Context: an optimization exercise on an open-source flow, tuned for small area. The choices shown serve that exercise and are no tape-out recipe. In this exercise RTL edits were held to simulation tests only and were not proved equivalent to the original. Some runs may be left out. An edit can pass the tests and still lose a function that they never use.

## flow/run.sh

```bash
#!/bin/bash
# synth_recipe.tcl (not shown) runs the flow's synth.tcl, then flattens the netlist and writes it again
# the make line also repeats each setting of config.mk as NAME=value (left out here)
make -C /OpenROAD-flow-scripts/flow DESIGN_CONFIG=/design/flow/config.mk WORK_HOME=/design/flow/orfs CLKGATE_MAP_FILE= SYNTH_SCRIPT=/design/flow/synth_recipe.tcl finish
```

## flow/config.mk

```make
export PLATFORM = sky130hd
export DESIGN_NAME = endeavour
export DESIGN_NICKNAME = endeavour
export VERILOG_FILES = /design/flow/design.v
export SDC_FILE = /design/flow/constraint.sdc
export NUM_CORES = 4
export LEC_CHECK = 0
export CAP_MARGIN = 20
export CORE_MARGIN = 2
export CORE_UTILIZATION = 40
export SLEW_MARGIN = 20
```

## flow/constraint.sdc

```tcl
create_clock -name core_clock -period 10.0 [get_ports {clk}]
set_input_delay 2.0000 -clock core_clock [delete_from_list [all_inputs] [get_ports {clk}]]
set_output_delay 2.0000 -clock core_clock [all_outputs]
set_load 0.01 [all_outputs]
```

## flow/design.v

```verilog
`default_nettype none
`timescale 1ns/1ps
module dffe_nbit_t #( parameter 
		      W=6,      
		      PU=6'b0   
		      ) 
    (
     input  wire         rstb,    
     input  wire         clk,     
     input  wire         ena,     
     input  wire [W-1:0] d,       
     output wire [W-1:0] q,       
     output wire         serOut   
     ); 
    reg [W-1:0] SRa;   
    reg [W-1:0] SRb;   
    reg [W-1:0] SRc;   
    assign q = (SRa & SRb) | (SRa & SRc) | (SRb & SRc);
    assign serOut = |((SRa ^ SRb) | (SRa ^ SRc) | (SRb ^ SRc));
    always @(posedge clk, negedge rstb) begin
	if (!rstb) begin
	    SRa <= PU;
	    SRb <= PU;
	    SRc <= PU;
	end else if (ena) begin
            SRa <= d;
            SRb <= d;
            SRc <= d;
	end else begin
	    SRa <= q;   
	    SRb <= q;   
	    SRc <= q;   
	end
    end
endmodule  
`default_nettype none
`timescale 1ns/1ps
module endeavour 
  (
   input  wire         hardrstb,       
   input  wire         softrstb,       
   input  wire         clk,            
   input  wire [4:0]   chipid_pads,    
   input  wire [19:0]  efuse_chipid,   
   output wire         do_efuse_load,  
   input  wire         serialin,       
   output wire         serialout,      
   output wire         serialout_en,   
   output wire         wstrobe,        
   output wire         rstrobe,        
   output wire         rshift,         
   output wire [7:0]   addr,           
   output wire [31:0]  wdata,          
   input  wire [255:0] rdata           
   );
    wire rstb = softrstb && hardrstb;
    wire [4:0] commid;          
    wire       commid_known;    
    wire [4:0] commid_d;
    reg        do_set_commid;   
    wire       commid_frozen;   
    dffe_nbit_t #(.W(6), .PU(6'b011111)) 
    commid_reg_t   
      ( .rstb(hardrstb), .clk(clk),
	.ena(do_set_commid && !commid_frozen),
	.d({1'b1,commid_d}),
	.q({commid_known,commid}),
	.serOut()   
	);
    reg commid_frozen_ena;   
    reg commid_frozen_d;     
    dffe_nbit_t #(.W(1), .PU(1'b0)) 
    commid_frozen_t   
      ( .rstb(hardrstb), .clk(clk),
	.ena(commid_frozen_ena),
	.d(commid_frozen_d),
	.q(commid_frozen),
	.serOut()   
	);
    reg [4:0] din_sync;
    reg       din;
    always @ (posedge clk or negedge rstb) begin
	if (!rstb) begin
	    din_sync <= 5'b0;
	    din      <= 1'b0;
	end else begin
	    din_sync[0] <= serialin;
	    din_sync[1] <= din_sync[0];
	    din_sync[2] <= din_sync[1];
	    din_sync[3] <= din_sync[2];
	    din_sync[4] <= din_sync[3];
	    din         <= (din_sync[4] && din_sync[2]) || 
			   (din_sync[4] && din_sync[3]) ||
			   (din_sync[3] && din_sync[2]) ;
	end
    end
    reg [63:0] sreg;
    reg sreg_clear, sreg_in, sreg_shift;   
    always @ (posedge clk or negedge rstb) begin
	if (!rstb) begin
	    sreg <= 64'b0;
	end else if (sreg_clear) begin
	    sreg <= 64'b0;
	end else if (sreg_shift) begin
	    sreg <= {sreg[62:0], sreg_in};
	end
    end
    localparam TICKS_QUIESCENT = 256;   
    localparam TICKS_BLIP = 4;      
    localparam TICKS_DIT = 16;      
    localparam TICKS_DMZ = 4;       
    localparam TICKS_DAH = 96;      
    localparam TICKS_QUIET = 96;    
    localparam TICKS_BITGAP = 8;    
    localparam TICKS_NEXTBIT = 64;  
    localparam TICKS_TXDIT = 8;     
    localparam TICKS_TXDAH = 48;    
    localparam TICKS_TXGAP = 16;    
    localparam TICKS_RBITS = 32;    
    localparam BITCOUNT_MAX = 56;
    localparam CMD_RD     = 3'b101;
    localparam CMD_RDNEXT = 3'b100;
    localparam CMD_SETID  = 3'b110;
    localparam CMD_WR     = 3'b111;
    localparam SHORT_REPLY_NBITS = 6'd8;   
    localparam LONG_REPLY_NBITS = 6'd48;   
    localparam WRCMD_NBITS     = 6'd56;    
    localparam RDCMD_NBITS     = 6'd16;    
    localparam RDNEXTCMD_NBITS = 6'd8;     
    wire [2:0]  sreg_cmd     = sreg[55:53];
    wire [4:0]  sreg_id      = sreg[52:48];
    wire [7:0]  sreg_addr    = sreg[47:40];
    wire [31:0] sreg_data    = sreg[39:8];
    wire [7:0]  sreg_crc     = sreg[7:0];
    assign commid_d = sreg[44:40];   
    wire [19:0] sreg_efuseid = sreg[35:16];
    wire [4:0]  sreg_padid   = sreg[12:8];
    wire id_match = commid_known && (sreg_id == commid);
    wire setid_match =
	 (!commid_frozen) &&
	 ((sreg_efuseid==efuse_chipid && sreg_padid==5'b11111) ||
	  (sreg_efuseid==20'hfffff    && sreg_padid==chipid_pads));
    wire efuseload_match = 
         sreg_efuseid==20'hfffff &&
         commid_d==5'b11111 &&
         sreg_padid==5'b11111;
    reg [7:0] rdaddr;
    reg [7:0] rdaddr_d;     
    reg       rdaddr_ena;   
    always @ (posedge clk or negedge rstb) begin
	if (!rstb) begin
	    rdaddr <= 8'b0;
	end else if (rdaddr_ena) begin
	    rdaddr <= rdaddr_d;
	end
    end
    wire [7:0] sreg_calccrc =
	       sreg[55:48] ^ sreg[47:40] ^ sreg[39:32] ^ 
	       sreg[31:24] ^ sreg[23:16] ^ sreg[15: 8];
    wire crcok = (sreg_calccrc == sreg_crc);
    reg        rstrobe_ff, rshift_ff;
    reg        wstrobe_ff, wstrobe_ff1;
    reg        wstrobe_d, rstrobe_d, rshift_d;   
    reg        addr_clear;   
    reg [7:0]  addr_ff;
    reg [31:0] wdata_ff;
    always @ (posedge clk or negedge rstb) begin
	if (!rstb) begin
	    addr_ff  <= 8'b0;
	    wdata_ff <= 32'b0;
	end else if (addr_clear) begin
	    addr_ff  <= 8'b0;
	    wdata_ff <= 32'b0;
	end else if (rstrobe_d) begin
	    addr_ff  <= rdaddr;
	end else if (wstrobe_d) begin
	    addr_ff  <= sreg_addr;
	    wdata_ff <= sreg_data;
	end
    end
    always @ (posedge clk or negedge rstb) begin
	if (!rstb) begin
	    wstrobe_ff  <= 1'b0;
	    wstrobe_ff1 <= 1'b0;
	    rstrobe_ff  <= 1'b0;
	    rshift_ff   <= 1'b0;
	end else begin
	    wstrobe_ff  <= wstrobe_d;
	    wstrobe_ff1 <= wstrobe_ff;
	    rstrobe_ff  <= rstrobe_d;
	    rshift_ff   <= rshift_d;
	end
    end
    assign wstrobe = wstrobe_ff1;   
    assign rstrobe = rstrobe_ff;
    assign rshift  = rshift_ff;
    assign addr    = addr_ff;
    assign wdata   = wdata_ff;
    wire rdat;   
    reg [1:0] rdat_ff;   
    reg [31:0] srin;
    always @ (posedge clk or negedge rstb) begin
	if (!rstb) begin
	    rdat_ff <= 2'b0;
	    srin    <= 32'b0;
	end else if (rshift_ff) begin
	    rdat_ff <= {rdat_ff[0], rdat};
	    srin    <= {srin[30:0], rdat_ff[1]};
	end
    end
    reg [47:0] srout;
    reg [5:0]  srout_bitcount;
    reg [5:0]  srout_bitcount_d;   
    wire [2:0] seqnum;
    reg srout_load, srout_shift, seqnum_inc;   
    always @ (posedge clk or negedge rstb) begin
	if (!rstb) begin
	    srout <= 48'b0;
	    srout_bitcount <= 6'b0;
	end else if (srout_load) begin
	    srout_bitcount <= srout_bitcount_d;
	    srout[47:43] <= commid;
	    srout[42:40] <= seqnum;
	    srout[39:32] <= rdaddr;
	    srout[31:0]  <= srin;   
	end else if (srout_shift) begin
	    srout_bitcount <= (srout_bitcount==6'b0 ? 
			       6'b0 : srout_bitcount - 1'b1);
	    srout <= {srout[46:0], 1'b0};
	end
    end
    dffe_nbit_t #(.W(3), .PU(3'b000))
    seqnum_reg_t   
      ( .rstb(rstb), .clk(clk), .ena(seqnum_inc), 
	.d(seqnum + 1'b1), .q(seqnum), 
	.serOut()   
	);
    reg [5:0] bitcount;
    reg bitcount_clear, bitcount_inc;   
    always @ (posedge clk or negedge rstb) begin
	if (!rstb) begin
	    bitcount <= 6'b0;
	end else if (bitcount_clear) begin
	    bitcount <= 6'b0;
	end else if (bitcount_inc) begin
	    bitcount <= bitcount + 1'b1;
	end
    end
    reg [5:0] bitcountnp;
    reg bitcountnp_ena;   
    always @ (posedge clk or negedge rstb) begin
	if (!rstb) begin
	    bitcountnp <= 6'b0;
	end else if (bitcount_clear) begin
	    bitcountnp <= 6'b0;
	end else if (bitcountnp_ena) begin
	    bitcountnp <= bitcount;
	end
    end
    reg [11:0] ticks;
    reg ticks_clear;   
    always @ (posedge clk or negedge rstb) begin
	if (!rstb) begin
	    ticks <= 12'b0;
	end else if (ticks_clear) begin
	    ticks <= 12'b0;
	end else if (ticks != 12'hfff) begin
	    ticks <= ticks + 1'b1;
	end
    end
    reg do_efuse_load_ff;
    reg do_do_efuse_load;   
    always @ (posedge clk or negedge rstb) begin
        if (!rstb) begin
            do_efuse_load_ff <= 1'b0;
        end else begin
            do_efuse_load_ff <= do_do_efuse_load;
        end
    end
    assign do_efuse_load = do_efuse_load_ff;   
    reg dout_ff, douten_ff;
    reg dout, douten;   
    always @ (posedge clk or negedge rstb) begin
	if (!rstb) begin
	    dout_ff    <= 1'b0;
	    douten_ff <= 1'b0;
	end else begin
	    dout_ff <= dout;
	    douten_ff <= douten;
	end
    end
    assign serialout    = dout_ff;
    assign serialout_en = douten_ff;
    localparam   
      START=7'd0, QUIESCENT=7'd1, WAIT_FIRSTBIT=7'd2, HIGH_BLIP=7'd3,
      HIGH_DIT=7'd4, HIGH_DMZ=7'd5, HIGH_DAH=7'd6, GOT_BIT=7'd7, BITGAP=7'd8,
      WAIT_NEXTBIT=7'd9, REALIGN=7'd10, EOT=7'd11, WRCMD=7'd126,
      SETIDCMD=7'd13, SETIDCMD1=7'd14, RDNEXTCMD=7'd15, RDCMD=7'd16,
      RDCMD1=7'd17, RDCMD2=7'd18, RDCMD3=7'd19, RDCMD4=7'd20, RDCMD5=7'd21,
      RDCMD9=7'd22, REPLY=7'd23, REPLYLOOP=7'd24, SEND_DIT=7'd25,
      SEND_DAH=7'd26, SEND_BITGAP=7'd27, EFUSECMD=7'd28, EOFQUIET=7'd29,
      ERROR=7'd31;
    wire [6:0] fsm;
    reg [6:0] fsm_prev;   
    reg [6:0] fsm_d;   
    dffe_nbit_t #(.W(7), .PU(7'd0))
    fsm_reg_t   
      ( .rstb(rstb), .clk(clk), .ena(1'b1),
        .d(fsm_d), .q(fsm), .serOut());   
    always @ (posedge clk or negedge rstb) begin
	if (!rstb) begin
	    fsm_prev <= START;
	end else begin
	    fsm_prev <= fsm;   
	end
    end
    always @ (*) begin
	fsm_d             = START;
	sreg_clear        = 1'b0;
	sreg_in           = 1'b0;
	sreg_shift        = 1'b0;
	ticks_clear       = 1'b0;
	bitcount_clear    = 1'b0;
	bitcount_inc      = 1'b0;
	bitcountnp_ena    = 1'b0;
	wstrobe_d         = 1'b0;
	rstrobe_d         = 1'b0;
	rshift_d          = 1'b0;
	douten            = 1'b0;
	dout              = 1'b0;
	srout_load        = 1'b0;
	srout_shift       = 1'b0;
	srout_bitcount_d  = 6'b0;
	seqnum_inc        = 1'b0;
	do_set_commid     = 1'b0;
        do_do_efuse_load  = 1'b0;
	rdaddr_ena        = 1'b0;
	rdaddr_d          = 8'b0;
	addr_clear        = 1'b0;
        commid_frozen_ena = 1'b0;
        commid_frozen_d   = 1'b1;
	case (fsm)
	    START:
	      begin
		  sreg_clear = 1'b1;    
		  ticks_clear = 1'b1;   
		  addr_clear = 1'b1;    
		  fsm_d = din ? START : QUIESCENT;
	      end
	    QUIESCENT:
	      begin
		  sreg_clear = 1'b1;
		  ticks_clear = 1'b0;
		  addr_clear = 1'b1;
		  if (din) begin
		      fsm_d = START;
		  end else if (ticks >= TICKS_QUIESCENT) begin
		      fsm_d = WAIT_FIRSTBIT;
		  end else begin
		      fsm_d = QUIESCENT;
		  end
	      end
	    WAIT_FIRSTBIT:
	      begin
		  sreg_clear = 1'b1;
		  ticks_clear = 1'b1;
		  bitcount_clear = 1'b1;
		  addr_clear = 1'b1;
		  fsm_d = din ? HIGH_BLIP : WAIT_FIRSTBIT;
	      end
	    HIGH_BLIP:
	      begin
		  sreg_clear = 1'b0;
		  ticks_clear = 1'b0;
		  if (!din) begin
		      fsm_d = ERROR;
		  end else if (ticks >= TICKS_BLIP) begin
		      ticks_clear = 1'b1;
		      fsm_d = HIGH_DIT;
		  end else begin
		      fsm_d = HIGH_BLIP;
		  end
	      end
	    HIGH_DIT:
	      begin
		  sreg_clear = 1'b0;
		  ticks_clear = 1'b0;
		  if (!din) begin
		      fsm_d = GOT_BIT;
		  end else if (ticks >= TICKS_DIT) begin
		      ticks_clear = 1'b1;
		      fsm_d = HIGH_DMZ;
		  end else begin
		      fsm_d = HIGH_DIT;
		  end
	      end
	    HIGH_DMZ:
	      begin
		  sreg_clear = 1'b0;
		  ticks_clear = 1'b0;
		  if (!din) begin
		      fsm_d = ERROR;
		  end else if (ticks >= TICKS_DMZ) begin
		      ticks_clear = 1'b1;
		      fsm_d = HIGH_DAH;
		  end else begin
		      fsm_d = HIGH_DMZ;
		  end
	      end
	    HIGH_DAH:
	      begin
		  sreg_clear = 1'b0;
		  ticks_clear = 1'b0;
		  if (!din) begin
		      fsm_d = GOT_BIT;
		  end else if (ticks >= TICKS_DAH) begin
		      fsm_d = ERROR;
		  end else begin
		      fsm_d = HIGH_DAH;
		  end
	      end
	    GOT_BIT:
	      begin
		  if ((fsm_prev==HIGH_DAH || fsm_prev==HIGH_DIT) && !din)
		  begin
		      sreg_in = (fsm_prev==HIGH_DAH);
		      sreg_shift = 1'b1;
		      sreg_clear = 1'b0;
		      ticks_clear = 1'b1;
		      bitcount_inc = 1'b1;
		      fsm_d = BITGAP;
		  end else begin
		      fsm_d = ERROR;
		  end
	      end
	    BITGAP:
	      begin
		  if (din) begin
		      fsm_d = ERROR;
		  end else if (ticks >= TICKS_BITGAP) begin
		      ticks_clear = 1'b1;
		      fsm_d = WAIT_NEXTBIT;
		  end else begin
		      fsm_d = BITGAP;
		  end
	      end
	    WAIT_NEXTBIT:
	      begin
		  if (bitcount > BITCOUNT_MAX) begin
		      fsm_d = ERROR;
		  end else if (din) begin
		      ticks_clear = 1'b1;
		      fsm_d = HIGH_BLIP;
		  end else if (ticks >= TICKS_NEXTBIT) begin
		      fsm_d = REALIGN;
		      bitcountnp_ena = 1'b1;
		  end else begin
		      fsm_d = WAIT_NEXTBIT;
		  end
	      end
	    REALIGN:
	      begin
		  if (bitcount >= BITCOUNT_MAX) begin
		      fsm_d = EOT;
		  end else begin
		      bitcount_inc = 1'b1;
		      sreg_in = 1'b0;
		      sreg_shift = 1'b1;
		      fsm_d = REALIGN;
		  end
	      end
	    EOT:
	      begin
                  if (sreg_cmd==CMD_SETID &&
                      bitcountnp==WRCMD_NBITS &&
                      efuseload_match && crcok)
                  begin
		      seqnum_inc = 1'b1;
		      fsm_d = EFUSECMD;
		  end else if (sreg_cmd==CMD_SETID && 
		      bitcountnp==WRCMD_NBITS &&
		      setid_match && crcok)
		  begin
		      seqnum_inc = 1'b1;
		      fsm_d = SETIDCMD;
		  end else if (sreg_cmd==CMD_WR &&
			       bitcountnp==WRCMD_NBITS &&
			       id_match && crcok)
		  begin
		      seqnum_inc = 1'b1;
		      fsm_d = WRCMD;
		  end else if (sreg_cmd==CMD_RD &&
			       bitcountnp==RDCMD_NBITS &&
			       id_match) begin
		      seqnum_inc = 1'b1;
		      fsm_d = RDCMD;
		  end else if (sreg_cmd==CMD_RDNEXT &&
			       bitcountnp==RDNEXTCMD_NBITS &&
			       id_match) begin
		      seqnum_inc = 1'b1;
		      fsm_d = RDNEXTCMD;
		  end else begin
		      fsm_d = ERROR;
		  end
	      end
	    WRCMD:
	      begin
		  if (fsm_prev==EOT) begin
		      wstrobe_d = 1'b1;
		      srout_bitcount_d = SHORT_REPLY_NBITS;
		      srout_load = 1'b1;
		      fsm_d = REPLY;
		  end else begin
		      fsm_d = ERROR;
		  end
	      end
	    SETIDCMD:
	      begin
		  if (sreg[55:48]==8'b11011111 &&
		      sreg[47:45]==3'b111 &&
		      sreg[39:36]==4'b1111 &&
		      sreg[15:13]==3'b111)
		  begin
		      do_set_commid = 1'b1;
                      commid_frozen_d = 1'b1;
                      commid_frozen_ena = 1'b1;
		      fsm_d = SETIDCMD1;
		  end else begin
		      fsm_d = ERROR;
		  end
	      end
	    SETIDCMD1:
	      begin
		  srout_bitcount_d = SHORT_REPLY_NBITS;
		  srout_load = 1'b1;
		  fsm_d = REPLY;
	      end
	    RDNEXTCMD:
	      begin
		  fsm_d = RDCMD1;
		  rdaddr_d = rdaddr + 8'h01;
		  rdaddr_ena = 1'b1;
	      end
	    RDCMD:
	      begin
		  fsm_d = RDCMD1;
		  rdaddr_d = sreg_addr;
		  rdaddr_ena = 1'b1;
	      end
	    RDCMD1:
	      begin
		  fsm_d = RDCMD2;
	      end
	    RDCMD2:
	      begin
		  rstrobe_d = 1'b1;
		  ticks_clear = 1'b1;
		  fsm_d = RDCMD3;
	      end
	    RDCMD3:
	      begin
		  rshift_d = 1'b1;
		  ticks_clear = 1'b1;
		  fsm_d = RDCMD4;
	      end
	    RDCMD4:
	      begin
		  rshift_d = 1'b1;
		  if (ticks < TICKS_RBITS) begin
		      fsm_d = RDCMD4;
		  end else begin
		      fsm_d = RDCMD5;
		  end
	      end
	    RDCMD5:
	      begin
		  fsm_d = RDCMD9;
	      end
	    RDCMD9:
	      begin
		  srout_bitcount_d = LONG_REPLY_NBITS;
		  srout_load = 1'b1;
		  fsm_d = REPLY;
	      end
	    REPLY:
	      begin
		  douten = 1'b1;
		  ticks_clear = 1'b1;
		  fsm_d = SEND_BITGAP;
	      end
	    REPLYLOOP:
	      begin
		  srout_shift = 1'b1;
		  ticks_clear = 1'b1;
		  addr_clear = 1'b1;
		  douten = 1'b1;
		  if (srout_bitcount==6'b0) begin
		      fsm_d = EOFQUIET;
		  end else if (srout[47]) begin
		      fsm_d = SEND_DAH;
		  end else begin
		      fsm_d = SEND_DIT;
		  end
	      end
            EOFQUIET:
              begin
                  douten = 1'b1;
                  dout = 1'b0;
                  if (ticks < TICKS_QUIET) begin
                      fsm_d = EOFQUIET;
                  end else begin
                      ticks_clear = 1'b1;
                      fsm_d = START;
                  end
              end
	    SEND_DIT:
	      begin
		  douten = 1'b1;
		  dout = 1'b1;
		  if (ticks < TICKS_TXDIT) begin
		      fsm_d = SEND_DIT;
		  end else begin
		      ticks_clear = 1'b1;
		      fsm_d = SEND_BITGAP;
		  end
	      end
	    SEND_DAH:
	      begin
		  douten = 1'b1;
		  dout = 1'b1;
		  if (ticks < TICKS_TXDAH) begin
		      fsm_d = SEND_DAH;
		  end else begin
		      ticks_clear = 1'b1;
		      fsm_d = SEND_BITGAP;
		  end
	      end
	    SEND_BITGAP:
	      begin
		  douten = 1'b1;
		  dout = 1'b0;
		  if (ticks < TICKS_TXGAP) begin
		      fsm_d = SEND_BITGAP;
		  end else begin
		      fsm_d = REPLYLOOP;
		  end
	      end
	    EFUSECMD:
	      begin
		  if (sreg[55:48]==8'b11011111 &&
		      sreg[47:40]==8'b11111111 &&
		      sreg[39:36]==4'b1111 &&
		      sreg[15:13]==3'b111)
		  begin
		      do_do_efuse_load = 1'b1;
                      commid_frozen_d = 1'b0;
                      commid_frozen_ena = 1'b1;
		  end
		  fsm_d = ERROR;
	      end
	    ERROR:
	      begin
		  addr_clear = 1'b1;
		  fsm_d = START;
	      end
	    default:
	      begin
		  addr_clear = 1'b1;
		  fsm_d = START;
	      end
	endcase
    end
    wire [7:0]   a = addr_ff; 
    wire [255:0] d = rdata; 
    assign rdat = d[a];
endmodule  
`default_nettype wire
```

Run 1, cells colored by class:
The bar under the picture is 50 um long. Fill, decap, tap and diode cells in gray.
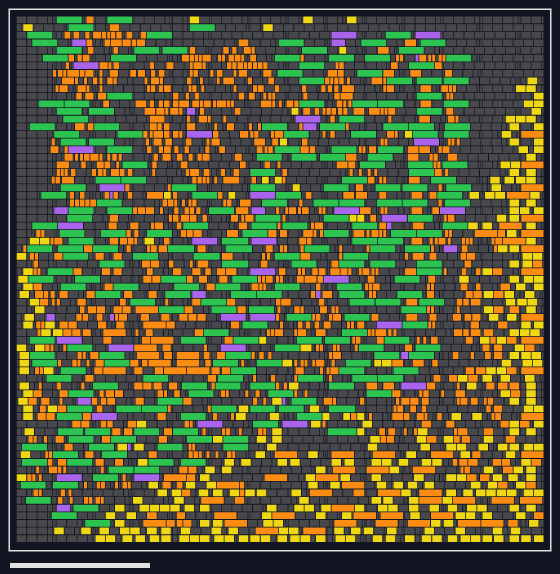
color	class	cells
purple	clock drivers and dummy loads	48
green	flops	251
orange	all other logic	1024
yellow	other buffers and delay cells	348
post-route cell area: 18700 um^2
sequential cell area share: 33.6%
core region area: 35300 um^2
Rows: 69
Core Util, Final: 53.0%

Run 1, gate families picked out:
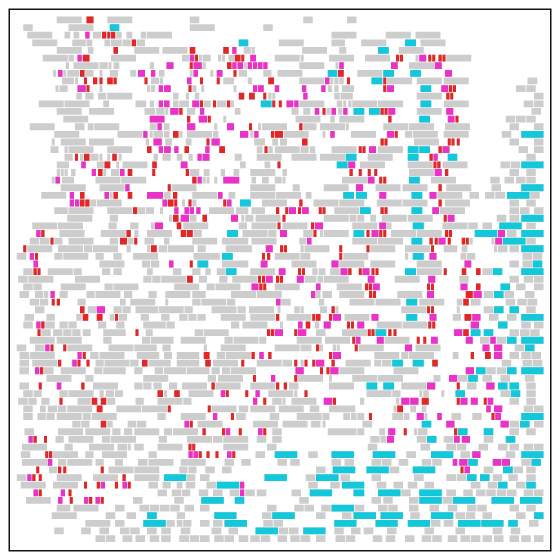
color	family	cells
magenta	inverting AOI/OAI gates	218
cyan	multiplexers	130
red	NAND gates	305
commonest non-fill, non-tap cell in the layout: clkdlybuf4s50_1
fraction of area in multi-input gates: 39.6%
Post-Layout Cell Count: 2132

Run 1, routing view:
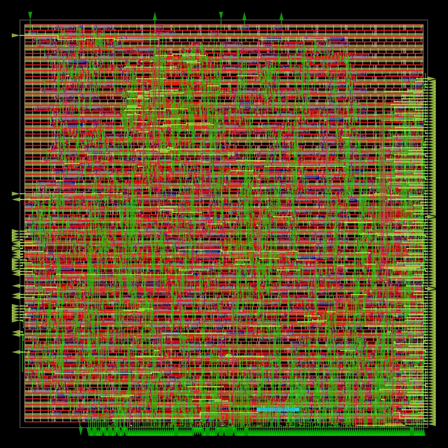
DR top layer: met5
routed length per instance: 21.3 um
total wire length: 45400 um
metal2 WL: 21900 um

Run 1, close-up of the layout:
Window x 36 to 61, y 132 to 157 um. Cells in gray, sequential cells in the stronger gray; small squares are vias.
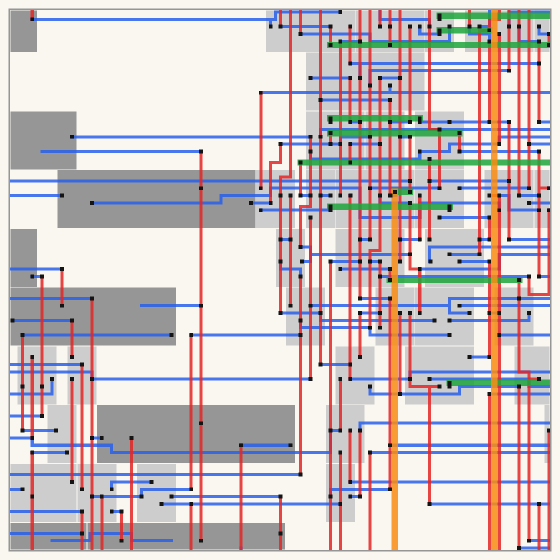
color	layer
red	met2
orange	met4
green	met3
blue	met1
cells with their middle in the window	36
most frequent	nor2_1 (5), nand3_1 (4)
sequential cells in the window	3

==> results.cfg, run 1 <==
[yosys]
synthTopCellsByArea = dfrtp_1, mux4_2, nand2_1
ys_types = 68
yosys-top-cells-count = dfrtp_1, nand2_1, clkbuf_1, nor2_1, a21oi_1
yosys_warnings = 5
netlist_area_um2 = 14200
synth_compound_area_share_pct = 14.8
synth_nets = 1687
synth_top_family_by_area = simple AND/OR/NAND/NOR gates
netlist_instances = 1394
synthSimpleGateAreaFrac_pct = 15.9
synthArstFlopShare_pct = 100
avgSynthCellArea_um2 = 10.2
synth_seq_cells = 251
synth-main-ff-cell = dfrtp_1
synth_adder_area_share_pct = 0.774
synthMuxAreaShare_pct = 14.0
synthXorXnorAreaFrac_pct = 6.33
synth_edf_count = 0
synth.most_common_cell = dfrtp_1
seq_area_frac_synth_pct = 44.2
synth_top_cell_area_share_pct = 43.3

[sta]
post-route-period-util_pct = 43.3
min_period_ns = 4.33
rsz0062_at_grt = no
setup_slack_ns = 5.67
setup_tns_ns = 0
max_slew_margin_pct = 41.2
report.final.slew_viol_count = 0
whs_ns = 0.350
worst_clock_skew_ns = 0.0172
setup-violations-final = 0
hold_violations = 0
clock.fmax_mhz = 231

[routing]
vias = 12200
avgViaCountPerCell = 5.71
drt_iter0_markers = 618
antenna_left = 0
drtPass1Iterations = 5

[floorplanning]
die_w_um = 193
io_pins = 331
die_y_um = 193
dieArea_um2 = 37100

[worst_setup_path]
worstSetupPathType = in2async
critPathMaxFanout = 68
cp-end-kind = async pin
critPathMaxStageDelay_ns = 0.81
crit_arrival_ns = 4.88
crit_chain = clkdlybuf4s50_1 > and2_4 > buf_4 > buf_4
r2r_cells = 10
critPathSlowestCell = buf_4
required_ns = 10.55
cp_common_cell = buf_4

[finish]
layout_common_cells = clkdlybuf4s50_1, dfrtp_1, nand2_1, nor2_1, a21oi_1
layout-drive-gt1-share_pct = 11.0
layout.nets = 1946
n_antenna_cell = 0
area_growth_syn_to_layout_pct = 31.6

[clock_network]
cts_sinks = 251
cts_setup_buffers = 0
holdBufCountCts = 0
htree_levels = 1
cts.path.max_buffers = 3
clk_latency_ns = 0.55
numCtsBuffers = 28
cts_resized = 0
cts_tree = yes

[global_routing]
grt_max_degree = 80
overflow = 0
grt_use_total_pct = 24.4
antenna_found_initial = 1
grt_pass1_vias = 12300

[placed_design]
gp_congestion = 0.910
portBuffers = 330
place.detailed.hpwl_um = 33100
dp_slack_ns = 4.98

[job]
max-cap-violations = 0

[worst_hold_path]
hold_depth = 0
hold_path_class = reg2reg

[status]
status = finished clean
-- run 1: layout make-up --
cell class | instances | area, um^2
sequential | 251 | 6290
multi-input combinational | 999 | 7410
tap | 461 | 577
fill | 3197 | 16600
clock buffer | 42 | 865
inverter | 25 | 93.8
clock inverter | 6 | 40.0
timing repair buffer | 348 | 3440
-- run 1: through the flow --
step	utilization (%)	std cells
floorplan	-	1394
global placement	50.4	2084
detailed placement	50.4	2084
CTS	53.0	2132
global route	53.0	2132
finish	53.0	2132
-- run 1: path summary, 6_finish.rpt --
check / to / start / slack (ns)
min in group asynchronous: commid_reg_t.SRa[5]$_DFFE_PN0P_ / hardrstb / 1.74
worst max-delay path: srout[14]$_DFFE_PN0P_ / hardrstb / 5.67
max in group core_clock: seqnum_reg_t.SRb[1]$_DFFE_PN0P_ / efuse_chipid[17] / 5.71
worst max register to register: srout[10]$_DFFE_PN0P_ / fsm_reg_t.SRa[0]$_DFF_PN0_ / 6.25
worst min register to register: wstrobe_ff1$_DFF_PN0_ / wstrobe_ff$_DFF_PN0_ / 0.35
worst min-delay path: wstrobe_ff1$_DFF_PN0_ / wstrobe_ff$_DFF_PN0_ / 0.35
-- run 1: metal layers --
| layer | vias to the layer above | GRT usage [%] | share of wire (%) |
|---|---|---|---|
| met5 | - | 0 | 0.040 |
| met4 | 2 | 6.58 | 2.4 |
| met3 | 77 | 3.51 | 5.6 |
| met2 | 347 | 41.4 | 48 |
| met1 | 6129 | 32.5 | 44 |
| li1 | 5624 | - | - |
-- run 1: state kept, by name (all words and copies together), names as in the netlist, 3 cells and up --
| name | cells |
|---|---|
| srin | 32 |
| fsm_prev | 6 |
| fsm_reg_t.SRa | 6 |
| ticks | 12 |
| sreg | 56 |
| srout | 48 |
| wdata_ff | 32 |
| commid_reg_t.SRa | 6 |
| din_sync | 5 |
| addr_ff | 8 |
| bitcountnp | 6 |
| srout_bitcount | 6 |
| bitcount | 6 |
| seqnum_reg_t.SRb | 3 |
| rdaddr | 8 |
-- run 1: critical path, delay by kind of cell --
family	cells	cell delay, ns
buf+inv	3	2.21
simple gates	1	0.57
Run 1, signal metal coverage by tile:
The bar under the picture is 50 um long. The die is cut into 39 by 39 equal tiles; black is low, pale yellow is high, scaled to the fullest tile. Values are wire area over tile area, all layers added.
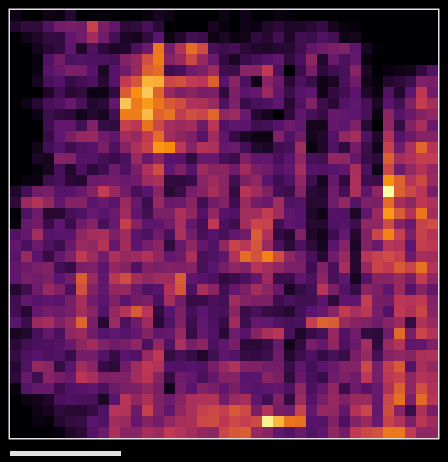

## Run 2: files that changed since run 1, shown whole
removed: flow/run.sh
==> flow/design.v <==
`default_nettype none
`timescale 1ns/1ps
module dffe_nbit_t #( parameter 
		      W=6,      
		      PU=6'b0   
		      ) 
    (
     input  wire         rstb,    
     input  wire         clk,     
     input  wire         ena,     
     input  wire [W-1:0] d,       
     output wire [W-1:0] q,       
     output wire         serOut   
     ); 
    reg [W-1:0] SRa;   
    reg [W-1:0] SRb;   
    reg [W-1:0] SRc;   
    assign q = (SRa & SRb) | (SRa & SRc) | (SRb & SRc);
    assign serOut = |((SRa ^ SRb) | (SRa ^ SRc) | (SRb ^ SRc));
    always @(posedge clk, negedge rstb) begin
	if (!rstb) begin
	    SRa <= PU;
	    SRb <= PU;
	    SRc <= PU;
	end else if (ena) begin
            SRa <= d;
            SRb <= d;
            SRc <= d;
	end else begin
	    SRa <= q;   
	    SRb <= q;   
	    SRc <= q;   
	end
    end
endmodule  
`default_nettype none
`timescale 1ns/1ps
module endeavour
  (
   input  wire         hardrstb,
   input  wire         softrstb,
   input  wire         clk,
   input  wire [4:0]   chipid_pads,
   input  wire [19:0]  efuse_chipid,
   output wire         do_efuse_load,
   input  wire         serialin,
   output wire         serialout,
   output wire         serialout_en,
   output wire         wstrobe,
   output wire         rstrobe,
   output wire         rshift,
   output wire [7:0]   addr,
   output wire [31:0]  wdata,
   input  wire [255:0] rdata
   );
    wire rstb = softrstb && hardrstb;
    localparam [4:0]
      START=5'd0, QUIESCENT=5'd1, WAIT_FIRSTBIT=5'd2, HIGH_BLIP=5'd3,
      HIGH_DIT=5'd4, HIGH_DMZ=5'd5, HIGH_DAH=5'd6, GOT_BIT=5'd7,
      BITGAP=5'd8, WAIT_NEXTBIT=5'd9, REALIGN=5'd10, EOT=5'd11,
      WRCMD=5'd12, SETIDCMD=5'd13, SETIDCMD1=5'd14, RDCMD=5'd15,
      RDCMD1=5'd16, RDCMD2=5'd17, RDCMD3=5'd18, RDCMD4=5'd19,
      RDCMD5=5'd20, RDCMD9=5'd21, REPLY=5'd22, REPLYLOOP=5'd23,
      SEND_DIT=5'd24, SEND_DAH=5'd25, SEND_BITGAP=5'd26, EFUSECMD=5'd27,
      EOFQUIET=5'd28, ERROR=5'd29, ERROR_EFL=5'd30;
    reg [4:0] fsm, fsm_d;
    reg [4:0] commid;
    reg       commid_known, commid_frozen;
    reg [4:0] din_sync;
    reg       din;
    always @(posedge clk or negedge rstb) begin
        if (!rstb) begin
            din_sync <= 5'b0;
            din      <= 1'b0;
        end else begin
            din_sync <= {din_sync[3:0], serialin};
            din      <= (din_sync[4] & din_sync[2]) |
                        (din_sync[4] & din_sync[3]) |
                        (din_sync[3] & din_sync[2]);
        end
    end
    wire st_dit   = (fsm == HIGH_DIT);
    wire st_dah   = (fsm == HIGH_DAH);
    wire got      = (st_dit | st_dah) & !din;    
    wire st_real  = (fsm == REALIGN);
    wire st_rd4   = (fsm == RDCMD4);
    wire st_rloop = (fsm == REPLYLOOP);
    reg [8:0] ticks;
    reg       ticks_keep;
    always @(posedge clk) begin
        if (ticks_keep) ticks <= ticks + 1'b1;
        else            ticks <= 9'd0;
    end
    reg  [5:0] bitcount;
    wire bc56 = bitcount[5] & bitcount[4] & bitcount[3];        
    wire bc57 = bc56 & bitcount[0];                             
    always @(posedge clk) begin
        if (fsm == WAIT_FIRSTBIT || fsm == REPLY)
            bitcount <= 6'd0;
        else if (got || st_real || st_rloop)
            bitcount <= bitcount + 1'b1;
    end
    reg [7:0] rdaddr;
    wire rdat = rdata[rdaddr];
    reg  [55:0] sreg;
    wire sreg_shift = got | (st_real & !bc56) | (st_rd4 & !ticks[5]) |
                      st_rloop;
    wire sreg_in = (st_rd4 & rdat) | st_dah;
    always @(posedge clk) begin
        if (sreg_shift) sreg <= {sreg[54:0], sreg_in};
    end
    wire [2:0]  cmd     = sreg[55:53];
    wire [4:0]  id      = sreg[52:48];
    wire [19:0] efuseid = sreg[35:16];
    wire [4:0]  padid   = sreg[12:8];
    wire crcok = ((sreg[55:48] ^ sreg[47:40] ^ sreg[39:32] ^ sreg[31:24] ^
                   sreg[23:16] ^ sreg[15:8] ^ sreg[7:0]) == 8'd0);
    wire id_match = commid_known && (id == commid);
    wire efid_ones = (efuseid == 20'hfffff);
    wire pad_ones  = (padid == 5'b11111);
    wire setid_match = !commid_frozen &&
         ((efuseid == efuse_chipid && pad_ones) ||
          (efid_ones && padid == chipid_pads));
    wire efuseload_match = efid_ones && sreg[44:40] == 5'b11111 && pad_ones;
    wire setid_fixed = sreg[55:45] == 11'b11011111111 &&
                       sreg[39:36] == 4'b1111 && sreg[15:13] == 3'b111;
    wire len56 = (ticks[6:0] == 7'd66);
    wire len16 = (ticks[6:0] == 7'd106);
    wire len8  = (ticks[6:0] == 7'd114);
    wire acc_efuse = cmd == 3'b110 && len56 && efuseload_match && crcok;
    wire acc_setid = cmd == 3'b110 && len56 && setid_match && crcok;
    wire acc_wr    = cmd == 3'b111 && len56 && id_match && crcok;
    wire acc_rd    = cmd[2:1] == 2'b10 && (cmd[0] ? len16 : len8) && id_match;
    reg rlong;
    always @(posedge clk) begin
        if (fsm == EOT) rlong <= !sreg[54];
    end
    reg [2:0] seqnum;
    always @(posedge clk or negedge rstb) begin
        if (!rstb)
            seqnum <= 3'd0;
        else if (fsm == EOT && (acc_efuse | acc_setid | acc_wr | acc_rd))
            seqnum <= seqnum + 1'b1;
    end
    always @(posedge clk or negedge rstb) begin
        if (!rstb)
            rdaddr <= 8'd0;
        else if (fsm == RDCMD)
            rdaddr <= sreg[53] ? sreg[47:40] : rdaddr + 8'd1;
    end
    always @(posedge clk or negedge hardrstb) begin
        if (!hardrstb) begin
            commid        <= 5'b11111;
            commid_known  <= 1'b0;
            commid_frozen <= 1'b0;
        end else if (fsm == SETIDCMD && setid_fixed) begin
            commid        <= sreg[44:40];
            commid_known  <= 1'b1;
            commid_frozen <= 1'b1;
        end else if (fsm == EFUSECMD && setid_fixed && sreg[44:40] == 5'b11111)
        begin
            commid_frozen <= 1'b0;
        end
    end
    reg rd_mode, wr_mode;
    always @(posedge clk or negedge rstb) begin
        if (!rstb) begin
            rd_mode <= 1'b0;
            wr_mode <= 1'b0;
        end else begin
            if (fsm == RDCMD2)   rd_mode <= 1'b1;
            else if (st_rloop)   rd_mode <= 1'b0;
            if (fsm == WRCMD)    wr_mode <= 1'b1;
            else if (st_rloop)   wr_mode <= 1'b0;
        end
    end
    assign addr  = rd_mode ? rdaddr : (wr_mode ? sreg[47:40] : 8'd0);
    assign wdata = wr_mode ? sreg[39:8] : 32'd0;
    assign wstrobe = wr_mode && fsm == SEND_BITGAP && ticks[4:0] == 5'd0;
    assign rstrobe = (fsm == RDCMD3);
    assign rshift  = (fsm == RDCMD4) || (fsm == RDCMD5);
    assign do_efuse_load = (fsm == ERROR_EFL);
    wire [15:0] hdr = {commid, seqnum, rdaddr};
    wire hdr_phase = !bitcount[5] && !bitcount[4];
    wire rbit = hdr_phase ? hdr[~bitcount[3:0]] : sreg[47];
    wire rdone = rlong ? (bitcount[5] & bitcount[4]) : bitcount[3];
    reg dout, douten;
    always @(posedge clk or negedge rstb) begin
        if (!rstb) begin
            dout   <= 1'b0;
            douten <= 1'b0;
        end else begin
            dout   <= (fsm == SEND_DIT) || (fsm == SEND_DAH);
            douten <= (fsm == REPLY) || (fsm == REPLYLOOP) ||
                      (fsm == EOFQUIET) || (fsm == SEND_DIT) ||
                      (fsm == SEND_DAH) || (fsm == SEND_BITGAP);
        end
    end
    assign serialout    = dout;
    assign serialout_en = douten;
    always @(posedge clk or negedge rstb) begin
        if (!rstb) fsm <= START;
        else       fsm <= fsm_d;
    end
    always @(*) begin
        fsm_d = START;
        ticks_keep = 1'b0;
        case (fsm)
          START:         fsm_d = din ? START : QUIESCENT;
          QUIESCENT: begin
              ticks_keep = 1'b1;
              if (din)            fsm_d = START;
              else if (ticks[8])  fsm_d = WAIT_FIRSTBIT;
              else                fsm_d = QUIESCENT;
          end
          WAIT_FIRSTBIT: fsm_d = din ? HIGH_BLIP : WAIT_FIRSTBIT;
          HIGH_BLIP: begin
              ticks_keep = !ticks[2];
              if (!din)           fsm_d = ERROR;
              else if (ticks[2])  fsm_d = HIGH_DIT;
              else                fsm_d = HIGH_BLIP;
          end
          HIGH_DIT: begin
              ticks_keep = !ticks[4];
              if (!din)           fsm_d = GOT_BIT;
              else if (ticks[4])  fsm_d = HIGH_DMZ;
              else                fsm_d = HIGH_DIT;
          end
          HIGH_DMZ: begin
              ticks_keep = !ticks[2];
              if (!din)           fsm_d = ERROR;
              else if (ticks[2])  fsm_d = HIGH_DAH;
              else                fsm_d = HIGH_DMZ;
          end
          HIGH_DAH: begin
              ticks_keep = 1'b1;
              if (!din)                     fsm_d = GOT_BIT;
              else if (ticks[6] & ticks[5]) fsm_d = ERROR;
              else                          fsm_d = HIGH_DAH;
          end
          GOT_BIT:       fsm_d = din ? ERROR : BITGAP;
          BITGAP: begin
              ticks_keep = !ticks[3];
              if (din)            fsm_d = ERROR;
              else if (ticks[3])  fsm_d = WAIT_NEXTBIT;
              else                fsm_d = BITGAP;
          end
          WAIT_NEXTBIT: begin
              ticks_keep = !din;
              if (bc57)           fsm_d = ERROR;
              else if (din)       fsm_d = HIGH_BLIP;
              else if (ticks[6])  fsm_d = REALIGN;
              else                fsm_d = WAIT_NEXTBIT;
          end
          REALIGN: begin
              ticks_keep = 1'b1;
              fsm_d = bc56 ? EOT : REALIGN;
          end
          EOT: begin
              if (acc_efuse)      fsm_d = EFUSECMD;
              else if (acc_setid) fsm_d = SETIDCMD;
              else if (acc_wr)    fsm_d = WRCMD;
              else if (acc_rd)    fsm_d = RDCMD;
              else                fsm_d = ERROR;
          end
          WRCMD:         fsm_d = REPLY;
          SETIDCMD:      fsm_d = setid_fixed ? SETIDCMD1 : ERROR;
          SETIDCMD1:     fsm_d = REPLY;
          RDCMD:         fsm_d = RDCMD1;
          RDCMD1:        fsm_d = RDCMD2;
          RDCMD2:        fsm_d = RDCMD3;
          RDCMD3:        fsm_d = RDCMD4;
          RDCMD4: begin
              ticks_keep = 1'b1;
              fsm_d = ticks[5] ? RDCMD5 : RDCMD4;
          end
          RDCMD5:        fsm_d = RDCMD9;
          RDCMD9:        fsm_d = REPLY;
          REPLY:         fsm_d = SEND_BITGAP;
          REPLYLOOP: begin
              if (rdone)          fsm_d = EOFQUIET;
              else if (rbit)      fsm_d = SEND_DAH;
              else                fsm_d = SEND_DIT;
          end
          EOFQUIET: begin
              ticks_keep = 1'b1;
              fsm_d = (ticks[6] & ticks[5]) ? START : EOFQUIET;
          end
          SEND_DIT: begin
              ticks_keep = !ticks[3];
              fsm_d = ticks[3] ? SEND_BITGAP : SEND_DIT;
          end
          SEND_DAH: begin
              ticks_keep = !(ticks[5] & ticks[4]);
              fsm_d = (ticks[5] & ticks[4]) ? SEND_BITGAP : SEND_DAH;
          end
          SEND_BITGAP: begin
              ticks_keep = 1'b1;
              fsm_d = ticks[4] ? REPLYLOOP : SEND_BITGAP;
          end
          EFUSECMD:
              fsm_d = (setid_fixed && sreg[44:40] == 5'b11111) ?
                      ERROR_EFL : ERROR;
          default:       fsm_d = START;
        endcase
    end
endmodule
`default_nettype wire
==> flow/flow/run.sh <==
#!/bin/bash
set -o pipefail
export BUFFER_PORTS_ARGS="-buffer_cell sky130_fd_sc_hd__buf_1"
bash standard.sh > standard.log 2>&1
==> flow/standard.sh <==
#!/bin/bash
# synth_recipe.tcl (not shown) runs the flow's synth.tcl, then flattens the netlist and writes it again
# the make line also repeats each setting of config.mk as NAME=value (left out here)
make -C /OpenROAD-flow-scripts/flow DESIGN_CONFIG=/design/flow/config.mk WORK_HOME=/design/flow/orfs CLKGATE_MAP_FILE= SYNTH_SCRIPT=/design/flow/synth_recipe.tcl "${@:-finish}"
Run 2, signal metal coverage by tile:
The bar under the picture is 50 um long. The die is cut into 29 by 29 equal tiles; black is low, pale yellow is high, scaled to the fullest tile. Values are wire area over tile area, all layers added.
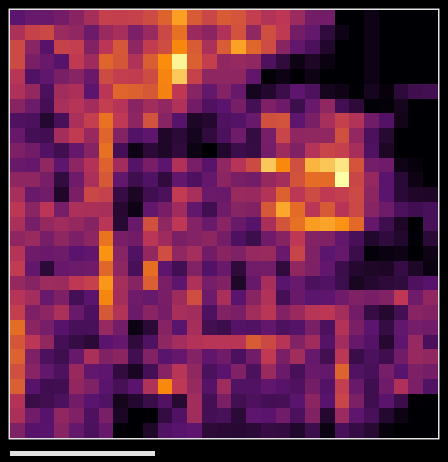
fullest tile	0.69
tiles over half the peak	15%
emptiest ninth of the die	upper right
mean over tiles	0.21
total wire length: 28900 um
routed length per instance: 21.3 um
vias: 7752
total global-route track usage: 26.0%

Run 2, gate families picked out:
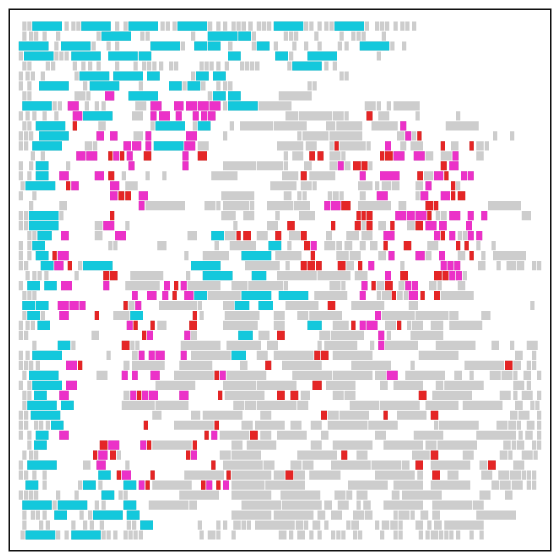
color	family	cells
red	NAND gates	122
cyan	multiplexers	102
magenta	inverting AOI/OAI gates	138
fraction of area in multi-input gates: 51.0%
Post-Layout Cell Count: 1358
commonest non-fill, non-tap cell in the layout: buf_1

==> run 2 against run 1 <==
Net effect:
- still clean
- fmax rose by 4.5%
- setup slack improved by 0.19 ns
- non-clock buffer count fell by 8
- die area is 42% lower
- sequential share of layout area fell by 4.9 points
- area after synthesis down 42%
- hold slack better by 0.010 ns
- core utilization fell by 3.8 points
- count of clock-buffer cells in the layout fell by 32
- critical endpoint is now wstrobe
==> results.cfg, run 2 <==
[worst_setup_path]
critPathMaxStageDelay_ns = 0.78
cp_top_family = simple AND/OR/NAND/NOR gates
rrSetupSlack_ns = 6.37
critPathMaxFanout = 21
required_ns = 8.00
r2r_cells = 7
worstSetupPathType = reg2out
critPathBufInv = 1
cp-end-kind = primary output
r2r_end = sreg[0]$_DFFE_PP_
critPathSlowestCell = dfrtp_1
r2r-start = rdaddr[0]$_DFFE_PN0N_

[finish]
layout-drive-gt1-share_pct = 8.83
layout_common_cells = buf_1, nand2_1, edfxtp_1, mux4_2, nor2_1
area_growth_syn_to_layout_pct = 21.1
largest_reg_flops = 56
largest_registers = sreg x56, ticks x9, rdaddr x8
largest-register = sreg

[yosys]
yosys-top-cells-count = nand2_1, edfxtp_1, mux4_2, nor2_1, mux2i_1
synth.most_common_cell = nand2_1
avgSynthCellArea_um2 = 10.4
yosys_warnings = 1
seq_area_frac_synth_pct = 34.7
synth_top_cell_area_share_pct = 20.9
synthMuxAreaShare_pct = 20.2
synthXorXnorAreaFrac_pct = 10.8
synth_top_family_by_area = multiplexers
synthArstFlopShare_pct = 31.4
ys_types = 66
synth_compound_area_share_pct = 12.7
synth_seq_cells = 105
netlist_area_um2 = 8200
synthTopCellsByArea = edfxtp_1, mux4_2, dfrtp_1
synth-main-ff-cell = edfxtp_1
synthSimpleGateAreaFrac_pct = 16.9
synth_edf_count = 57
synth_adder_area_share_pct = 1.04

[clock_network]
cts.path.max_buffers = 2
cts_tree = yes
holdBufCountCts = 0
cts_sinks = 105
clk_latency_ns = 0.36
cts_resized = 0

[sta]
setup_tns_ns = 0
hold_violations = 0
worst_clock_skew_ns = 0.0133
whs_ns = 0.361
setup-violations-final = 0
post-route-period-util_pct = 41.4
min_period_ns = 4.14
rsz0062_at_grt = no
max_slew_margin_pct = 35.5
report.final.slew_viol_count = 0

[routing]
antenna_left = 0
met3WireLength_um = 1990
avgViaCountPerCell = 5.71
drt-met1-wl_um = 12300
met2_length_um = 13900
drt_iter0_markers = 771
maxUsedRoutingLayer = met4

[floorplanning]
dieArea_um2 = 21700
io_pins = 331
coreArea_um2 = 20200

[status]
status = finished clean

[placed_design]
place.detailed.hpwl_um = 22400
gp_congestion = 0.913

[global_routing]
grt_max_degree = 56
overflow = 0
grt_pass1_vias = 7343

[worst_hold_path]
hold_end = din_sync[2]$_DFF_PN0_
min_from = din_sync[1]$_DFF_PN0_
hold_path_class = reg2reg
hold_depth = 0

[job]
max-cap-violations = 0
Run 2, placement view:
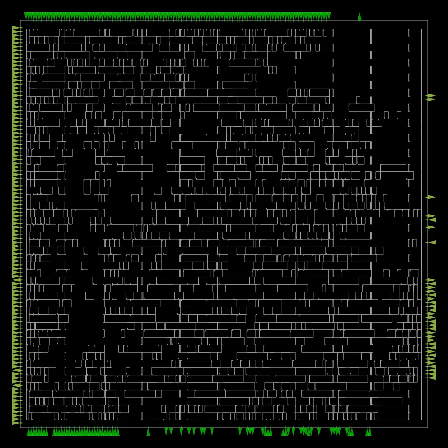
Rows: 52
Core Util, Final: 49.2%
sequential cell area share: 28.7%

Run 2, close-up of the layout:
Window x 24 to 49, y 98 to 123 um. Cells in gray, sequential cells in the stronger gray; small squares are vias.
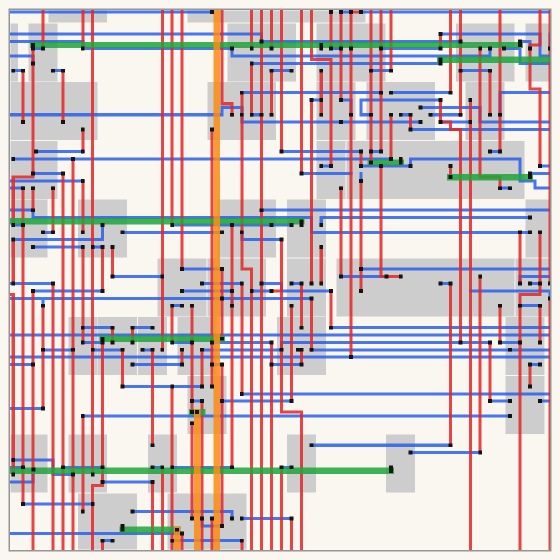
color	layer
red	met2
green	met3
orange	met4
blue	met1
most frequent	a21oi_1 (5), o21ai_0 (4), buf_1 (4)
sequential cells in the window	0
cells with their middle in the window	35

## run 2: changes by cell type in the layout (fill, tap and decap cells not counted), moves of 53 or more
cell	delta
nand2_1	-172
a22o_1	-53
clkdlybuf4s50_1	-330
dfrtp_1	-218
edfxtp_1	+57
buf_1	+330
## run 2: routing by layer
| layer | vias to the layer above | global-route usage (%) |
|---|---|---|
| met4 | 0 | 7.45 |
| li1 | 3592 | - |
| met1 | 3768 | 36.9 |
| met2 | 354 | 41.9 |
| met3 | 38 | 3.57 |
| met5 | - | 0 |
## run 2: worst max path at each step
stage                            endpoint  slack (ns)  depth (start not counted)
detailed placement  seqnum[1]$_DFFE_PN0P_        6.05                          8
CTS                               wstrobe        5.86                          3
global route                      wstrobe        5.74                          3
global placement    seqnum[1]$_DFFE_PN0P_        6.05                          8
floorplan                         wstrobe        6.26                          5
finish                            wstrobe        5.86                          3
## run 2: logic make-up after synthesis
kind of cell             count (synthesis)
XOR/XNOR                                79
multiplexers                           102
AND/OR/NAND/NOR                        267
AO/OA/AOI/OAI                          156
buffers and inverters                   72
adder cells (fa/ha/maj)                  7
flip-flops                             105
## run 2: metrics by stage
| stage | std cells | cell area [um^2] | worst slack (ns) | utilization [%] |
|---|---|---|---|---|
| 2_1_floorplan | 788 | 8200 | 6.26 | - |
| 3_3_place_gp | 1341 | 9620 | 6.05 | 47.7 |
| 3_5_place_dp | 1341 | 9620 | 6.05 | 47.7 |
| 4_1_cts | 1357 | 9930 | 5.86 | 49.2 |
| 5_1_grt | 1358 | 9930 | 5.74 | 49.2 |
| 6_report | 1358 | 9930 | 5.86 | 49.2 |
## run 2: final cells by class
type | count | area (um^2)
tap | 270 | 338
clock inverter | 6 | 72.6
timing repair buffer | 340 | 1310
clock buffer | 10 | 239
inverter | 15 | 56.3
multi-input combinational | 611 | 5060
sequential | 105 | 2850
fill | 1981 | 10200
antenna | 1 | 2.50
## run 2: worst reg2reg max path: cells and delay by family, from the launching register on
family | cells | cell delay (ns)
compound gates | 4 | 0.99
flops | 1 | 0.86
simple gates | 1 | 0.09
buf+inv | 1 | 0.79
mux | 1 | 0.63
Run 2, cells colored by class:
The bar under the picture is 50 um long. Fill, decap, tap and diode cells in gray.
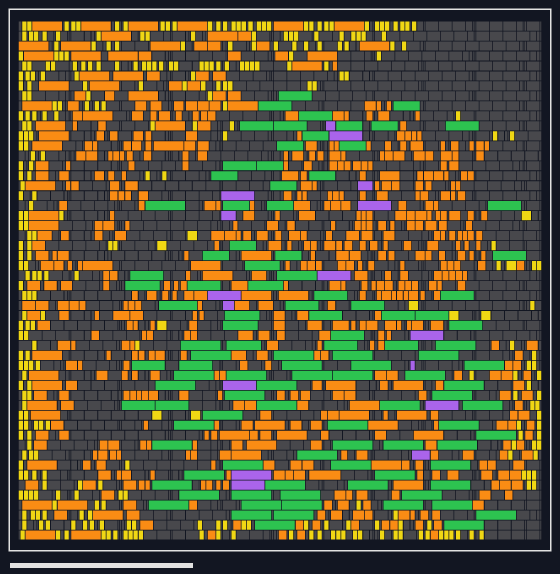

--- run 3 (diff from run 2) ---
==> flow/run.sh (new file) <==
#!/bin/bash
# synth_recipe.tcl (not shown) runs the flow's synth.tcl, then flattens the netlist and writes it again
# the make line also repeats each setting of config.mk as NAME=value (left out here)
make -C /OpenROAD-flow-scripts/flow DESIGN_CONFIG=/design/flow/config.mk WORK_HOME=/design/flow/orfs CLKGATE_MAP_FILE= SYNTH_SCRIPT=/design/flow/synth_recipe.tcl finish
removed: flow/flow/run.sh
removed: flow/standard.sh
Run 3, cells colored by class:
The bar under the picture is 50 um long. Fill, decap, tap and diode cells in gray.
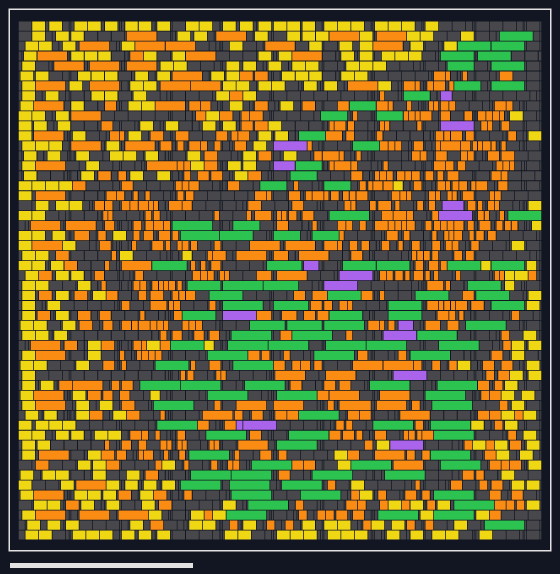
color	class	cells
yellow	other buffers and delay cells	339
orange	all other logic	626
purple	clock drivers and dummy loads	16
green	flops	105
core region area: 20200 um^2
Core Util, Final: 59.5%
sequential cell area share: 23.7%
post-route cell area: 12000 um^2

Run 3, close-up of the layout:
Window x 24 to 49, y 98 to 123 um. Cells in gray, sequential cells in the stronger gray; small squares are vias.
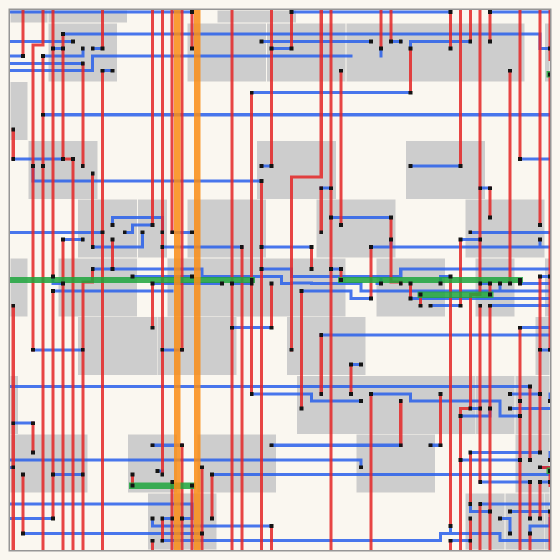
color	layer
orange	met4
red	met2
green	met3
blue	met1
cells with their middle in the window	30
sequential cells in the window	0
most frequent	clkdlybuf4s50_1 (11), a21oi_1 (4)

Run 3, routing view:
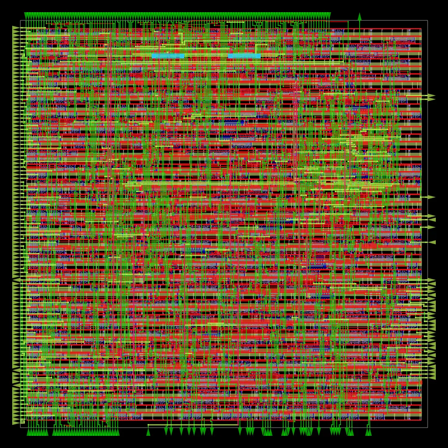
routed length per instance: 22.3 um
vias: 7705

Run 3, placement view:
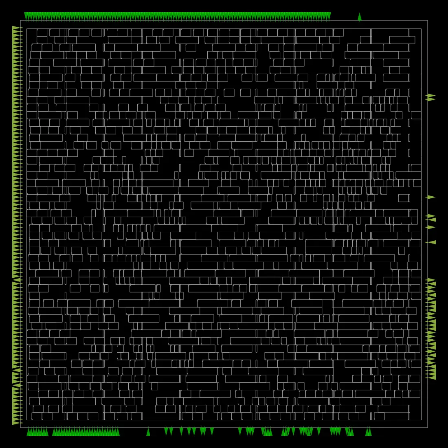
num sequential: 105
Tapcells: 270
fillcell total: 1777

==> run 3 against run 2 <==
Net effect:
- setup slack worse by 0.41 ns
- global-route usage up 1.7 points
- sequential share of layout area down 4.9 points
- synthesized cell count unchanged
- routed wire length up 4.7%
- critical path depth unchanged
- still clean on timing, DRC and antenna
- design area up 21%
==> results.cfg, run 3 <==
[clock_network]
cts_setup_buffers = 0
holdBufCountCts = 0
htree_levels = 3
cts_sinks = 105
numCtsBuffers = 9
cts_resized = 0
cts_tree = yes

[yosys]
avgSynthCellArea_um2 = 10.4
synth_edf_count = 57
synth_compound_area_share_pct = 12.7
ys_types = 66
synthSimpleGateAreaFrac_pct = 16.9
synth.most_common_cell = nand2_1
synthXorXnorAreaFrac_pct = 10.8
synthMuxAreaShare_pct = 20.2
synthArstFlopShare_pct = 31.4
netlist_instances = 788
synth_top_cell_area_share_pct = 20.9
yosys_warnings = 1

[global_routing]
grt_max_degree = 57
overflow = 0

[routing]
antenna_left = 0
wirelength_um = 30300
drt_iter0_markers = 590

[finish]
largest-register = sreg
layout.nets = 1372
final_common_cell = clkdlybuf4s50_1
largest_reg_flops = 56
layout_common_cells = clkdlybuf4s50_1, nand2_1, edfxtp_1, mux4_2, nor2_1
area_growth_syn_to_layout_pct = 46.3
layout.cells.non_filler = 1358

[floorplanning]
io_pins = 331
rows = 52
die_y_um = 147

[sta]
rsz0062_at_grt = no
hold_violations = 0
max_slew_margin_pct = 32.0
worst_clock_skew_ns = 0.0146
post-route-period-util_pct = 45.5
whs_ns = 0.350

[worst_setup_path]
required_ns = 8.00
critPathMaxFanout = 21
cp_top_family = simple AND/OR/NAND/NOR gates
critPathBufInv = 1
crit_chain = nand2b_1 > nor4_1 > clkdlybuf4s50_1
worstSetupPathType = reg2out
critPathMaxStageDelay_ns = 0.76

[placed_design]
gp_congestion = 0.889
place_area_um2 = 11700
portBuffers = 330

[worst_hold_path]
hold_path_class = reg2reg

[status]
status = finished clean
[run 3: per-layer routing]
metal,track usage (%),wire [um],vias to the layer above
li1,-,-,3588
met1,36.7,12500,3736
met2,44.7,14600,335
met3,7.14,2400,42
met4,8.56,700,4
met5,0,20,-
[run 3: path summary, 6_finish.rpt]
check | from | slack [ns] | endpoint
max in group asynchronous | hardrstb | 7.23 | rdaddr[0]$_DFFE_PN0N_
worst min register to register | din_sync[0]$_DFF_PN0_ | 0.35 | din_sync[1]$_DFF_PN0_
worst max register to register | rdaddr[0]$_DFFE_PN0N_ | 6.37 | sreg[0]$_DFFE_PP_
min in group asynchronous | hardrstb | 1.93 | commid_known$_DFFE_PN0P_
worst max-delay path | fsm[3]$_DFF_PN0_ | 5.45 | wstrobe
worst min-delay path | din_sync[0]$_DFF_PN0_ | 0.35 | din_sync[1]$_DFF_PN0_
[run 3: cell families after synthesis]
logic type / Yosys count
multiplexers: 102
adder cells (fa/ha/maj): 7
flip-flops: 105
buffers and inverters: 72
AO/OA/AOI/OAI: 156
AND/OR/NAND/NOR: 267
XOR/XNOR: 79
[run 3: per-stage QoR]
stage               setup WS, ns
floorplan                   6.26
detailed placement          5.72
finish                      5.45
global route                5.32
global placement            5.76
CTS                         5.52
[run 3: layout make-up]
class / instances / area (um^2)
clock inverters: 6 / 68.8
repair buffers: 339 / 3370
multi-input cells: 611 / 5060
inverters: 15 / 56.3
fillers: 1777 / 8170
flip-flops and latches: 105 / 2850
diodes: 2 / 5.00
clock buffers: 10 / 250
well taps: 270 / 338
Run 3, signal metal coverage by tile:
The bar under the picture is 50 um long. The die is cut into 29 by 29 equal tiles; black is low, pale yellow is high, scaled to the fullest tile. Values are wire area over tile area, all layers added.
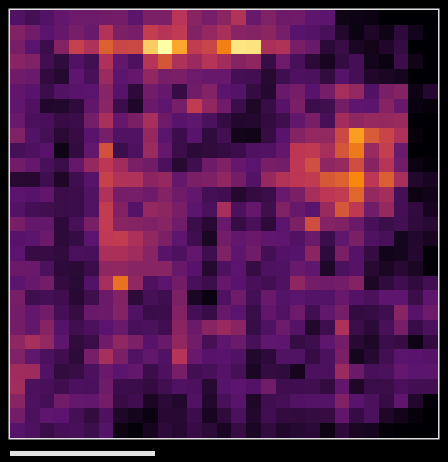

--- run 4 (diff from run 3) ---
--- a/flow/design.v
+++ b/flow/design.v
@@ -64,7 +64,8 @@
       SEND_DIT=5'd24, SEND_DAH=5'd25, SEND_BITGAP=5'd26, EFUSECMD=5'd27,
       EOFQUIET=5'd28, ERROR=5'd29, ERROR_EFL=5'd30;
     reg [4:0] fsm, fsm_d;
-    reg [4:0] commid;
+    reg [4:0] commid_n;    
+    wire [4:0] commid = ~commid_n;
     reg       commid_known, commid_frozen;
     reg [4:0] din_sync;
     reg       din;
@@ -101,29 +102,63 @@
             bitcount <= bitcount + 1'b1;
     end
     reg [7:0] rdaddr;
-    wire rdat = rdata[rdaddr];
-    reg  [55:0] sreg;
-    wire sreg_shift = got | (st_real & !bc56) | (st_rd4 & !ticks[5]) |
-                      st_rloop;
-    wire sreg_in = (st_rd4 & rdat) | st_dah;
-    always @(posedge clk) begin
-        if (sreg_shift) sreg <= {sreg[54:0], sreg_in};
-    end
-    wire [2:0]  cmd     = sreg[55:53];
-    wire [4:0]  id      = sreg[52:48];
-    wire [19:0] efuseid = sreg[35:16];
-    wire [4:0]  padid   = sreg[12:8];
-    wire crcok = ((sreg[55:48] ^ sreg[47:40] ^ sreg[39:32] ^ sreg[31:24] ^
-                   sreg[23:16] ^ sreg[15:8] ^ sreg[7:0]) == 8'd0);
-    wire id_match = commid_known && (id == commid);
+    wire [7:0]  rsel1 = 8'd1 << rdaddr[2:0];
+    wire [7:0]  rsel2 = 8'd1 << rdaddr[5:3];
+    wire [31:0] rgrp1;
+    wire [3:0]  rgrp2;
+    genvar gi;
+    generate for (gi = 0; gi < 32; gi = gi + 1) begin : RG1
+        assign rgrp1[gi] = |(rdata[gi*8 +: 8] & rsel1);
+    end endgenerate
+    generate for (gi = 0; gi < 4; gi = gi + 1) begin : RG2
+        assign rgrp2[gi] = |(rgrp1[gi*8 +: 8] & rsel2);
+    end endgenerate
+    wire rdat = rgrp2[rdaddr[7:6]];
+    wire word_shift = got | (st_real & !bc56);
+    wire in_bit = st_dah;
+    wire k_lt3  = (bitcount[5:2] == 4'd0) && !(bitcount[1] && bitcount[0]);
+    wire k_ge8  = |bitcount[5:3];
+    wire k_lt48 = !(bitcount[5] && bitcount[4]);
+    wire k_3    = (bitcount == 6'd3);
+    reg [2:0] cmd;
+    always @(posedge clk) begin
+        if (word_shift && k_lt3) cmd <= {cmd[1:0], in_bit};
+    end
+    reg idm, id1;   
+    wire [2:0] idpos = 3'd7 - bitcount[2:0];    
+    wire commid_bit = commid[idpos];
+    always @(posedge clk) begin
+        if (word_shift && !k_lt3 && !k_ge8) begin
+            idm <= (idm || k_3) && (in_bit == commid_bit);
+            id1 <= (id1 || k_3) && in_bit;
+        end
+    end
+    reg  [39:0] sreg;
+    wire hdr_phase = !bitcount[5] && !bitcount[4];
+    wire sreg_shift = (word_shift && k_ge8 && k_lt48) ||
+                      (st_rd4 && !ticks[5]) || (st_rloop && !hdr_phase);
+    wire sreg_in = (st_rd4 & rdat) | in_bit;
+    always @(posedge clk) begin
+        if (sreg_shift) sreg <= {sreg[38:0], sreg_in};
+    end
+    reg [7:0] crcacc;
+    always @(posedge clk) begin
+        if (word_shift)
+            crcacc <= {crcacc[6:0], (crcacc[7] & k_ge8) ^ in_bit};
+    end
+    wire [19:0] efuseid = sreg[27:8];
+    wire [4:0]  padid   = sreg[4:0];
+    wire crcok = (crcacc == 8'd0);
+    wire id_match = commid_known && idm;
     wire efid_ones = (efuseid == 20'hfffff);
     wire pad_ones  = (padid == 5'b11111);
     wire setid_match = !commid_frozen &&
          ((efuseid == efuse_chipid && pad_ones) ||
           (efid_ones && padid == chipid_pads));
-    wire efuseload_match = efid_ones && sreg[44:40] == 5'b11111 && pad_ones;
-    wire setid_fixed = sreg[55:45] == 11'b11011111111 &&
-                       sreg[39:36] == 4'b1111 && sreg[15:13] == 3'b111;
+    wire newid_ones = (sreg[36:32] == 5'b11111);
+    wire efuseload_match = efid_ones && newid_ones && pad_ones;
+    wire setid_fixed = cmd == 3'b110 && id1 && sreg[39:37] == 3'b111 &&
+                       sreg[31:28] == 4'b1111 && sreg[7:5] == 3'b111;
     wire len56 = (ticks[6:0] == 7'd66);
     wire len16 = (ticks[6:0] == 7'd106);
     wire len8  = (ticks[6:0] == 7'd114);
@@ -131,10 +166,7 @@
     wire acc_setid = cmd == 3'b110 && len56 && setid_match && crcok;
     wire acc_wr    = cmd == 3'b111 && len56 && id_match && crcok;
     wire acc_rd    = cmd[2:1] == 2'b10 && (cmd[0] ? len16 : len8) && id_match;
-    reg rlong;
-    always @(posedge clk) begin
-        if (fsm == EOT) rlong <= !sreg[54];
-    end
+    wire rlong = !cmd[1];
     reg [2:0] seqnum;
     always @(posedge clk or negedge rstb) begin
         if (!rstb)
@@ -146,18 +178,18 @@
         if (!rstb)
             rdaddr <= 8'd0;
         else if (fsm == RDCMD)
-            rdaddr <= sreg[53] ? sreg[47:40] : rdaddr + 8'd1;
+            rdaddr <= cmd[0] ? sreg[39:32] : rdaddr + 8'd1;
     end
     always @(posedge clk or negedge hardrstb) begin
         if (!hardrstb) begin
-            commid        <= 5'b11111;
+            commid_n      <= 5'b00000;
             commid_known  <= 1'b0;
             commid_frozen <= 1'b0;
         end else if (fsm == SETIDCMD && setid_fixed) begin
-            commid        <= sreg[44:40];
+            commid_n      <= ~sreg[36:32];
             commid_known  <= 1'b1;
             commid_frozen <= 1'b1;
-        end else if (fsm == EFUSECMD && setid_fixed && sreg[44:40] == 5'b11111)
+        end else if (fsm == EFUSECMD && setid_fixed && newid_ones)
         begin
             commid_frozen <= 1'b0;
         end
@@ -174,15 +206,14 @@
             else if (st_rloop)   wr_mode <= 1'b0;
         end
     end
-    assign addr  = rd_mode ? rdaddr : (wr_mode ? sreg[47:40] : 8'd0);
-    assign wdata = wr_mode ? sreg[39:8] : 32'd0;
+    assign addr  = rd_mode ? rdaddr : (wr_mode ? sreg[39:32] : 8'd0);
+    assign wdata = wr_mode ? sreg[31:0] : 32'd0;
     assign wstrobe = wr_mode && fsm == SEND_BITGAP && ticks[4:0] == 5'd0;
     assign rstrobe = (fsm == RDCMD3);
     assign rshift  = (fsm == RDCMD4) || (fsm == RDCMD5);
     assign do_efuse_load = (fsm == ERROR_EFL);
     wire [15:0] hdr = {commid, seqnum, rdaddr};
-    wire hdr_phase = !bitcount[5] && !bitcount[4];
-    wire rbit = hdr_phase ? hdr[~bitcount[3:0]] : sreg[47];
+    wire rbit = hdr_phase ? hdr[~bitcount[3:0]] : sreg[31];
     wire rdone = rlong ? (bitcount[5] & bitcount[4]) : bitcount[3];
     reg dout, douten;
     always @(posedge clk or negedge rstb) begin
@@ -299,7 +330,7 @@
               fsm_d = ticks[4] ? REPLYLOOP : SEND_BITGAP;
           end
           EFUSECMD:
-              fsm_d = (setid_fixed && sreg[44:40] == 5'b11111) ?
+              fsm_d = (setid_fixed && newid_ones) ?
                       ERROR_EFL : ERROR;
           default:       fsm_d = START;
         endcase
==> flow/flow/run.sh (new file) <==
#!/bin/bash
set -o pipefail
export BUFFER_PORTS_ARGS="-buffer_cell sky130_fd_sc_hd__buf_1"
bash standard.sh > standard.log 2>&1
==> flow/standard.sh (new file) <==
#!/bin/bash
# synth_recipe.tcl (not shown) runs the flow's synth.tcl, then flattens the netlist and writes it again
# the make line also repeats each setting of config.mk as NAME=value (left out here)
make -C /OpenROAD-flow-scripts/flow DESIGN_CONFIG=/design/flow/config.mk WORK_HOME=/design/flow/orfs CLKGATE_MAP_FILE= SYNTH_SCRIPT=/design/flow/synth_recipe.tcl "${@:-finish}"
--- a/flow/config.mk
+++ b/flow/config.mk
@@ -7,5 +7,5 @@
 export LEC_CHECK = 0
 export CAP_MARGIN = 20
 export CORE_MARGIN = 2
-export CORE_UTILIZATION = 40
+export CORE_UTILIZATION = 60
 export SLEW_MARGIN = 20
removed: flow/run.sh
Run 4, signal metal coverage by tile:
The bar under the picture is 20 um long. The die is cut into 23 by 23 equal tiles; black is low, pale yellow is high, scaled to the fullest tile. Values are wire area over tile area, all layers added.
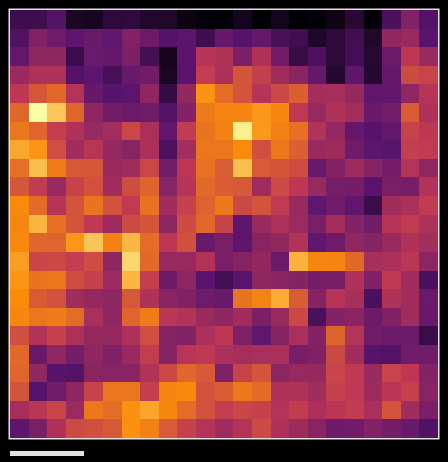
mean over tiles	0.38
fullest tile	0.87
nearly empty tiles	1.1%
tiles over half the peak	36%
vias: 8538
routed length per instance: 22.6 um
total wire length: 28700 um
total global-route track usage: 43.1%

Run 4, cells colored by class:
The bar under the picture is 20 um long. Fill, decap, tap and diode cells in gray.
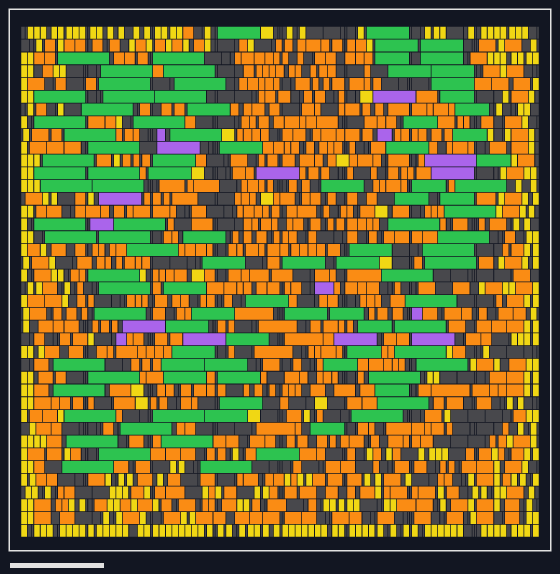
color	class	cells
purple	clock drivers and dummy loads	16
green	flops	101
yellow	other buffers and delay cells	343
orange	all other logic	661

Run 4, gate families picked out:
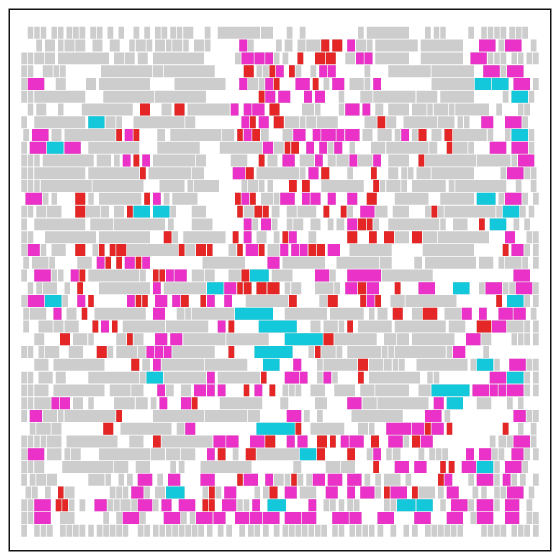
color	family	cells
red	NAND gates	147
magenta	inverting AOI/OAI gates	226
cyan	multiplexers	33

Run 4, close-up of the layout:
Window x 16 to 41, y 74 to 99 um. Cells in gray, sequential cells in the stronger gray; small squares are vias.
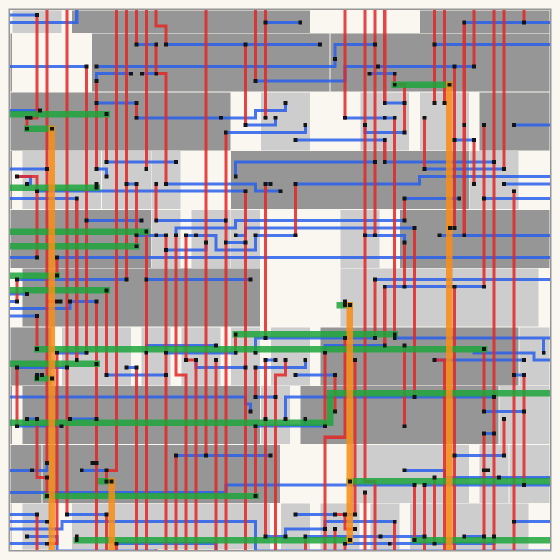
color	layer
blue	met1
green	met3
red	met2
orange	met4
cells with their middle in the window	39
sequential cells in the window	11
most frequent	edfxtp_1 (9), nand2_1 (5), o21ai_0 (4)
netlist names of flops here include	sreg (9), rdaddr (2)

==> run 4 against run 3 <==
Net effect:
- setup slack gained 0.097 ns
- still clean
- final cell count is 6.6% lower
- core utilization is 15 points higher
- via count rose by 11%
- hold slack better by 0.011 ns
- routed wire length decreased by 5.2%
- count of clock-buffer cells in the layout unchanged
==> results.cfg, run 4 <==
[yosys]
yosys_warnings = 1
yosys-top-cells-count = nand2_1, nor2_1, edfxtp_1, a222oi_1, clkbuf_1
netlist_area_um2 = 7400
ys_types = 68
synth.most_common_cell = nand2_1
synth-main-ff-cell = edfxtp_1
synth_nets = 1130
seq_area_frac_synth_pct = 36.7
synthArstFlopShare_pct = 32.7
avgSynthCellArea_um2 = 8.87
synth_top_cell_area_share_pct = 21.5
synthTopCellsByArea = edfxtp_1, dfrtp_1, a222oi_1
synth_top_cell_by_area = edfxtp_1
netlist_instances = 834
synth_seq_cells = 101
synth_edf_count = 53

[finish]
layout_common_cells = buf_1, nand2_1, nor2_1, edfxtp_1, a222oi_1
final_common_cell = buf_1
largest_registers = sreg x40, ticks x9
layout-drive-gt1-share_pct = 4.64
final_area_um2 = 8930
largest-register = sreg
area_growth_syn_to_layout_pct = 20.8
nFillCells = 954
largest_reg_flops = 40
layout.nets = 1412

[placed_design]
place.detailed.hpwl_um = 21800
portBuffers = 330
place_area_um2 = 8620
gp_congestion = 1.05

[clock_network]
cts_resized = 0
clk_pin_slew_worst_paths_ns = 0.07
htree_levels = 3
clk_latency_ns = 0.35
cts_sinks = 101
clock-root-buffer = clkbuf_16
numCtsBuffers = 9
cts.path.max_buffers = 2
cts_setup_buffers = 0
cts_tree = yes
holdBufCountCts = 0

[sta]
report.final.slew_viol_count = 0
min_period_ns = 4.45
worst_clock_skew_ns = 0.00953
worst_pin_slew_ns = 0.976
rsz0062_at_grt = no
max_slew_margin_pct = 34.9
clock.fmax_mhz = 225
hold_violations = 0
setup-violations-final = 0
setup_tns_ns = 0
post-route-period-util_pct = 44.5

[floorplanning]
rows = 40
die_w_um = 115
io_pins = 331
die_y_um = 115
initial_core_util_pct = 61.6
dieArea_um2 = 13200
coreArea_um2 = 12000

[worst_setup_path]
worstSetupPathType = reg2out
required_ns = 8.00
cp-end-kind = primary output
r2r-start = rdaddr[2]$_DFFE_PN0N_
crit_start = fsm[3]$_DFF_PN0_
crit_arrival_ns = 2.45
critPathMaxFanout = 26
start_kind = flop

[global_routing]
grt_pass1_wl_um = 43000
grt_pass1_vias = 7966
antenna_found_initial = 3
grt_max_degree = 63
overflow = 0

[routing]
drt_iter0_markers = 1090
antenna_left = 0
met3WireLength_um = 3690
met2_length_um = 13400
drt-met1-wl_um = 10300
maxUsedRoutingLayer = met5
drc = 0
avgViaCountPerCell = 6.73
drtPass1Iterations = 9

[job]
max-cap-violations = 0

[worst_hold_path]
hold_path_class = reg2reg
min_from = din_sync[0]$_DFF_PN0_

[status]
status = finished clean
==> run 4: worst max-delay path, stage by stage (launching register included) <==
cell	delay, ns
dfrtp_1	0.87
nor2b_1	0.40
nand2_1	0.20
nor4_1	0.43
buf_1	0.20
==> run 4: cell type report <==
| class | count | area, um^2 | share of cell area, % |
|---|---|---|---|
| Multi-Input combinational cell | 646 | 4330 | 48.4 |
| Sequential cell | 101 | 2720 | 30.4 |
| Timing Repair Buffer | 343 | 1340 | 15.0 |
| Clock buffer | 10 | 239 | 2.68 |
| Tap cell | 147 | 184 | 2.06 |
| Clock inverter | 6 | 67.6 | 0.756 |
| Inverter | 15 | 58.8 | 0.658 |
| Antenna cell | 1 | 2.50 | 0.0280 |
==> run 4: cell families (layout without fill, tap and decap cells) <==
group	count (synthesis)	count (layout)	synth area share, %
muxes	33	33	5.57
xor gates and xnor gates	41	41	4.86
adders and majority gates	12	12	2.00
AOI/OAI and AO/OA	246	246	24.7
other	0	1	0
buffers and inverters	87	374	5.13
DFF	101	101	36.7
and+or+nand+nor	314	314	21.0
==> run 4: through the flow <==
stage          hold slack (ns)  instances  utilization, %  worst slack (ns)
4_1_cts                  0.362       1268            74.3              5.67
6_report                 0.361       1269            74.4              5.55
3_3_place_gp             0.340       1252            71.7              5.85
2_1_floorplan            0.331        834               -              5.34
5_1_grt                  0.371       1269            74.4              5.50
3_5_place_dp             0.338       1252            71.8              5.85
==> run 4: path summary, 6_finish.rpt <==
| path | cells after the start | endpoint | slack (ns) |
|---|---|---|---|
| max in group asynchronous | 3 | rdaddr[6]$_DFFE_PN0N_ | 7.49 |
| setup / recovery | 4 | wstrobe | 5.55 |
| hold / removal | 0 | din_sync[1]$_DFF_PN0_ | 0.36 |
| hold reg to reg | 0 | din_sync[1]$_DFF_PN0_ | 0.36 |
| setup reg to reg | 10 | sreg[0]$_DFFE_PP_ | 6.43 |
| min in group asynchronous | 1 | commid_frozen$_DFFE_PN0P_ | 1.61 |
==> run 4: layer usage <==
| layer | vias to the layer above | track usage, % |
|---|---|---|
| met4 | 4 | 16.8 |
| met2 | 666 | 71.2 |
| met1 | 3968 | 53.5 |
| li1 | 3805 | - |
| met3 | 95 | 12.8 |
| met5 | - | 0 |
Run 4, placement view:
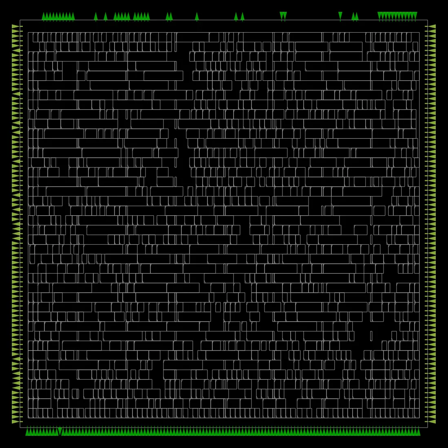

--- run 5 (diff from run 4) ---
--- a/flow/design.v
+++ b/flow/design.v
@@ -58,11 +58,11 @@
       START=5'd0, QUIESCENT=5'd1, WAIT_FIRSTBIT=5'd2, HIGH_BLIP=5'd3,
       HIGH_DIT=5'd4, HIGH_DMZ=5'd5, HIGH_DAH=5'd6, GOT_BIT=5'd7,
       BITGAP=5'd8, WAIT_NEXTBIT=5'd9, REALIGN=5'd10, EOT=5'd11,
-      WRCMD=5'd12, SETIDCMD=5'd13, SETIDCMD1=5'd14, RDCMD=5'd15,
+      WRCMD=5'd12, SETIDCMD=5'd13, PRE_REPLY=5'd14, RDCMD=5'd15,
       RDCMD1=5'd16, RDCMD2=5'd17, RDCMD3=5'd18, RDCMD4=5'd19,
-      RDCMD5=5'd20, RDCMD9=5'd21, REPLY=5'd22, REPLYLOOP=5'd23,
+      RDCMD5=5'd20, START2=5'd21, REPLY=5'd22, REPLYLOOP=5'd23,
       SEND_DIT=5'd24, SEND_DAH=5'd25, SEND_BITGAP=5'd26, EFUSECMD=5'd27,
-      EOFQUIET=5'd28, ERROR=5'd29, ERROR_EFL=5'd30;
+      EOFQUIET=5'd28, ERROR=5'd29, ERROR_EFL=5'd30, QUIESCENT2=5'd31;
     reg [4:0] fsm, fsm_d;
     reg [4:0] commid_n;    
     wire [4:0] commid = ~commid_n;
@@ -86,11 +86,11 @@
     wire st_real  = (fsm == REALIGN);
     wire st_rd4   = (fsm == RDCMD4);
     wire st_rloop = (fsm == REPLYLOOP);
-    reg [8:0] ticks;
+    reg [7:0] ticks;
     reg       ticks_keep;
     always @(posedge clk) begin
         if (ticks_keep) ticks <= ticks + 1'b1;
-        else            ticks <= 9'd0;
+        else            ticks <= 8'd0;
     end
     reg  [5:0] bitcount;
     wire bc56 = bitcount[5] & bitcount[4] & bitcount[3];        
@@ -159,13 +159,12 @@
     wire efuseload_match = efid_ones && newid_ones && pad_ones;
     wire setid_fixed = cmd == 3'b110 && id1 && sreg[39:37] == 3'b111 &&
                        sreg[31:28] == 4'b1111 && sreg[7:5] == 3'b111;
-    wire len56 = (ticks[6:0] == 7'd66);
-    wire len16 = (ticks[6:0] == 7'd106);
-    wire len8  = (ticks[6:0] == 7'd114);
-    wire acc_efuse = cmd == 3'b110 && len56 && efuseload_match && crcok;
-    wire acc_setid = cmd == 3'b110 && len56 && setid_match && crcok;
-    wire acc_wr    = cmd == 3'b111 && len56 && id_match && crcok;
-    wire acc_rd    = cmd[2:1] == 2'b10 && (cmd[0] ? len16 : len8) && id_match;
+    wire len_ok = ticks[6:0] == {1'b1, !cmd[1], !cmd[1] & !cmd[0],
+                                 !cmd[1] & cmd[0], 3'b010};
+    wire acc_efuse = cmd == 3'b110 && len_ok && efuseload_match && crcok;
+    wire acc_setid = cmd == 3'b110 && len_ok && setid_match && crcok;
+    wire acc_wr    = cmd == 3'b111 && len_ok && id_match && crcok;
+    wire acc_rd    = cmd[2:1] == 2'b10 && len_ok && id_match;
     wire rlong = !cmd[1];
     reg [2:0] seqnum;
     always @(posedge clk or negedge rstb) begin
@@ -215,20 +214,15 @@
     wire [15:0] hdr = {commid, seqnum, rdaddr};
     wire rbit = hdr_phase ? hdr[~bitcount[3:0]] : sreg[31];
     wire rdone = rlong ? (bitcount[5] & bitcount[4]) : bitcount[3];
-    reg dout, douten;
+    reg dout;
     always @(posedge clk or negedge rstb) begin
-        if (!rstb) begin
-            dout   <= 1'b0;
-            douten <= 1'b0;
-        end else begin
-            dout   <= (fsm == SEND_DIT) || (fsm == SEND_DAH);
-            douten <= (fsm == REPLY) || (fsm == REPLYLOOP) ||
-                      (fsm == EOFQUIET) || (fsm == SEND_DIT) ||
-                      (fsm == SEND_DAH) || (fsm == SEND_BITGAP);
-        end
+        if (!rstb) dout <= 1'b0;
+        else       dout <= (fsm == SEND_DIT) || (fsm == SEND_DAH);
     end
     assign serialout    = dout;
-    assign serialout_en = douten;
+    assign serialout_en = (fsm == SEND_BITGAP) || (fsm == REPLYLOOP) ||
+                          (fsm == SEND_DIT) || (fsm == SEND_DAH) ||
+                          (fsm == EOFQUIET) || (fsm == START2);
     always @(posedge clk or negedge rstb) begin
         if (!rstb) fsm <= START;
         else       fsm <= fsm_d;
@@ -237,13 +231,14 @@
         fsm_d = START;
         ticks_keep = 1'b0;
         case (fsm)
-          START:         fsm_d = din ? START : QUIESCENT;
+          START, START2: fsm_d = din ? START : QUIESCENT;
           QUIESCENT: begin
               ticks_keep = 1'b1;
               if (din)            fsm_d = START;
-              else if (ticks[8])  fsm_d = WAIT_FIRSTBIT;
+              else if (&ticks)    fsm_d = QUIESCENT2;
               else                fsm_d = QUIESCENT;
           end
+          QUIESCENT2:    fsm_d = din ? START : WAIT_FIRSTBIT;
           WAIT_FIRSTBIT: fsm_d = din ? HIGH_BLIP : WAIT_FIRSTBIT;
           HIGH_BLIP: begin
               ticks_keep = !ticks[2];
@@ -295,8 +290,8 @@
               else                fsm_d = ERROR;
           end
           WRCMD:         fsm_d = REPLY;
-          SETIDCMD:      fsm_d = setid_fixed ? SETIDCMD1 : ERROR;
-          SETIDCMD1:     fsm_d = REPLY;
+          SETIDCMD:      fsm_d = setid_fixed ? PRE_REPLY : ERROR;
+          PRE_REPLY:     fsm_d = REPLY;
           RDCMD:         fsm_d = RDCMD1;
           RDCMD1:        fsm_d = RDCMD2;
           RDCMD2:        fsm_d = RDCMD3;
@@ -305,8 +300,7 @@
               ticks_keep = 1'b1;
               fsm_d = ticks[5] ? RDCMD5 : RDCMD4;
           end
-          RDCMD5:        fsm_d = RDCMD9;
-          RDCMD9:        fsm_d = REPLY;
+          RDCMD5:        fsm_d = PRE_REPLY;
           REPLY:         fsm_d = SEND_BITGAP;
           REPLYLOOP: begin
               if (rdone)          fsm_d = EOFQUIET;
@@ -315,7 +309,7 @@
           end
           EOFQUIET: begin
               ticks_keep = 1'b1;
-              fsm_d = (ticks[6] & ticks[5]) ? START : EOFQUIET;
+              fsm_d = (ticks[6] & ticks[5]) ? START2 : EOFQUIET;
           end
           SEND_DIT: begin
               ticks_keep = !ticks[3];
@@ -332,7 +326,6 @@
           EFUSECMD:
               fsm_d = (setid_fixed && newid_ones) ?
                       ERROR_EFL : ERROR;
-          default:       fsm_d = START;
         endcase
     end
 endmodule
==> flow/flow/run.sh (replaced) <==
#!/bin/bash
# Layout flow: the standard flow (standard.sh), with two changes:
#  1. synthesis maps the logic with an area-oriented ABC script
#     (flow/area.script) instead of ORFS's speed script; everything else in
#     synthesis, including the flip-flop mapping, is the standard one;
#  2. the port buffers inserted at global placement use the smallest buffer.
# Each tool's output goes to a log file in this folder and to ORFS's logs.
set -euo pipefail
W=$PWD
# synthesis script = synth_recipe.tcl, with the ABC script swapped
{
  echo "proc abc {args} {"
  echo "  set i [lsearch \$args -script]"
  echo "  if {\$i >= 0} { lset args [expr {\$i + 1}] $W/flow/area.script }"
  echo "  yosys abc {*}\$args"
  echo "}"
  cat "$W/synth_recipe.tcl"
} > "$W/area_synth.tcl"
sed "s#SYNTH_SCRIPT=[^ ]*#SYNTH_SCRIPT=$W/area_synth.tcl#" "$W/standard.sh" > "$W/area_standard.sh"
grep -q "SYNTH_SCRIPT=$W/area_synth.tcl" "$W/area_standard.sh"
export BUFFER_PORTS_ARGS="-buffer_cell sky130_fd_sc_hd__buf_1"
bash "$W/area_standard.sh" > "$W/flow.log" 2>&1
==> flow/flow/area.script (new file) <==
&get -n
&st
&dch -f
&nf -a -p -R 100
&st
&dch -f
&nf -a -p -R 100
&st
&dch -f
&nf -a -p -R 100
&put
topo
dnsize -c
--- a/flow/config.mk
+++ b/flow/config.mk
@@ -7,5 +7,6 @@
 export LEC_CHECK = 0
 export CAP_MARGIN = 20
 export CORE_MARGIN = 2
-export CORE_UTILIZATION = 60
+export CORE_UTILIZATION = 50
+export CTS_BUF_LIST = sky130_fd_sc_hd__clkbuf_8
 export SLEW_MARGIN = 20
Run 5, placement view:
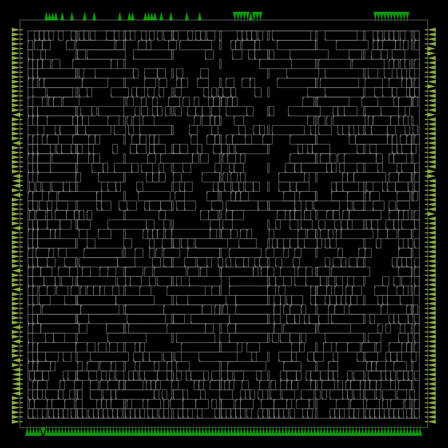
Tapcells: 172
Post-Layout Cell Count: 1219

Run 5, signal metal coverage by tile:
The bar under the picture is 20 um long. The die is cut into 23 by 23 equal tiles; black is low, pale yellow is high, scaled to the fullest tile. Values are wire area over tile area, all layers added.
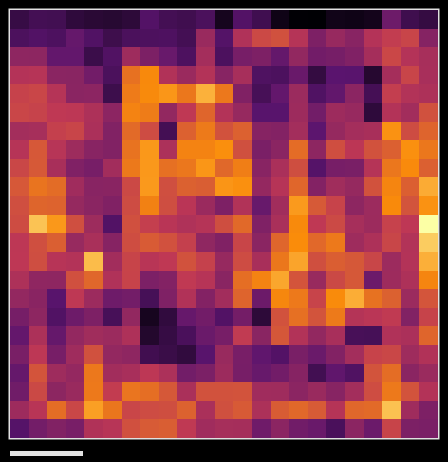
mean over tiles	0.39
nearly empty tiles	0.40%
tiles over half the peak	38%
fullest tile	0.85
routed length per instance: 24.6 um
total global-route track usage: 42.7%

==> run 5 against run 4 <==
Net effect:
- still clean on timing, DRC and antenna
- design area fell by 8.3%
- core utilization down 9.2 points
- die area increased by 4.2%
- critical endpoint is now rshift
- highest routed layer unchanged
==> results.cfg, run 5 <==
[status]
status = finished clean

[worst_setup_path]
critPathBufInv = 2
r2r_cells = 9
start_kind = flop
cp-end-kind = primary output
cp-endpoint = rshift
path_depth = 5
crit_arrival_ns = 2.47
cp_top_family = flip-flops
required_ns = 8.00
r2r-start = rdaddr[2]$_DFFE_PN0P_
critPathSlowestCell = dfrtp_1
critPathMaxStageDelay_ns = 0.76

[clock_network]
clk_pin_slew_worst_paths_ns = 0.10
cts.path.max_buffers = 2
htree_levels = 3
numCtsBuffers = 9
holdBufCountCts = 0

[floorplanning]
dieArea_um2 = 13800
io_pins = 331
coreArea_um2 = 12600
die_y_um = 117

[finish]
nFillCells = 1109
layout-drive-gt1-share_pct = 2.68
layout.nets = 1337
layout_common_cells = buf_1, a222oi_1, nand2_1, edfxtp_1, nor2_1

[yosys]
ys_types = 50
synthTopCellsByArea = edfxtp_1, dfrtp_1, a222oi_1
synth_top_cell_area_share_pct = 24.8
synth.most_common_cell = a222oi_1
synthArstFlopShare_pct = 32.3
synth_seq_cells = 99
synth_top_cell_by_area = edfxtp_1
synth_edf_count = 53
netlist_area_um2 = 6430
seq_area_frac_synth_pct = 41.6

[placed_design]
gp_congestion = 1.01

[sta]
hold_violations = 0
clock.fmax_mhz = 224
rsz0062_at_grt = no
setup_tns_ns = 0
worst_clock_skew_ns = 0.0161

[job]
max-cap-violations = 0

[global_routing]
grt_pass1_vias = 7762
overflow = 0
grt_max_degree = 35

[routing]
drtPass1Iterations = 10
drc = 0

[worst_hold_path]
hold_path_class = reg2reg
Run 5, routing view:
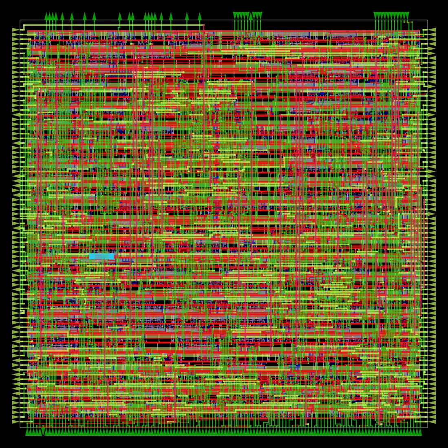
vias: 8163
length of routed wiring on met1: 11100 um
total wire length: 30000 um
WL met3: 3730 um
metal2 WL: 13500 um

Run 5, close-up of the layout:
Window x 17 to 42, y 76 to 101 um. Cells in gray, sequential cells in the stronger gray; small squares are vias.
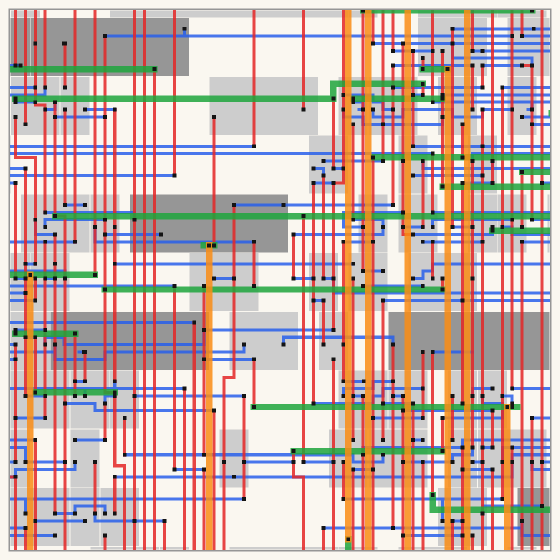
color	layer
blue	met1
red	met2
orange	met4
green	met3
netlist names of flops here include	ticks (3), fsm (1)
most frequent	nor2_1 (11), nand2_1 (9), nor3_1 (4)
cells with their middle in the window	49
sequential cells in the window	4

-- run 5: cell count changes after synthesis, moves of 18 or more --
cell,change
a222oi_1,+18
mux2i_1,-19
and2_0,+37
nand2_1,-28
clkbuf_1,-49
clkinv_1,+23
and2_1,-33
-- run 5: layout make-up --
type | instances | area share [%]
well taps | 172 | 2.63
diodes | 1 | 0.0305
flip-flops and latches | 99 | 32.6
clock buffers | 11 | 1.85
repair buffers | 339 | 15.9
clock inverters | 5 | 0.657
multi-input cells | 568 | 45.2
inverters | 24 | 1.10
-- run 5: per-stage QoR --
stage	hold slack (ns)	instance area [um^2]	utilization [%]	instances
floorplan	0.331	6430	-	691
global placement	0.334	7990	63.5	1202
detailed placement	0.336	7990	63.5	1202
CTS	0.356	8190	65.2	1218
global route	0.371	8190	65.2	1218
finish	0.354	8190	65.2	1219
-- run 5: cell families after synthesis --
| family | after synthesis | synth area share, % |
|---|---|---|
| flip-flops | 99 | 41.6 |
| AND/OR/NAND/NOR | 278 | 21.8 |
| multiplexers | 6 | 0.993 |
| AO/OA/AOI/OAI | 243 | 28.0 |
| adder cells (fa/ha/maj) | 12 | 2.30 |
| buffers and inverters | 24 | 1.40 |
| XOR/XNOR | 29 | 3.95 |
-- run 5: worst min-delay path by stage --
stage,start,to,depth (start not counted)
floorplan,din_sync[0]$_DFF_PN0_,din_sync[1]$_DFF_PN0_,0
global placement,din_sync[1]$_DFF_PN0_,din_sync[2]$_DFF_PN0_,0
detailed placement,din_sync[0]$_DFF_PN0_,din_sync[1]$_DFF_PN0_,0
CTS,din_sync[0]$_DFF_PN0_,din_sync[1]$_DFF_PN0_,0
global route,din_sync[1]$_DFF_PN0_,din_sync[2]$_DFF_PN0_,0
finish,din_sync[0]$_DFF_PN0_,din_sync[1]$_DFF_PN0_,0
-- run 5: routing by layer --
| layer | global-route usage, % | wire length (um) | part of all wire, % |
|---|---|---|---|
| met3 | 11.1 | 3730 | 12 |
| met2 | 67.0 | 13500 | 45 |
| met1 | 54.0 | 11100 | 37 |
| met4 | 22.8 | 1670 | 5.6 |
| met5 | 0 | 5 | 0.017 |
Run 5, gate families picked out:
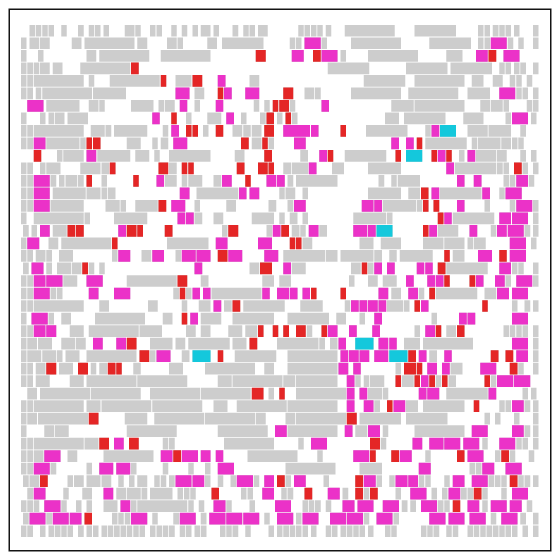

--- run 6 (diff from run 5) ---
--- a/flow/config.mk
+++ b/flow/config.mk
@@ -8,5 +8,4 @@
 export CAP_MARGIN = 20
 export CORE_MARGIN = 2
 export CORE_UTILIZATION = 50
-export CTS_BUF_LIST = sky130_fd_sc_hd__clkbuf_8
 export SLEW_MARGIN = 20
Run 6, gate families picked out:
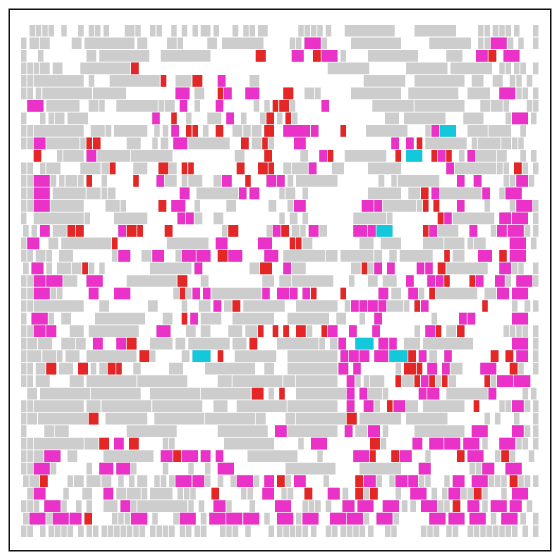
color	family	cells
cyan	multiplexers	6
red	NAND gates	125
magenta	inverting AOI/OAI gates	234

Run 6, placement view:
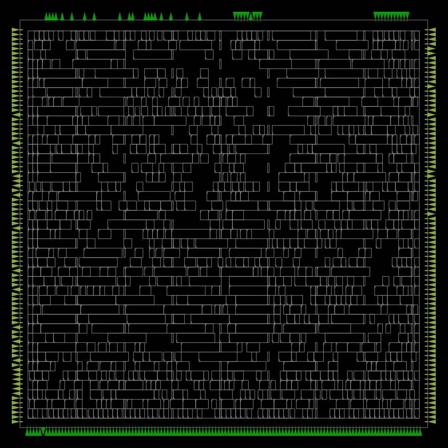
num sequential: 99
Rows: 41
sequential cell area share: 32.2%
core region area: 12600 um^2

==> run 6 against run 5 <==
Net effect:
- first-iteration DRC count grew 12%
- global-route usage shrank 0.089 points
- synthesized cell count is the same
- non-clock buffer count is the same
- largest cell class unchanged
==> results.cfg, run 6 <==
[finish]
n_antenna_cell = 0
multi_input_area_um2 = 3700
largest_reg_flops = 40
regArea_um2 = 2670
layout.cells.non_filler = 1218
layout_common_cells = buf_1, a222oi_1, nand2_1, edfxtp_1, nor2_1

[routing]
vias = 8205
avgViaCountPerCell = 6.74
antenna_left = 0
wl_per_cell_um = 24.7

[yosys]
synth_top_cell_area_share_pct = 24.8
synth_compound_area_share_pct = 28.0
synth_nets = 987
synth_top_family_by_area = compound AO/OA/AOI/OAI gates
netlist_instances = 691
ys_types = 50
synth_seq_cells = 99
yosys-top-cells-count = a222oi_1, nand2_1, edfxtp_1, nor2_1

[sta]
report.final.slew_viol_count = 0
post-route-period-util_pct = 44.2
min_period_ns = 4.42
rsz0062_at_grt = no
worst_pin_slew_ns = 1.04
setup_tns_ns = 0
worst_clock_skew_ns = 0.0108

[status]
status = finished clean

[job]
max-cap-violations = 0

[worst_setup_path]
critPathSlowestCell = dfrtp_1
worstSetupPathType = reg2out
crit_chain = clkinv_1 > nor3_1 > nand2_1 > o21ai_0 > buf_1

[floorplanning]
io_pins = 331

[worst_hold_path]
hold_path_class = reg2reg

[global_routing]
grt_pass1_vias = 7767
grt_use_total_pct = 42.6
antenna_found_initial = 2

[clock_network]
cts.path.max_buffers = 2
cts_sinks = 99
numCtsBuffers = 9
cts_tree = yes
holdBufCountCts = 0

[placed_design]
place.detailed.hpwl_um = 22800

[pwr]
Run 6, close-up of the layout:
Window x 17 to 42, y 76 to 101 um. Cells in gray, sequential cells in the stronger gray; small squares are vias.
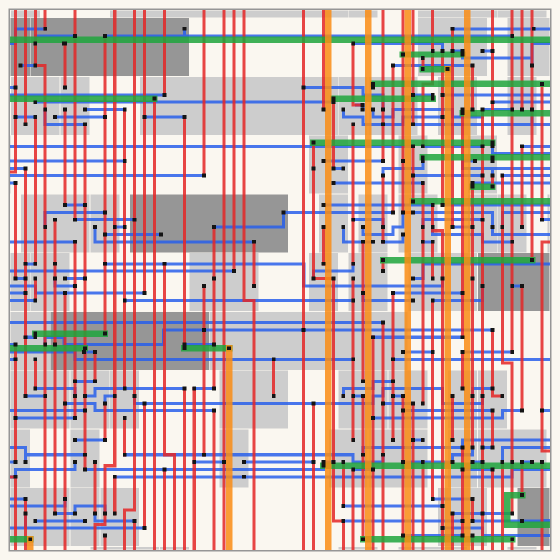
color	layer
red	met2
green	met3
orange	met4
blue	met1
most frequent	nor2_1 (11), nand2_1 (9), nor3_1 (4)
netlist names of flops here include	ticks (3)
sequential cells in the window	3
cells with their middle in the window	49

Run 6, signal metal coverage by tile:
The bar under the picture is 20 um long. The die is cut into 23 by 23 equal tiles; black is low, pale yellow is high, scaled to the fullest tile. Values are wire area over tile area, all layers added.
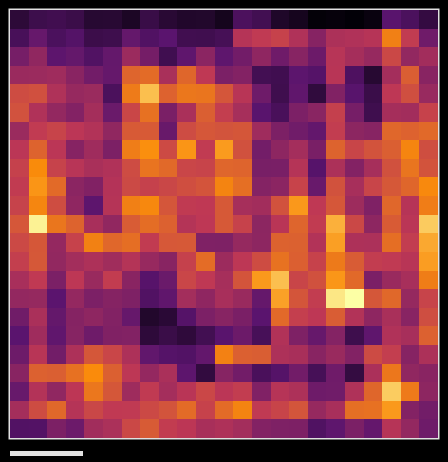
tiles over half the peak	39%
mean over tiles	0.39
nearly empty tiles	0.60%
fullest tile	0.87

[run 6: kinds of logic (layout without fill, tap and decap cells)]
kind of cell,count (synthesis),in the layout
buffers and inverters,24,379
xor gates and xnor gates,29,29
adders and majority gates,12,12
AOI/OAI and AO/OA,243,243
DFF,99,99
muxes,6,6
and+or+nand+nor,278,278
[run 6: worst paths after layout]
kind / from / depth (start not counted) / endpoint / slack (ns)
max: fsm[4]$_DFF_PN0_ / 5 / rshift / 5.58
min: din_sync[0]$_DFF_PN0_ / 0 / din_sync[1]$_DFF_PN0_ / 0.35
max reg2reg: rdaddr[2]$_DFFE_PN0P_ / 9 / sreg[0]$_DFFE_PP_ / 6.08
min reg2reg: din_sync[0]$_DFF_PN0_ / 0 / din_sync[1]$_DFF_PN0_ / 0.35
max in group asynchronous: hardrstb / 3 / rdaddr[4]$_DFFE_PN0P_ / 7.48
min in group asynchronous: hardrstb / 1 / commid_frozen$_DFFE_PN0P_ / 1.60
[run 6: cell type report]
cell class	instances	share of cell area, %
multi-input combinational	568	44.6
clock buffer	12	3.09
tap	172	2.60
clock inverter	4	0.604
inverter	24	1.09
sequential	99	32.2
timing repair buffer	339	15.8
[run 6: worst max-delay path: cells and delay by family, from the launching register on]
| family | cells | cell delay, ns |
|---|---|---|
| AO/OA/AOI/OAI | 1 | 0.20 |
| buffers and inverters | 2 | 0.48 |
| flip-flops | 1 | 0.75 |
| AND/OR/NAND/NOR | 2 | 0.62 |
[run 6: metal layers]
layer  part of all wire (%)  vias to the layer above  global-route usage [%]
met5                  0.090                        -                       0
met4                    5.6                        4                    22.9
met3                     12                      119                    10.2
met2                     45                      694                    67.4
met1                     37                     3826                    54.0
li1                       -                     3562                       -
[run 6: stage by stage]
stage	instance area (um^2)	utilization, %	worst slack, ns
after detailed placement	7990	63.5	5.65
after floorplan	6430	-	6.29
after global routing	8290	66.0	5.44
after CTS	8290	66.0	5.64
after global placement	7990	63.5	5.80
final	8290	66.0	5.58
Run 6, routing view:
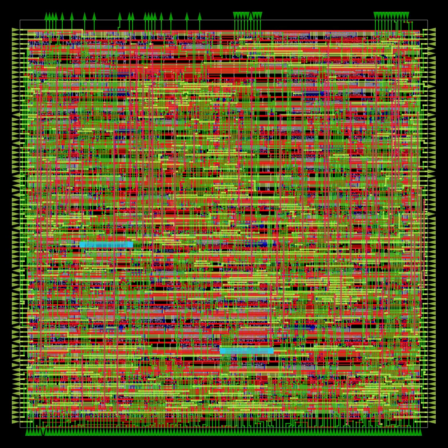

--- run 7 (diff from run 6) ---
--- a/flow/design.v
+++ b/flow/design.v
@@ -193,18 +193,11 @@
             commid_frozen <= 1'b0;
         end
     end
-    reg rd_mode, wr_mode;
-    always @(posedge clk or negedge rstb) begin
-        if (!rstb) begin
-            rd_mode <= 1'b0;
-            wr_mode <= 1'b0;
-        end else begin
-            if (fsm == RDCMD2)   rd_mode <= 1'b1;
-            else if (st_rloop)   rd_mode <= 1'b0;
-            if (fsm == WRCMD)    wr_mode <= 1'b1;
-            else if (st_rloop)   wr_mode <= 1'b0;
-        end
-    end
+    wire rfirst  = (fsm == REPLY) ||
+                   ((fsm == SEND_BITGAP || fsm == REPLYLOOP) && bitcount == 6'd0);
+    wire rd_mode = (fsm == RDCMD3) || (fsm == RDCMD4) || (fsm == RDCMD5) ||
+                   ((fsm == PRE_REPLY || rfirst) && rlong);
+    wire wr_mode = rfirst && !rlong && cmd[0];
     assign addr  = rd_mode ? rdaddr : (wr_mode ? sreg[39:32] : 8'd0);
     assign wdata = wr_mode ? sreg[31:0] : 32'd0;
     assign wstrobe = wr_mode && fsm == SEND_BITGAP && ticks[4:0] == 5'd0;
==> flow/flow/area.script (replaced) <==
&get -n
&st
&dc2
&dch -f
&nf -a -p -R 100
&st
&dc2
&dch -f
&nf -a -p -R 100
&st
&dc2
&dch -f
&nf -a -p -R 100
&put
topo
dnsize -c
--- a/flow/config.mk
+++ b/flow/config.mk
@@ -8,4 +8,5 @@
 export CAP_MARGIN = 20
 export CORE_MARGIN = 2
 export CORE_UTILIZATION = 50
+export CTS_BUF_LIST = sky130_fd_sc_hd__clkbuf_8
 export SLEW_MARGIN = 20
Run 7, routing view:
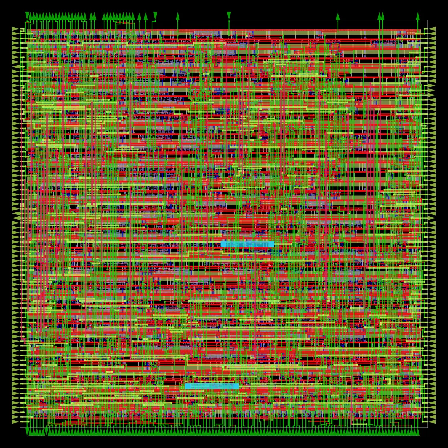
routed length per instance: 22.7 um
metal2 WL: 13100 um
total wire length: 27600 um

Run 7, signal metal coverage by tile:
The bar under the picture is 20 um long. The die is cut into 23 by 23 equal tiles; black is low, pale yellow is high, scaled to the fullest tile. Values are wire area over tile area, all layers added.
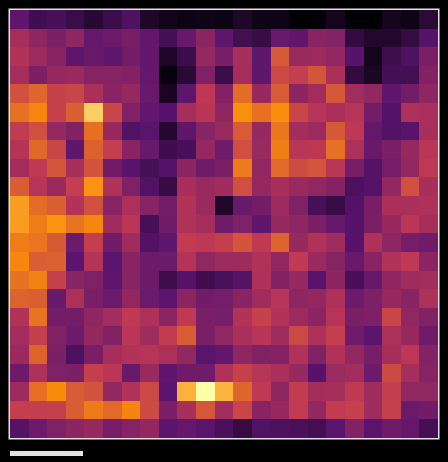
tiles over half the peak	23%
nearly empty tiles	0.80%
fullest tile	0.90
mean over tiles	0.35
densest ninth of the die	middle left
vias: 7845
total global-route track usage: 40.0%

==> run 7 against run 6 <==
Net effect:
- largest cell class unchanged
- hold slack improved by 0.017 ns
- via count is 4.4% lower
- clock skew is 0.0099 ns higher
- sequential share of layout area about the same
- critical path type unchanged
- register-to-register slack better by 0.10 ns
- first-iteration DRC count fell by 19%
- global-route usage is 2.6 points lower
==> results.cfg, run 7 <==
[placed_design]
place.detailed.hpwl_um = 21400
gp_congestion = 0.993
place_area_um2 = 7940
dp_slack_ns = 4.55
portBuffers = 330

[clock_network]
clk_latency_ns = 0.38
cts_setup_buffers = 0
numCtsBuffers = 9
cts_sinks = 97
cts.path.max_buffers = 2
cts_tree = yes
htree_levels = 3
cts_resized = 0
holdBufCountCts = 0
clock-root-buffer = clkbuf_8

[worst_setup_path]
cp-end-kind = primary output
critPathMaxFanout = 8
r2r_cells = 11
critPathSlowestCell = o21ai_1
r2r-start = rdaddr[0]$_DFFE_PN0P_
required_ns = 8.00
rrSetupSlack_ns = 6.18
crit_start = fsm[2]$_DFF_PN0_
worstSetupPathType = reg2out
r2r_end = sreg[0]$_DFFE_PP_
critPathMaxStageDelay_ns = 0.81
crit_chain = clkinv_1 > nor2_1 > nand2_1 > nor2_1 > nor2_1 > o22ai_1 > a21oi_1 > o21ai_1 > a22o_1 > buf_1
crit_arrival_ns = 3.67
start_kind = flop
cp_common_cell = nor2_1

[worst_hold_path]
hold_depth = 0
hold_end = din_sync[1]$_DFF_PN0_
hold_path_class = reg2reg
min_from = din_sync[0]$_DFF_PN0_

[finish]
layout_common_cells = buf_1, a222oi_1, nor2_1, edfxtp_1, nand2_1
area_growth_syn_to_layout_pct = 27.2
layout.nets = 1334
largest-register = sreg
final_area_um2 = 8140

[floorplanning]
initial_core_util_pct = 50.9
dieArea_um2 = 13700
rows = 41
io_pins = 331
coreArea_um2 = 12600
die_y_um = 117
die_w_um = 117

[routing]
drc = 0
drt_iter0_markers = 1076
drtPass1Iterations = 10
antenna_left = 0
avgViaCountPerCell = 6.46

[sta]
clock.fmax_mhz = 176
report.final.slew_viol_count = 0
post-route-period-util_pct = 56.7
setup_tns_ns = 0
setup_slack_ns = 4.33
setup-violations-final = 0
min_period_ns = 5.67
hold_violations = 0
max_slew_margin_pct = 27.1
worst_pin_slew_ns = 1.08
worst_clock_skew_ns = 0.0207
rsz0062_at_grt = no

[yosys]
synthArstFlopShare_pct = 30.9
synth_seq_cells = 97
yosys_warnings = 1
synth-main-ff-cell = edfxtp_1
seq_area_frac_synth_pct = 41.0
ys_types = 49
synth.most_common_cell = a222oi_1
synth_top_cell_by_area = edfxtp_1
synthTopCellsByArea = edfxtp_1, dfrtp_1, a222oi_1
netlist_instances = 686
synth_nets = 983
netlist_area_um2 = 6400
synth_edf_count = 53
avgSynthCellArea_um2 = 9.33
yosys-top-cells-count = a222oi_1, nor2_1, edfxtp_1, nand2_1, nand3_1
synth_top_cell_area_share_pct = 24.9

[global_routing]
grt_max_degree = 42
overflow = 0
grt_pass1_wl_um = 40300
antenna_found_initial = 4

[status]
status = finished clean

[job]
max-cap-violations = 0
Run 7, close-up of the layout:
Window x 17 to 42, y 75 to 100 um. Cells in gray, sequential cells in the stronger gray; small squares are vias.
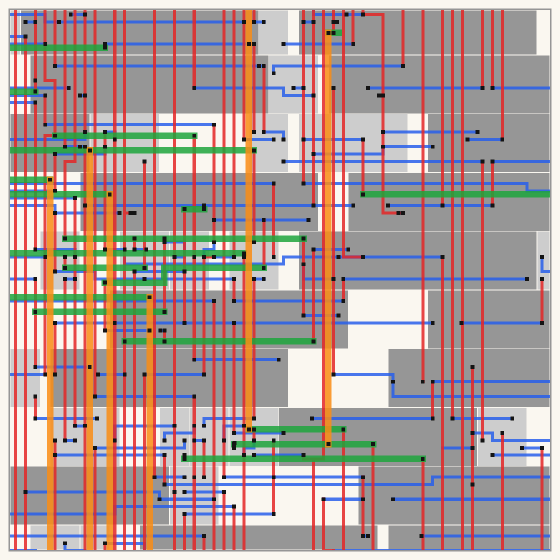
color	layer
green	met3
red	met2
blue	met1
orange	met4
netlist names of flops here include	sreg (11), din_sync (3)
sequential cells in the window	15
cells with their middle in the window	30
most frequent	edfxtp_1 (11)

Run 7, placement view:
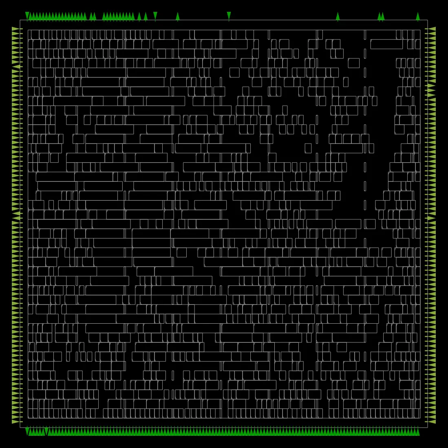
sequential cell area share: 32.2%
Post-Layout Cell Count: 1215

[run 7: changes by cell type after synthesis, moves of 4 or more]
cell	change
a22o_1	+6
a21oi_1	-8
nor2_1	+12
xor2_1	+8
nand2_1	-7
a311oi_1	+4
o22ai_1	-9
nor4_1	+4
xnor2_1	-5
a221oi_1	-4
[run 7: logic make-up after synthesis]
logic type,count (synthesis),synth area share [%]
adders and majority gates,13,2.50
buffers and inverters,21,1.23
muxes,7,1.13
DFF,97,41.0
and+or+nand+nor,286,22.6
AOI/OAI and AO/OA,230,27.2
xor gates and xnor gates,32,4.38
[run 7: worst max-delay path by stage]
stage,endpoint,slack [ns]
after floorplan,wstrobe,5.32
after global placement,wstrobe,4.61
after detailed placement,wstrobe,4.55
after CTS,wstrobe,4.12
after global routing,addr[1],4.01
final,addr[3],4.33
[run 7: through the flow]
stage	hold WS, ns	util [%]	instances
6_report	0.366	64.7	1215
5_1_grt	0.385	64.7	1215
4_1_cts	0.377	64.7	1214
3_5_place_dp	0.342	63.1	1198
3_3_place_gp	0.335	63.1	1198
2_1_floorplan	0.331	-	686
[run 7: area by class of cell]
type	count	area (um^2)
Clock buffer	9	124
Tap cell	172	215
Fill cell	1134	4430
Timing Repair Buffer	340	1310
Clock inverter	7	72.6
Inverter	21	78.8
Multi-Input combinational cell	568	3710
Sequential cell	97	2620
Antenna cell	1	2.50
[run 7: routing by layer]
metal	routed length [um]	global-route usage, %	up-vias
met2	13100	67.2	561
met4	1370	18.5	4
li1	-	-	3543
met5	27	0	-
met3	2930	7.88	89
met1	10200	49.9	3648
[run 7: worst max-delay path, delay by kind of cell, from the launching register on]
family	cells	cell delay (ns)
AND/OR/NAND/NOR	4	1.18
buffers and inverters	2	0.30
flip-flops	1	0.48
AO/OA/AOI/OAI	4	1.34
Run 7, cells colored by class:
The bar under the picture is 20 um long. Fill, decap, tap and diode cells in gray.
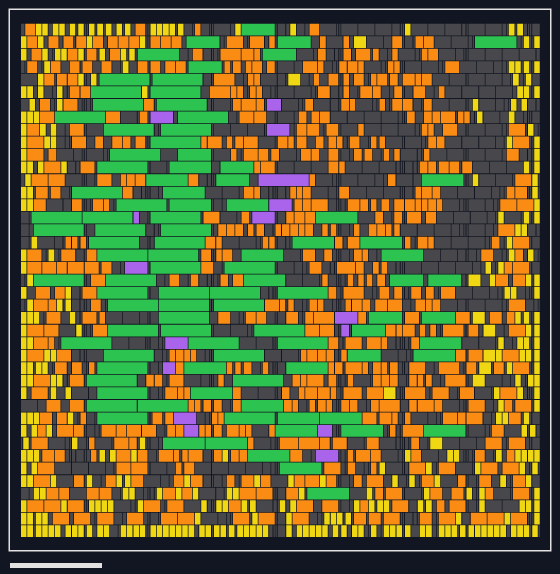

--- run 8 (diff from run 7) ---
--- a/flow/flow/run.sh
+++ b/flow/flow/run.sh
@@ -3,7 +3,8 @@
 #  1. synthesis maps the logic with an area-oriented ABC script
 #     (flow/area.script) instead of ORFS's speed script; everything else in
 #     synthesis, including the flip-flop mapping, is the standard one;
-#  2. the port buffers inserted at global placement use the smallest buffer.
+#  2. the port buffers inserted at global placement use the smallest buffer;
+#  3. clock tree synthesis inserts no dummy (balancing) loads.
 # Each tool's output goes to a log file in this folder and to ORFS's logs.
 set -euo pipefail
 W=$PWD
@@ -19,4 +20,5 @@
 sed "s#SYNTH_SCRIPT=[^ ]*#SYNTH_SCRIPT=$W/area_synth.tcl#" "$W/standard.sh" > "$W/area_standard.sh"
 grep -q "SYNTH_SCRIPT=$W/area_synth.tcl" "$W/area_standard.sh"
 export BUFFER_PORTS_ARGS="-buffer_cell sky130_fd_sc_hd__buf_1"
+export CTS_ARGS="-sink_clustering_enable -repair_clock_nets -dont_use_dummy_load -buf_list sky130_fd_sc_hd__clkbuf_8"
 bash "$W/area_standard.sh" > "$W/flow.log" 2>&1
--- a/flow/config.mk
+++ b/flow/config.mk
@@ -8,5 +8,4 @@
 export CAP_MARGIN = 20
 export CORE_MARGIN = 2
 export CORE_UTILIZATION = 50
-export CTS_BUF_LIST = sky130_fd_sc_hd__clkbuf_8
 export SLEW_MARGIN = 20
Run 8, cells colored by class:
The bar under the picture is 20 um long. Fill, decap, tap and diode cells in gray.
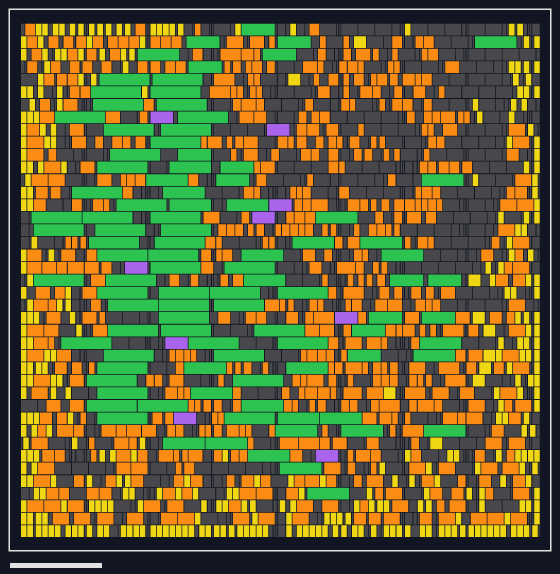
color	class	cells
purple	cells driving clock nets	9
orange	all other logic	589
green	flops	97
yellow	other buffers and delay cells	340
sequential cell area share: 32.5%
post-route cell area: 8060 um^2
Core Util, Final: 64.2%

Run 8, close-up of the layout:
Window x 17 to 42, y 75 to 100 um. Cells in gray, sequential cells in the stronger gray; small squares are vias.
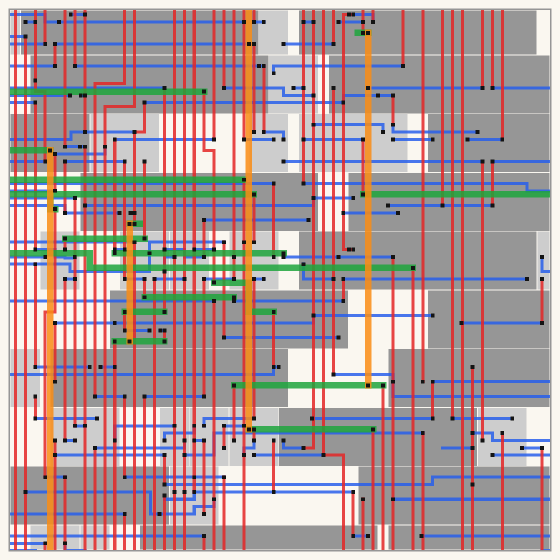
color	layer
blue	met1
orange	met4
red	met2
green	met3
most frequent	edfxtp_1 (11)
cells with their middle in the window	30
sequential cells in the window	15
netlist names of flops here include	sreg (11), din_sync (3)

Run 8, placement view:
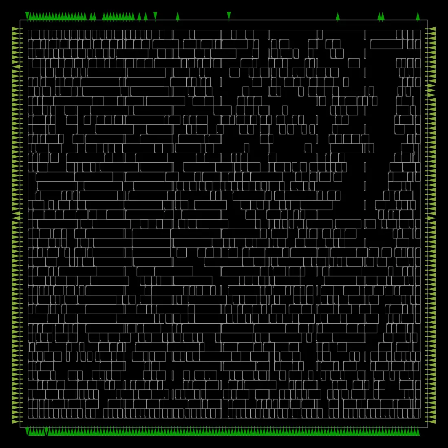
fillcell total: 1146
num sequential: 97
Post-Layout Cell Count: 1208

Run 8, signal metal coverage by tile:
The bar under the picture is 20 um long. The die is cut into 23 by 23 equal tiles; black is low, pale yellow is high, scaled to the fullest tile. Values are wire area over tile area, all layers added.
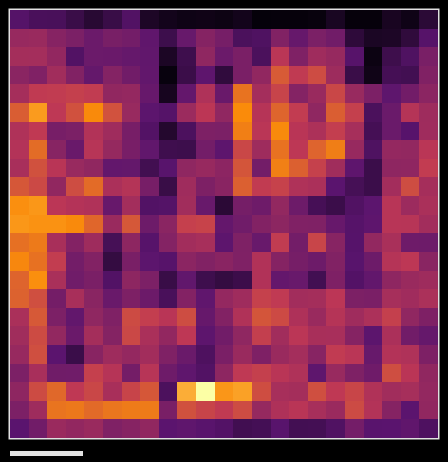
fullest tile	0.91
tiles over half the peak	21%
nearly empty tiles	0.90%
mean over tiles	0.35

==> run 8 against run 7 <==
Net effect:
- global-route usage about the same
- count of clock-buffer cells in the layout is the same
- register-to-register slack lost 0.10 ns
- fmax decreased by 0.70%
- core utilization down 0.58 points
- final cell count is 0.58% lower
- area after synthesis unchanged
- die area unchanged
- critical path type unchanged
- largest cell class unchanged
==> results.cfg, run 8 <==
[yosys]
synthArstFlopShare_pct = 30.9
avgSynthCellArea_um2 = 9.33
synth-main-ff-cell = edfxtp_1
synth_top_family_by_area = compound AO/OA/AOI/OAI gates
synth_top_cell_by_area = edfxtp_1

[clock_network]
clock-root-buffer = clkbuf_8
clk_pin_slew_worst_paths_ns = 0.10

[sta]
post-route-period-util_pct = 57.1
setup-violations-final = 0
min_period_ns = 5.71

[finish]
regArea_um2 = 2620
largest_reg_flops = 40
layout-drive-gt1-share_pct = 2.32
final_common_cell = buf_1
multi_input_area_um2 = 3710

[placed_design]
gp_congestion = 0.993

[floorplanning]
rows = 41
die_w_um = 117

[status]
status = finished clean

[worst_setup_path]
crit_arrival_ns = 3.71
cp_top_family = compound AO/OA/AOI/OAI gates
worstSetupPathType = reg2out
critPathMaxStageDelay_ns = 0.83

[job]
max-cap-violations = 0
==> run 8: cell counts after synthesis <==
Identical to the previous run, type by type.
==> run 8: how the worst max path moves through the flow <==
stage                      from  endpoint  slack (ns)  cells after the start
2_1_floorplan  fsm[2]$_DFF_PN0_   wstrobe        5.32                      8
3_3_place_gp   fsm[2]$_DFF_PN0_   wstrobe        4.61                      9
3_5_place_dp   fsm[2]$_DFF_PN0_   wstrobe        4.55                      9
4_1_cts        fsm[2]$_DFF_PN0_   wstrobe        4.14                      9
5_1_grt        fsm[2]$_DFF_PN0_   addr[1]        4.03                     10
6_report       fsm[2]$_DFF_PN0_   addr[6]        4.29                     10
==> run 8: final cells by class <==
cell class / instances / area share [%]
diodes: 1 / 0.0310
clock buffers: 9 / 1.54
inverters: 21 / 0.978
multi-input cells: 568 / 46.0
flip-flops and latches: 97 / 32.5
well taps: 172 / 2.67
repair buffers: 340 / 16.3
==> run 8: routing by layer <==
layer | GRT usage (%) | share of wire [%] | vias up
met3 | 6.69 | 10 | 87
met4 | 17.4 | 4.5 | 2
met1 | 50.9 | 38 | 3643
li1 | - | - | 3532
met5 | 0 | 0.069 | -
met2 | 67.6 | 48 | 569

==> notes/layouts.md <==
Pictures saved along the way, in no particular order.

Routing view.
(a)
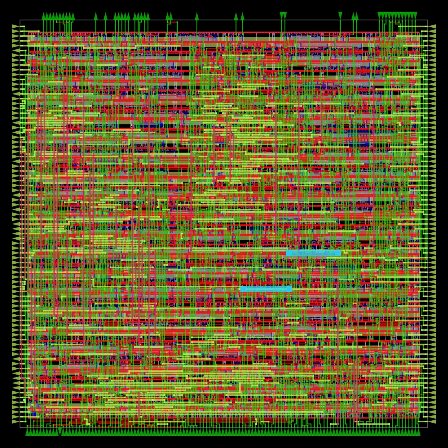
(b)
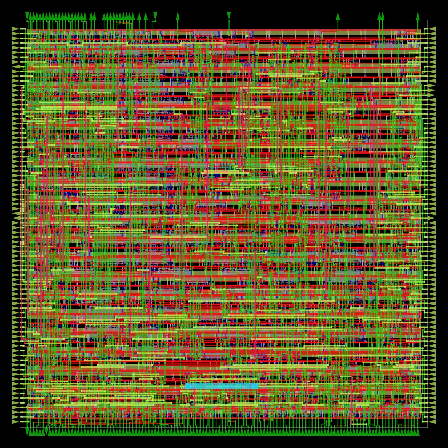
(c)
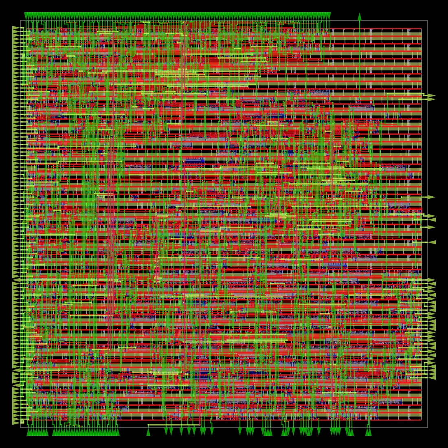
(c) is run 2.
(b) is run 8.
(a) is run 4.
The one with the lowest track usage is (c).


==> notes/layouts.md <==
Pictures saved along the way, in no particular order.

Gate families picked out.
image #1
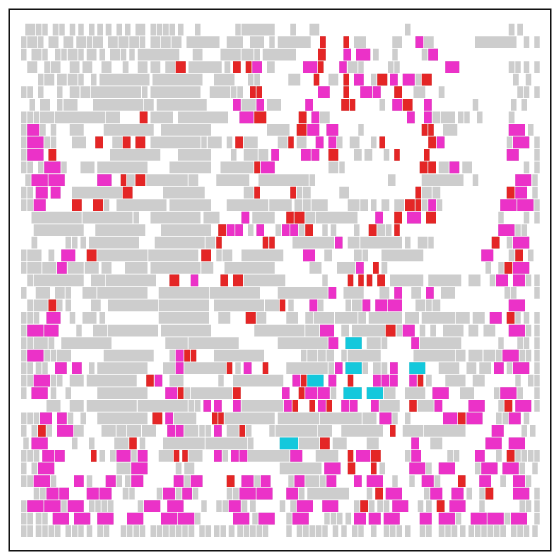
image #2
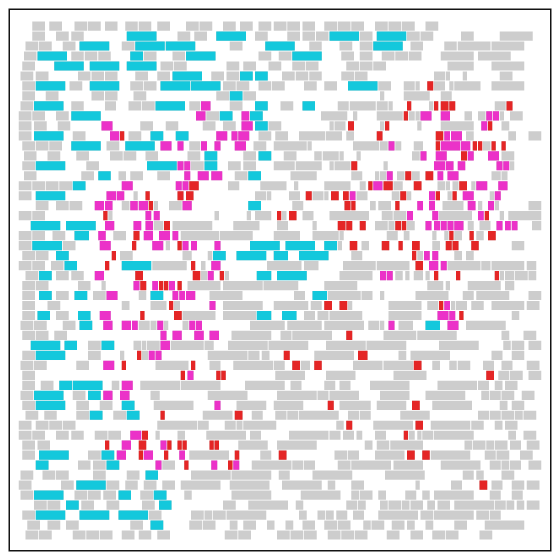
image #1 -> run 7
image #2 -> run 3

Key to image #1:
color	family	cells
red	NAND gates	117
magenta	inverting AOI/OAI gates	214
cyan	multiplexers	7

==> afterwards: timing with drivers on the ports <==
Ports are ideal in the flow. The routed layouts listed here were re-timed in OpenROAD. Step 1, drivers: a clkbuf_16 drives clk and a buf_2 each remaining input, both assumed. Step 2 moves the port delays by t, midway between the first and last clock arrival at a register: inputs arrive t later, outputs are due t later. That takes back most of the time a late clock gives input paths. Three values: ideal, step 1, step 2; two values: the first two.
| run | t (ns) | slack for setup (ns) | latest minus earliest clock arrival (ns) | worst slew at a driven data input, ns | pins driven straight from the clock port |
|---|---|---|---|---|---|
| run 1 | 0.589 | 5.672 / 5.666 / 5.077 | 0.018 / 0.018 | 0.09 | 1 |
| run 2 | 0.396 | 5.859 / 5.817 / 6.028 | 0.013 / 0.013 | 0.10 | 1 |
| run 3 | 0.393 | 5.451 / 5.410 / 5.698 | 0.016 / 0.015 | 0.11 | 1 |
| run 4 | 0.387 | 5.548 / 5.510 / 5.768 | 0.009 / 0.010 | 0.11 | 1 |
| run 5 | 0.420 | 5.532 / 5.499 / 5.462 | 0.016 / 0.016 | 0.12 | 1 |
| run 6 | 0.397 | 5.582 / 5.537 / 5.463 | 0.011 / 0.011 | 0.10 | 1 |
| run 7 | 0.406 | 4.329 / 4.293 / 4.699 | 0.023 / 0.022 | 0.16 | 1 |
| run 8 | 0.397 | 4.289 / 4.255 / 4.652 | 0.026 / 0.026 | 0.16 | 1 |
After both steps every run listed still meets setup and hold. For run 1, which loses most, drivers alone change the setup slack by -0.006 ns; drivers and shift together by -0.595 ns. Setup slack includes reset recovery checks.
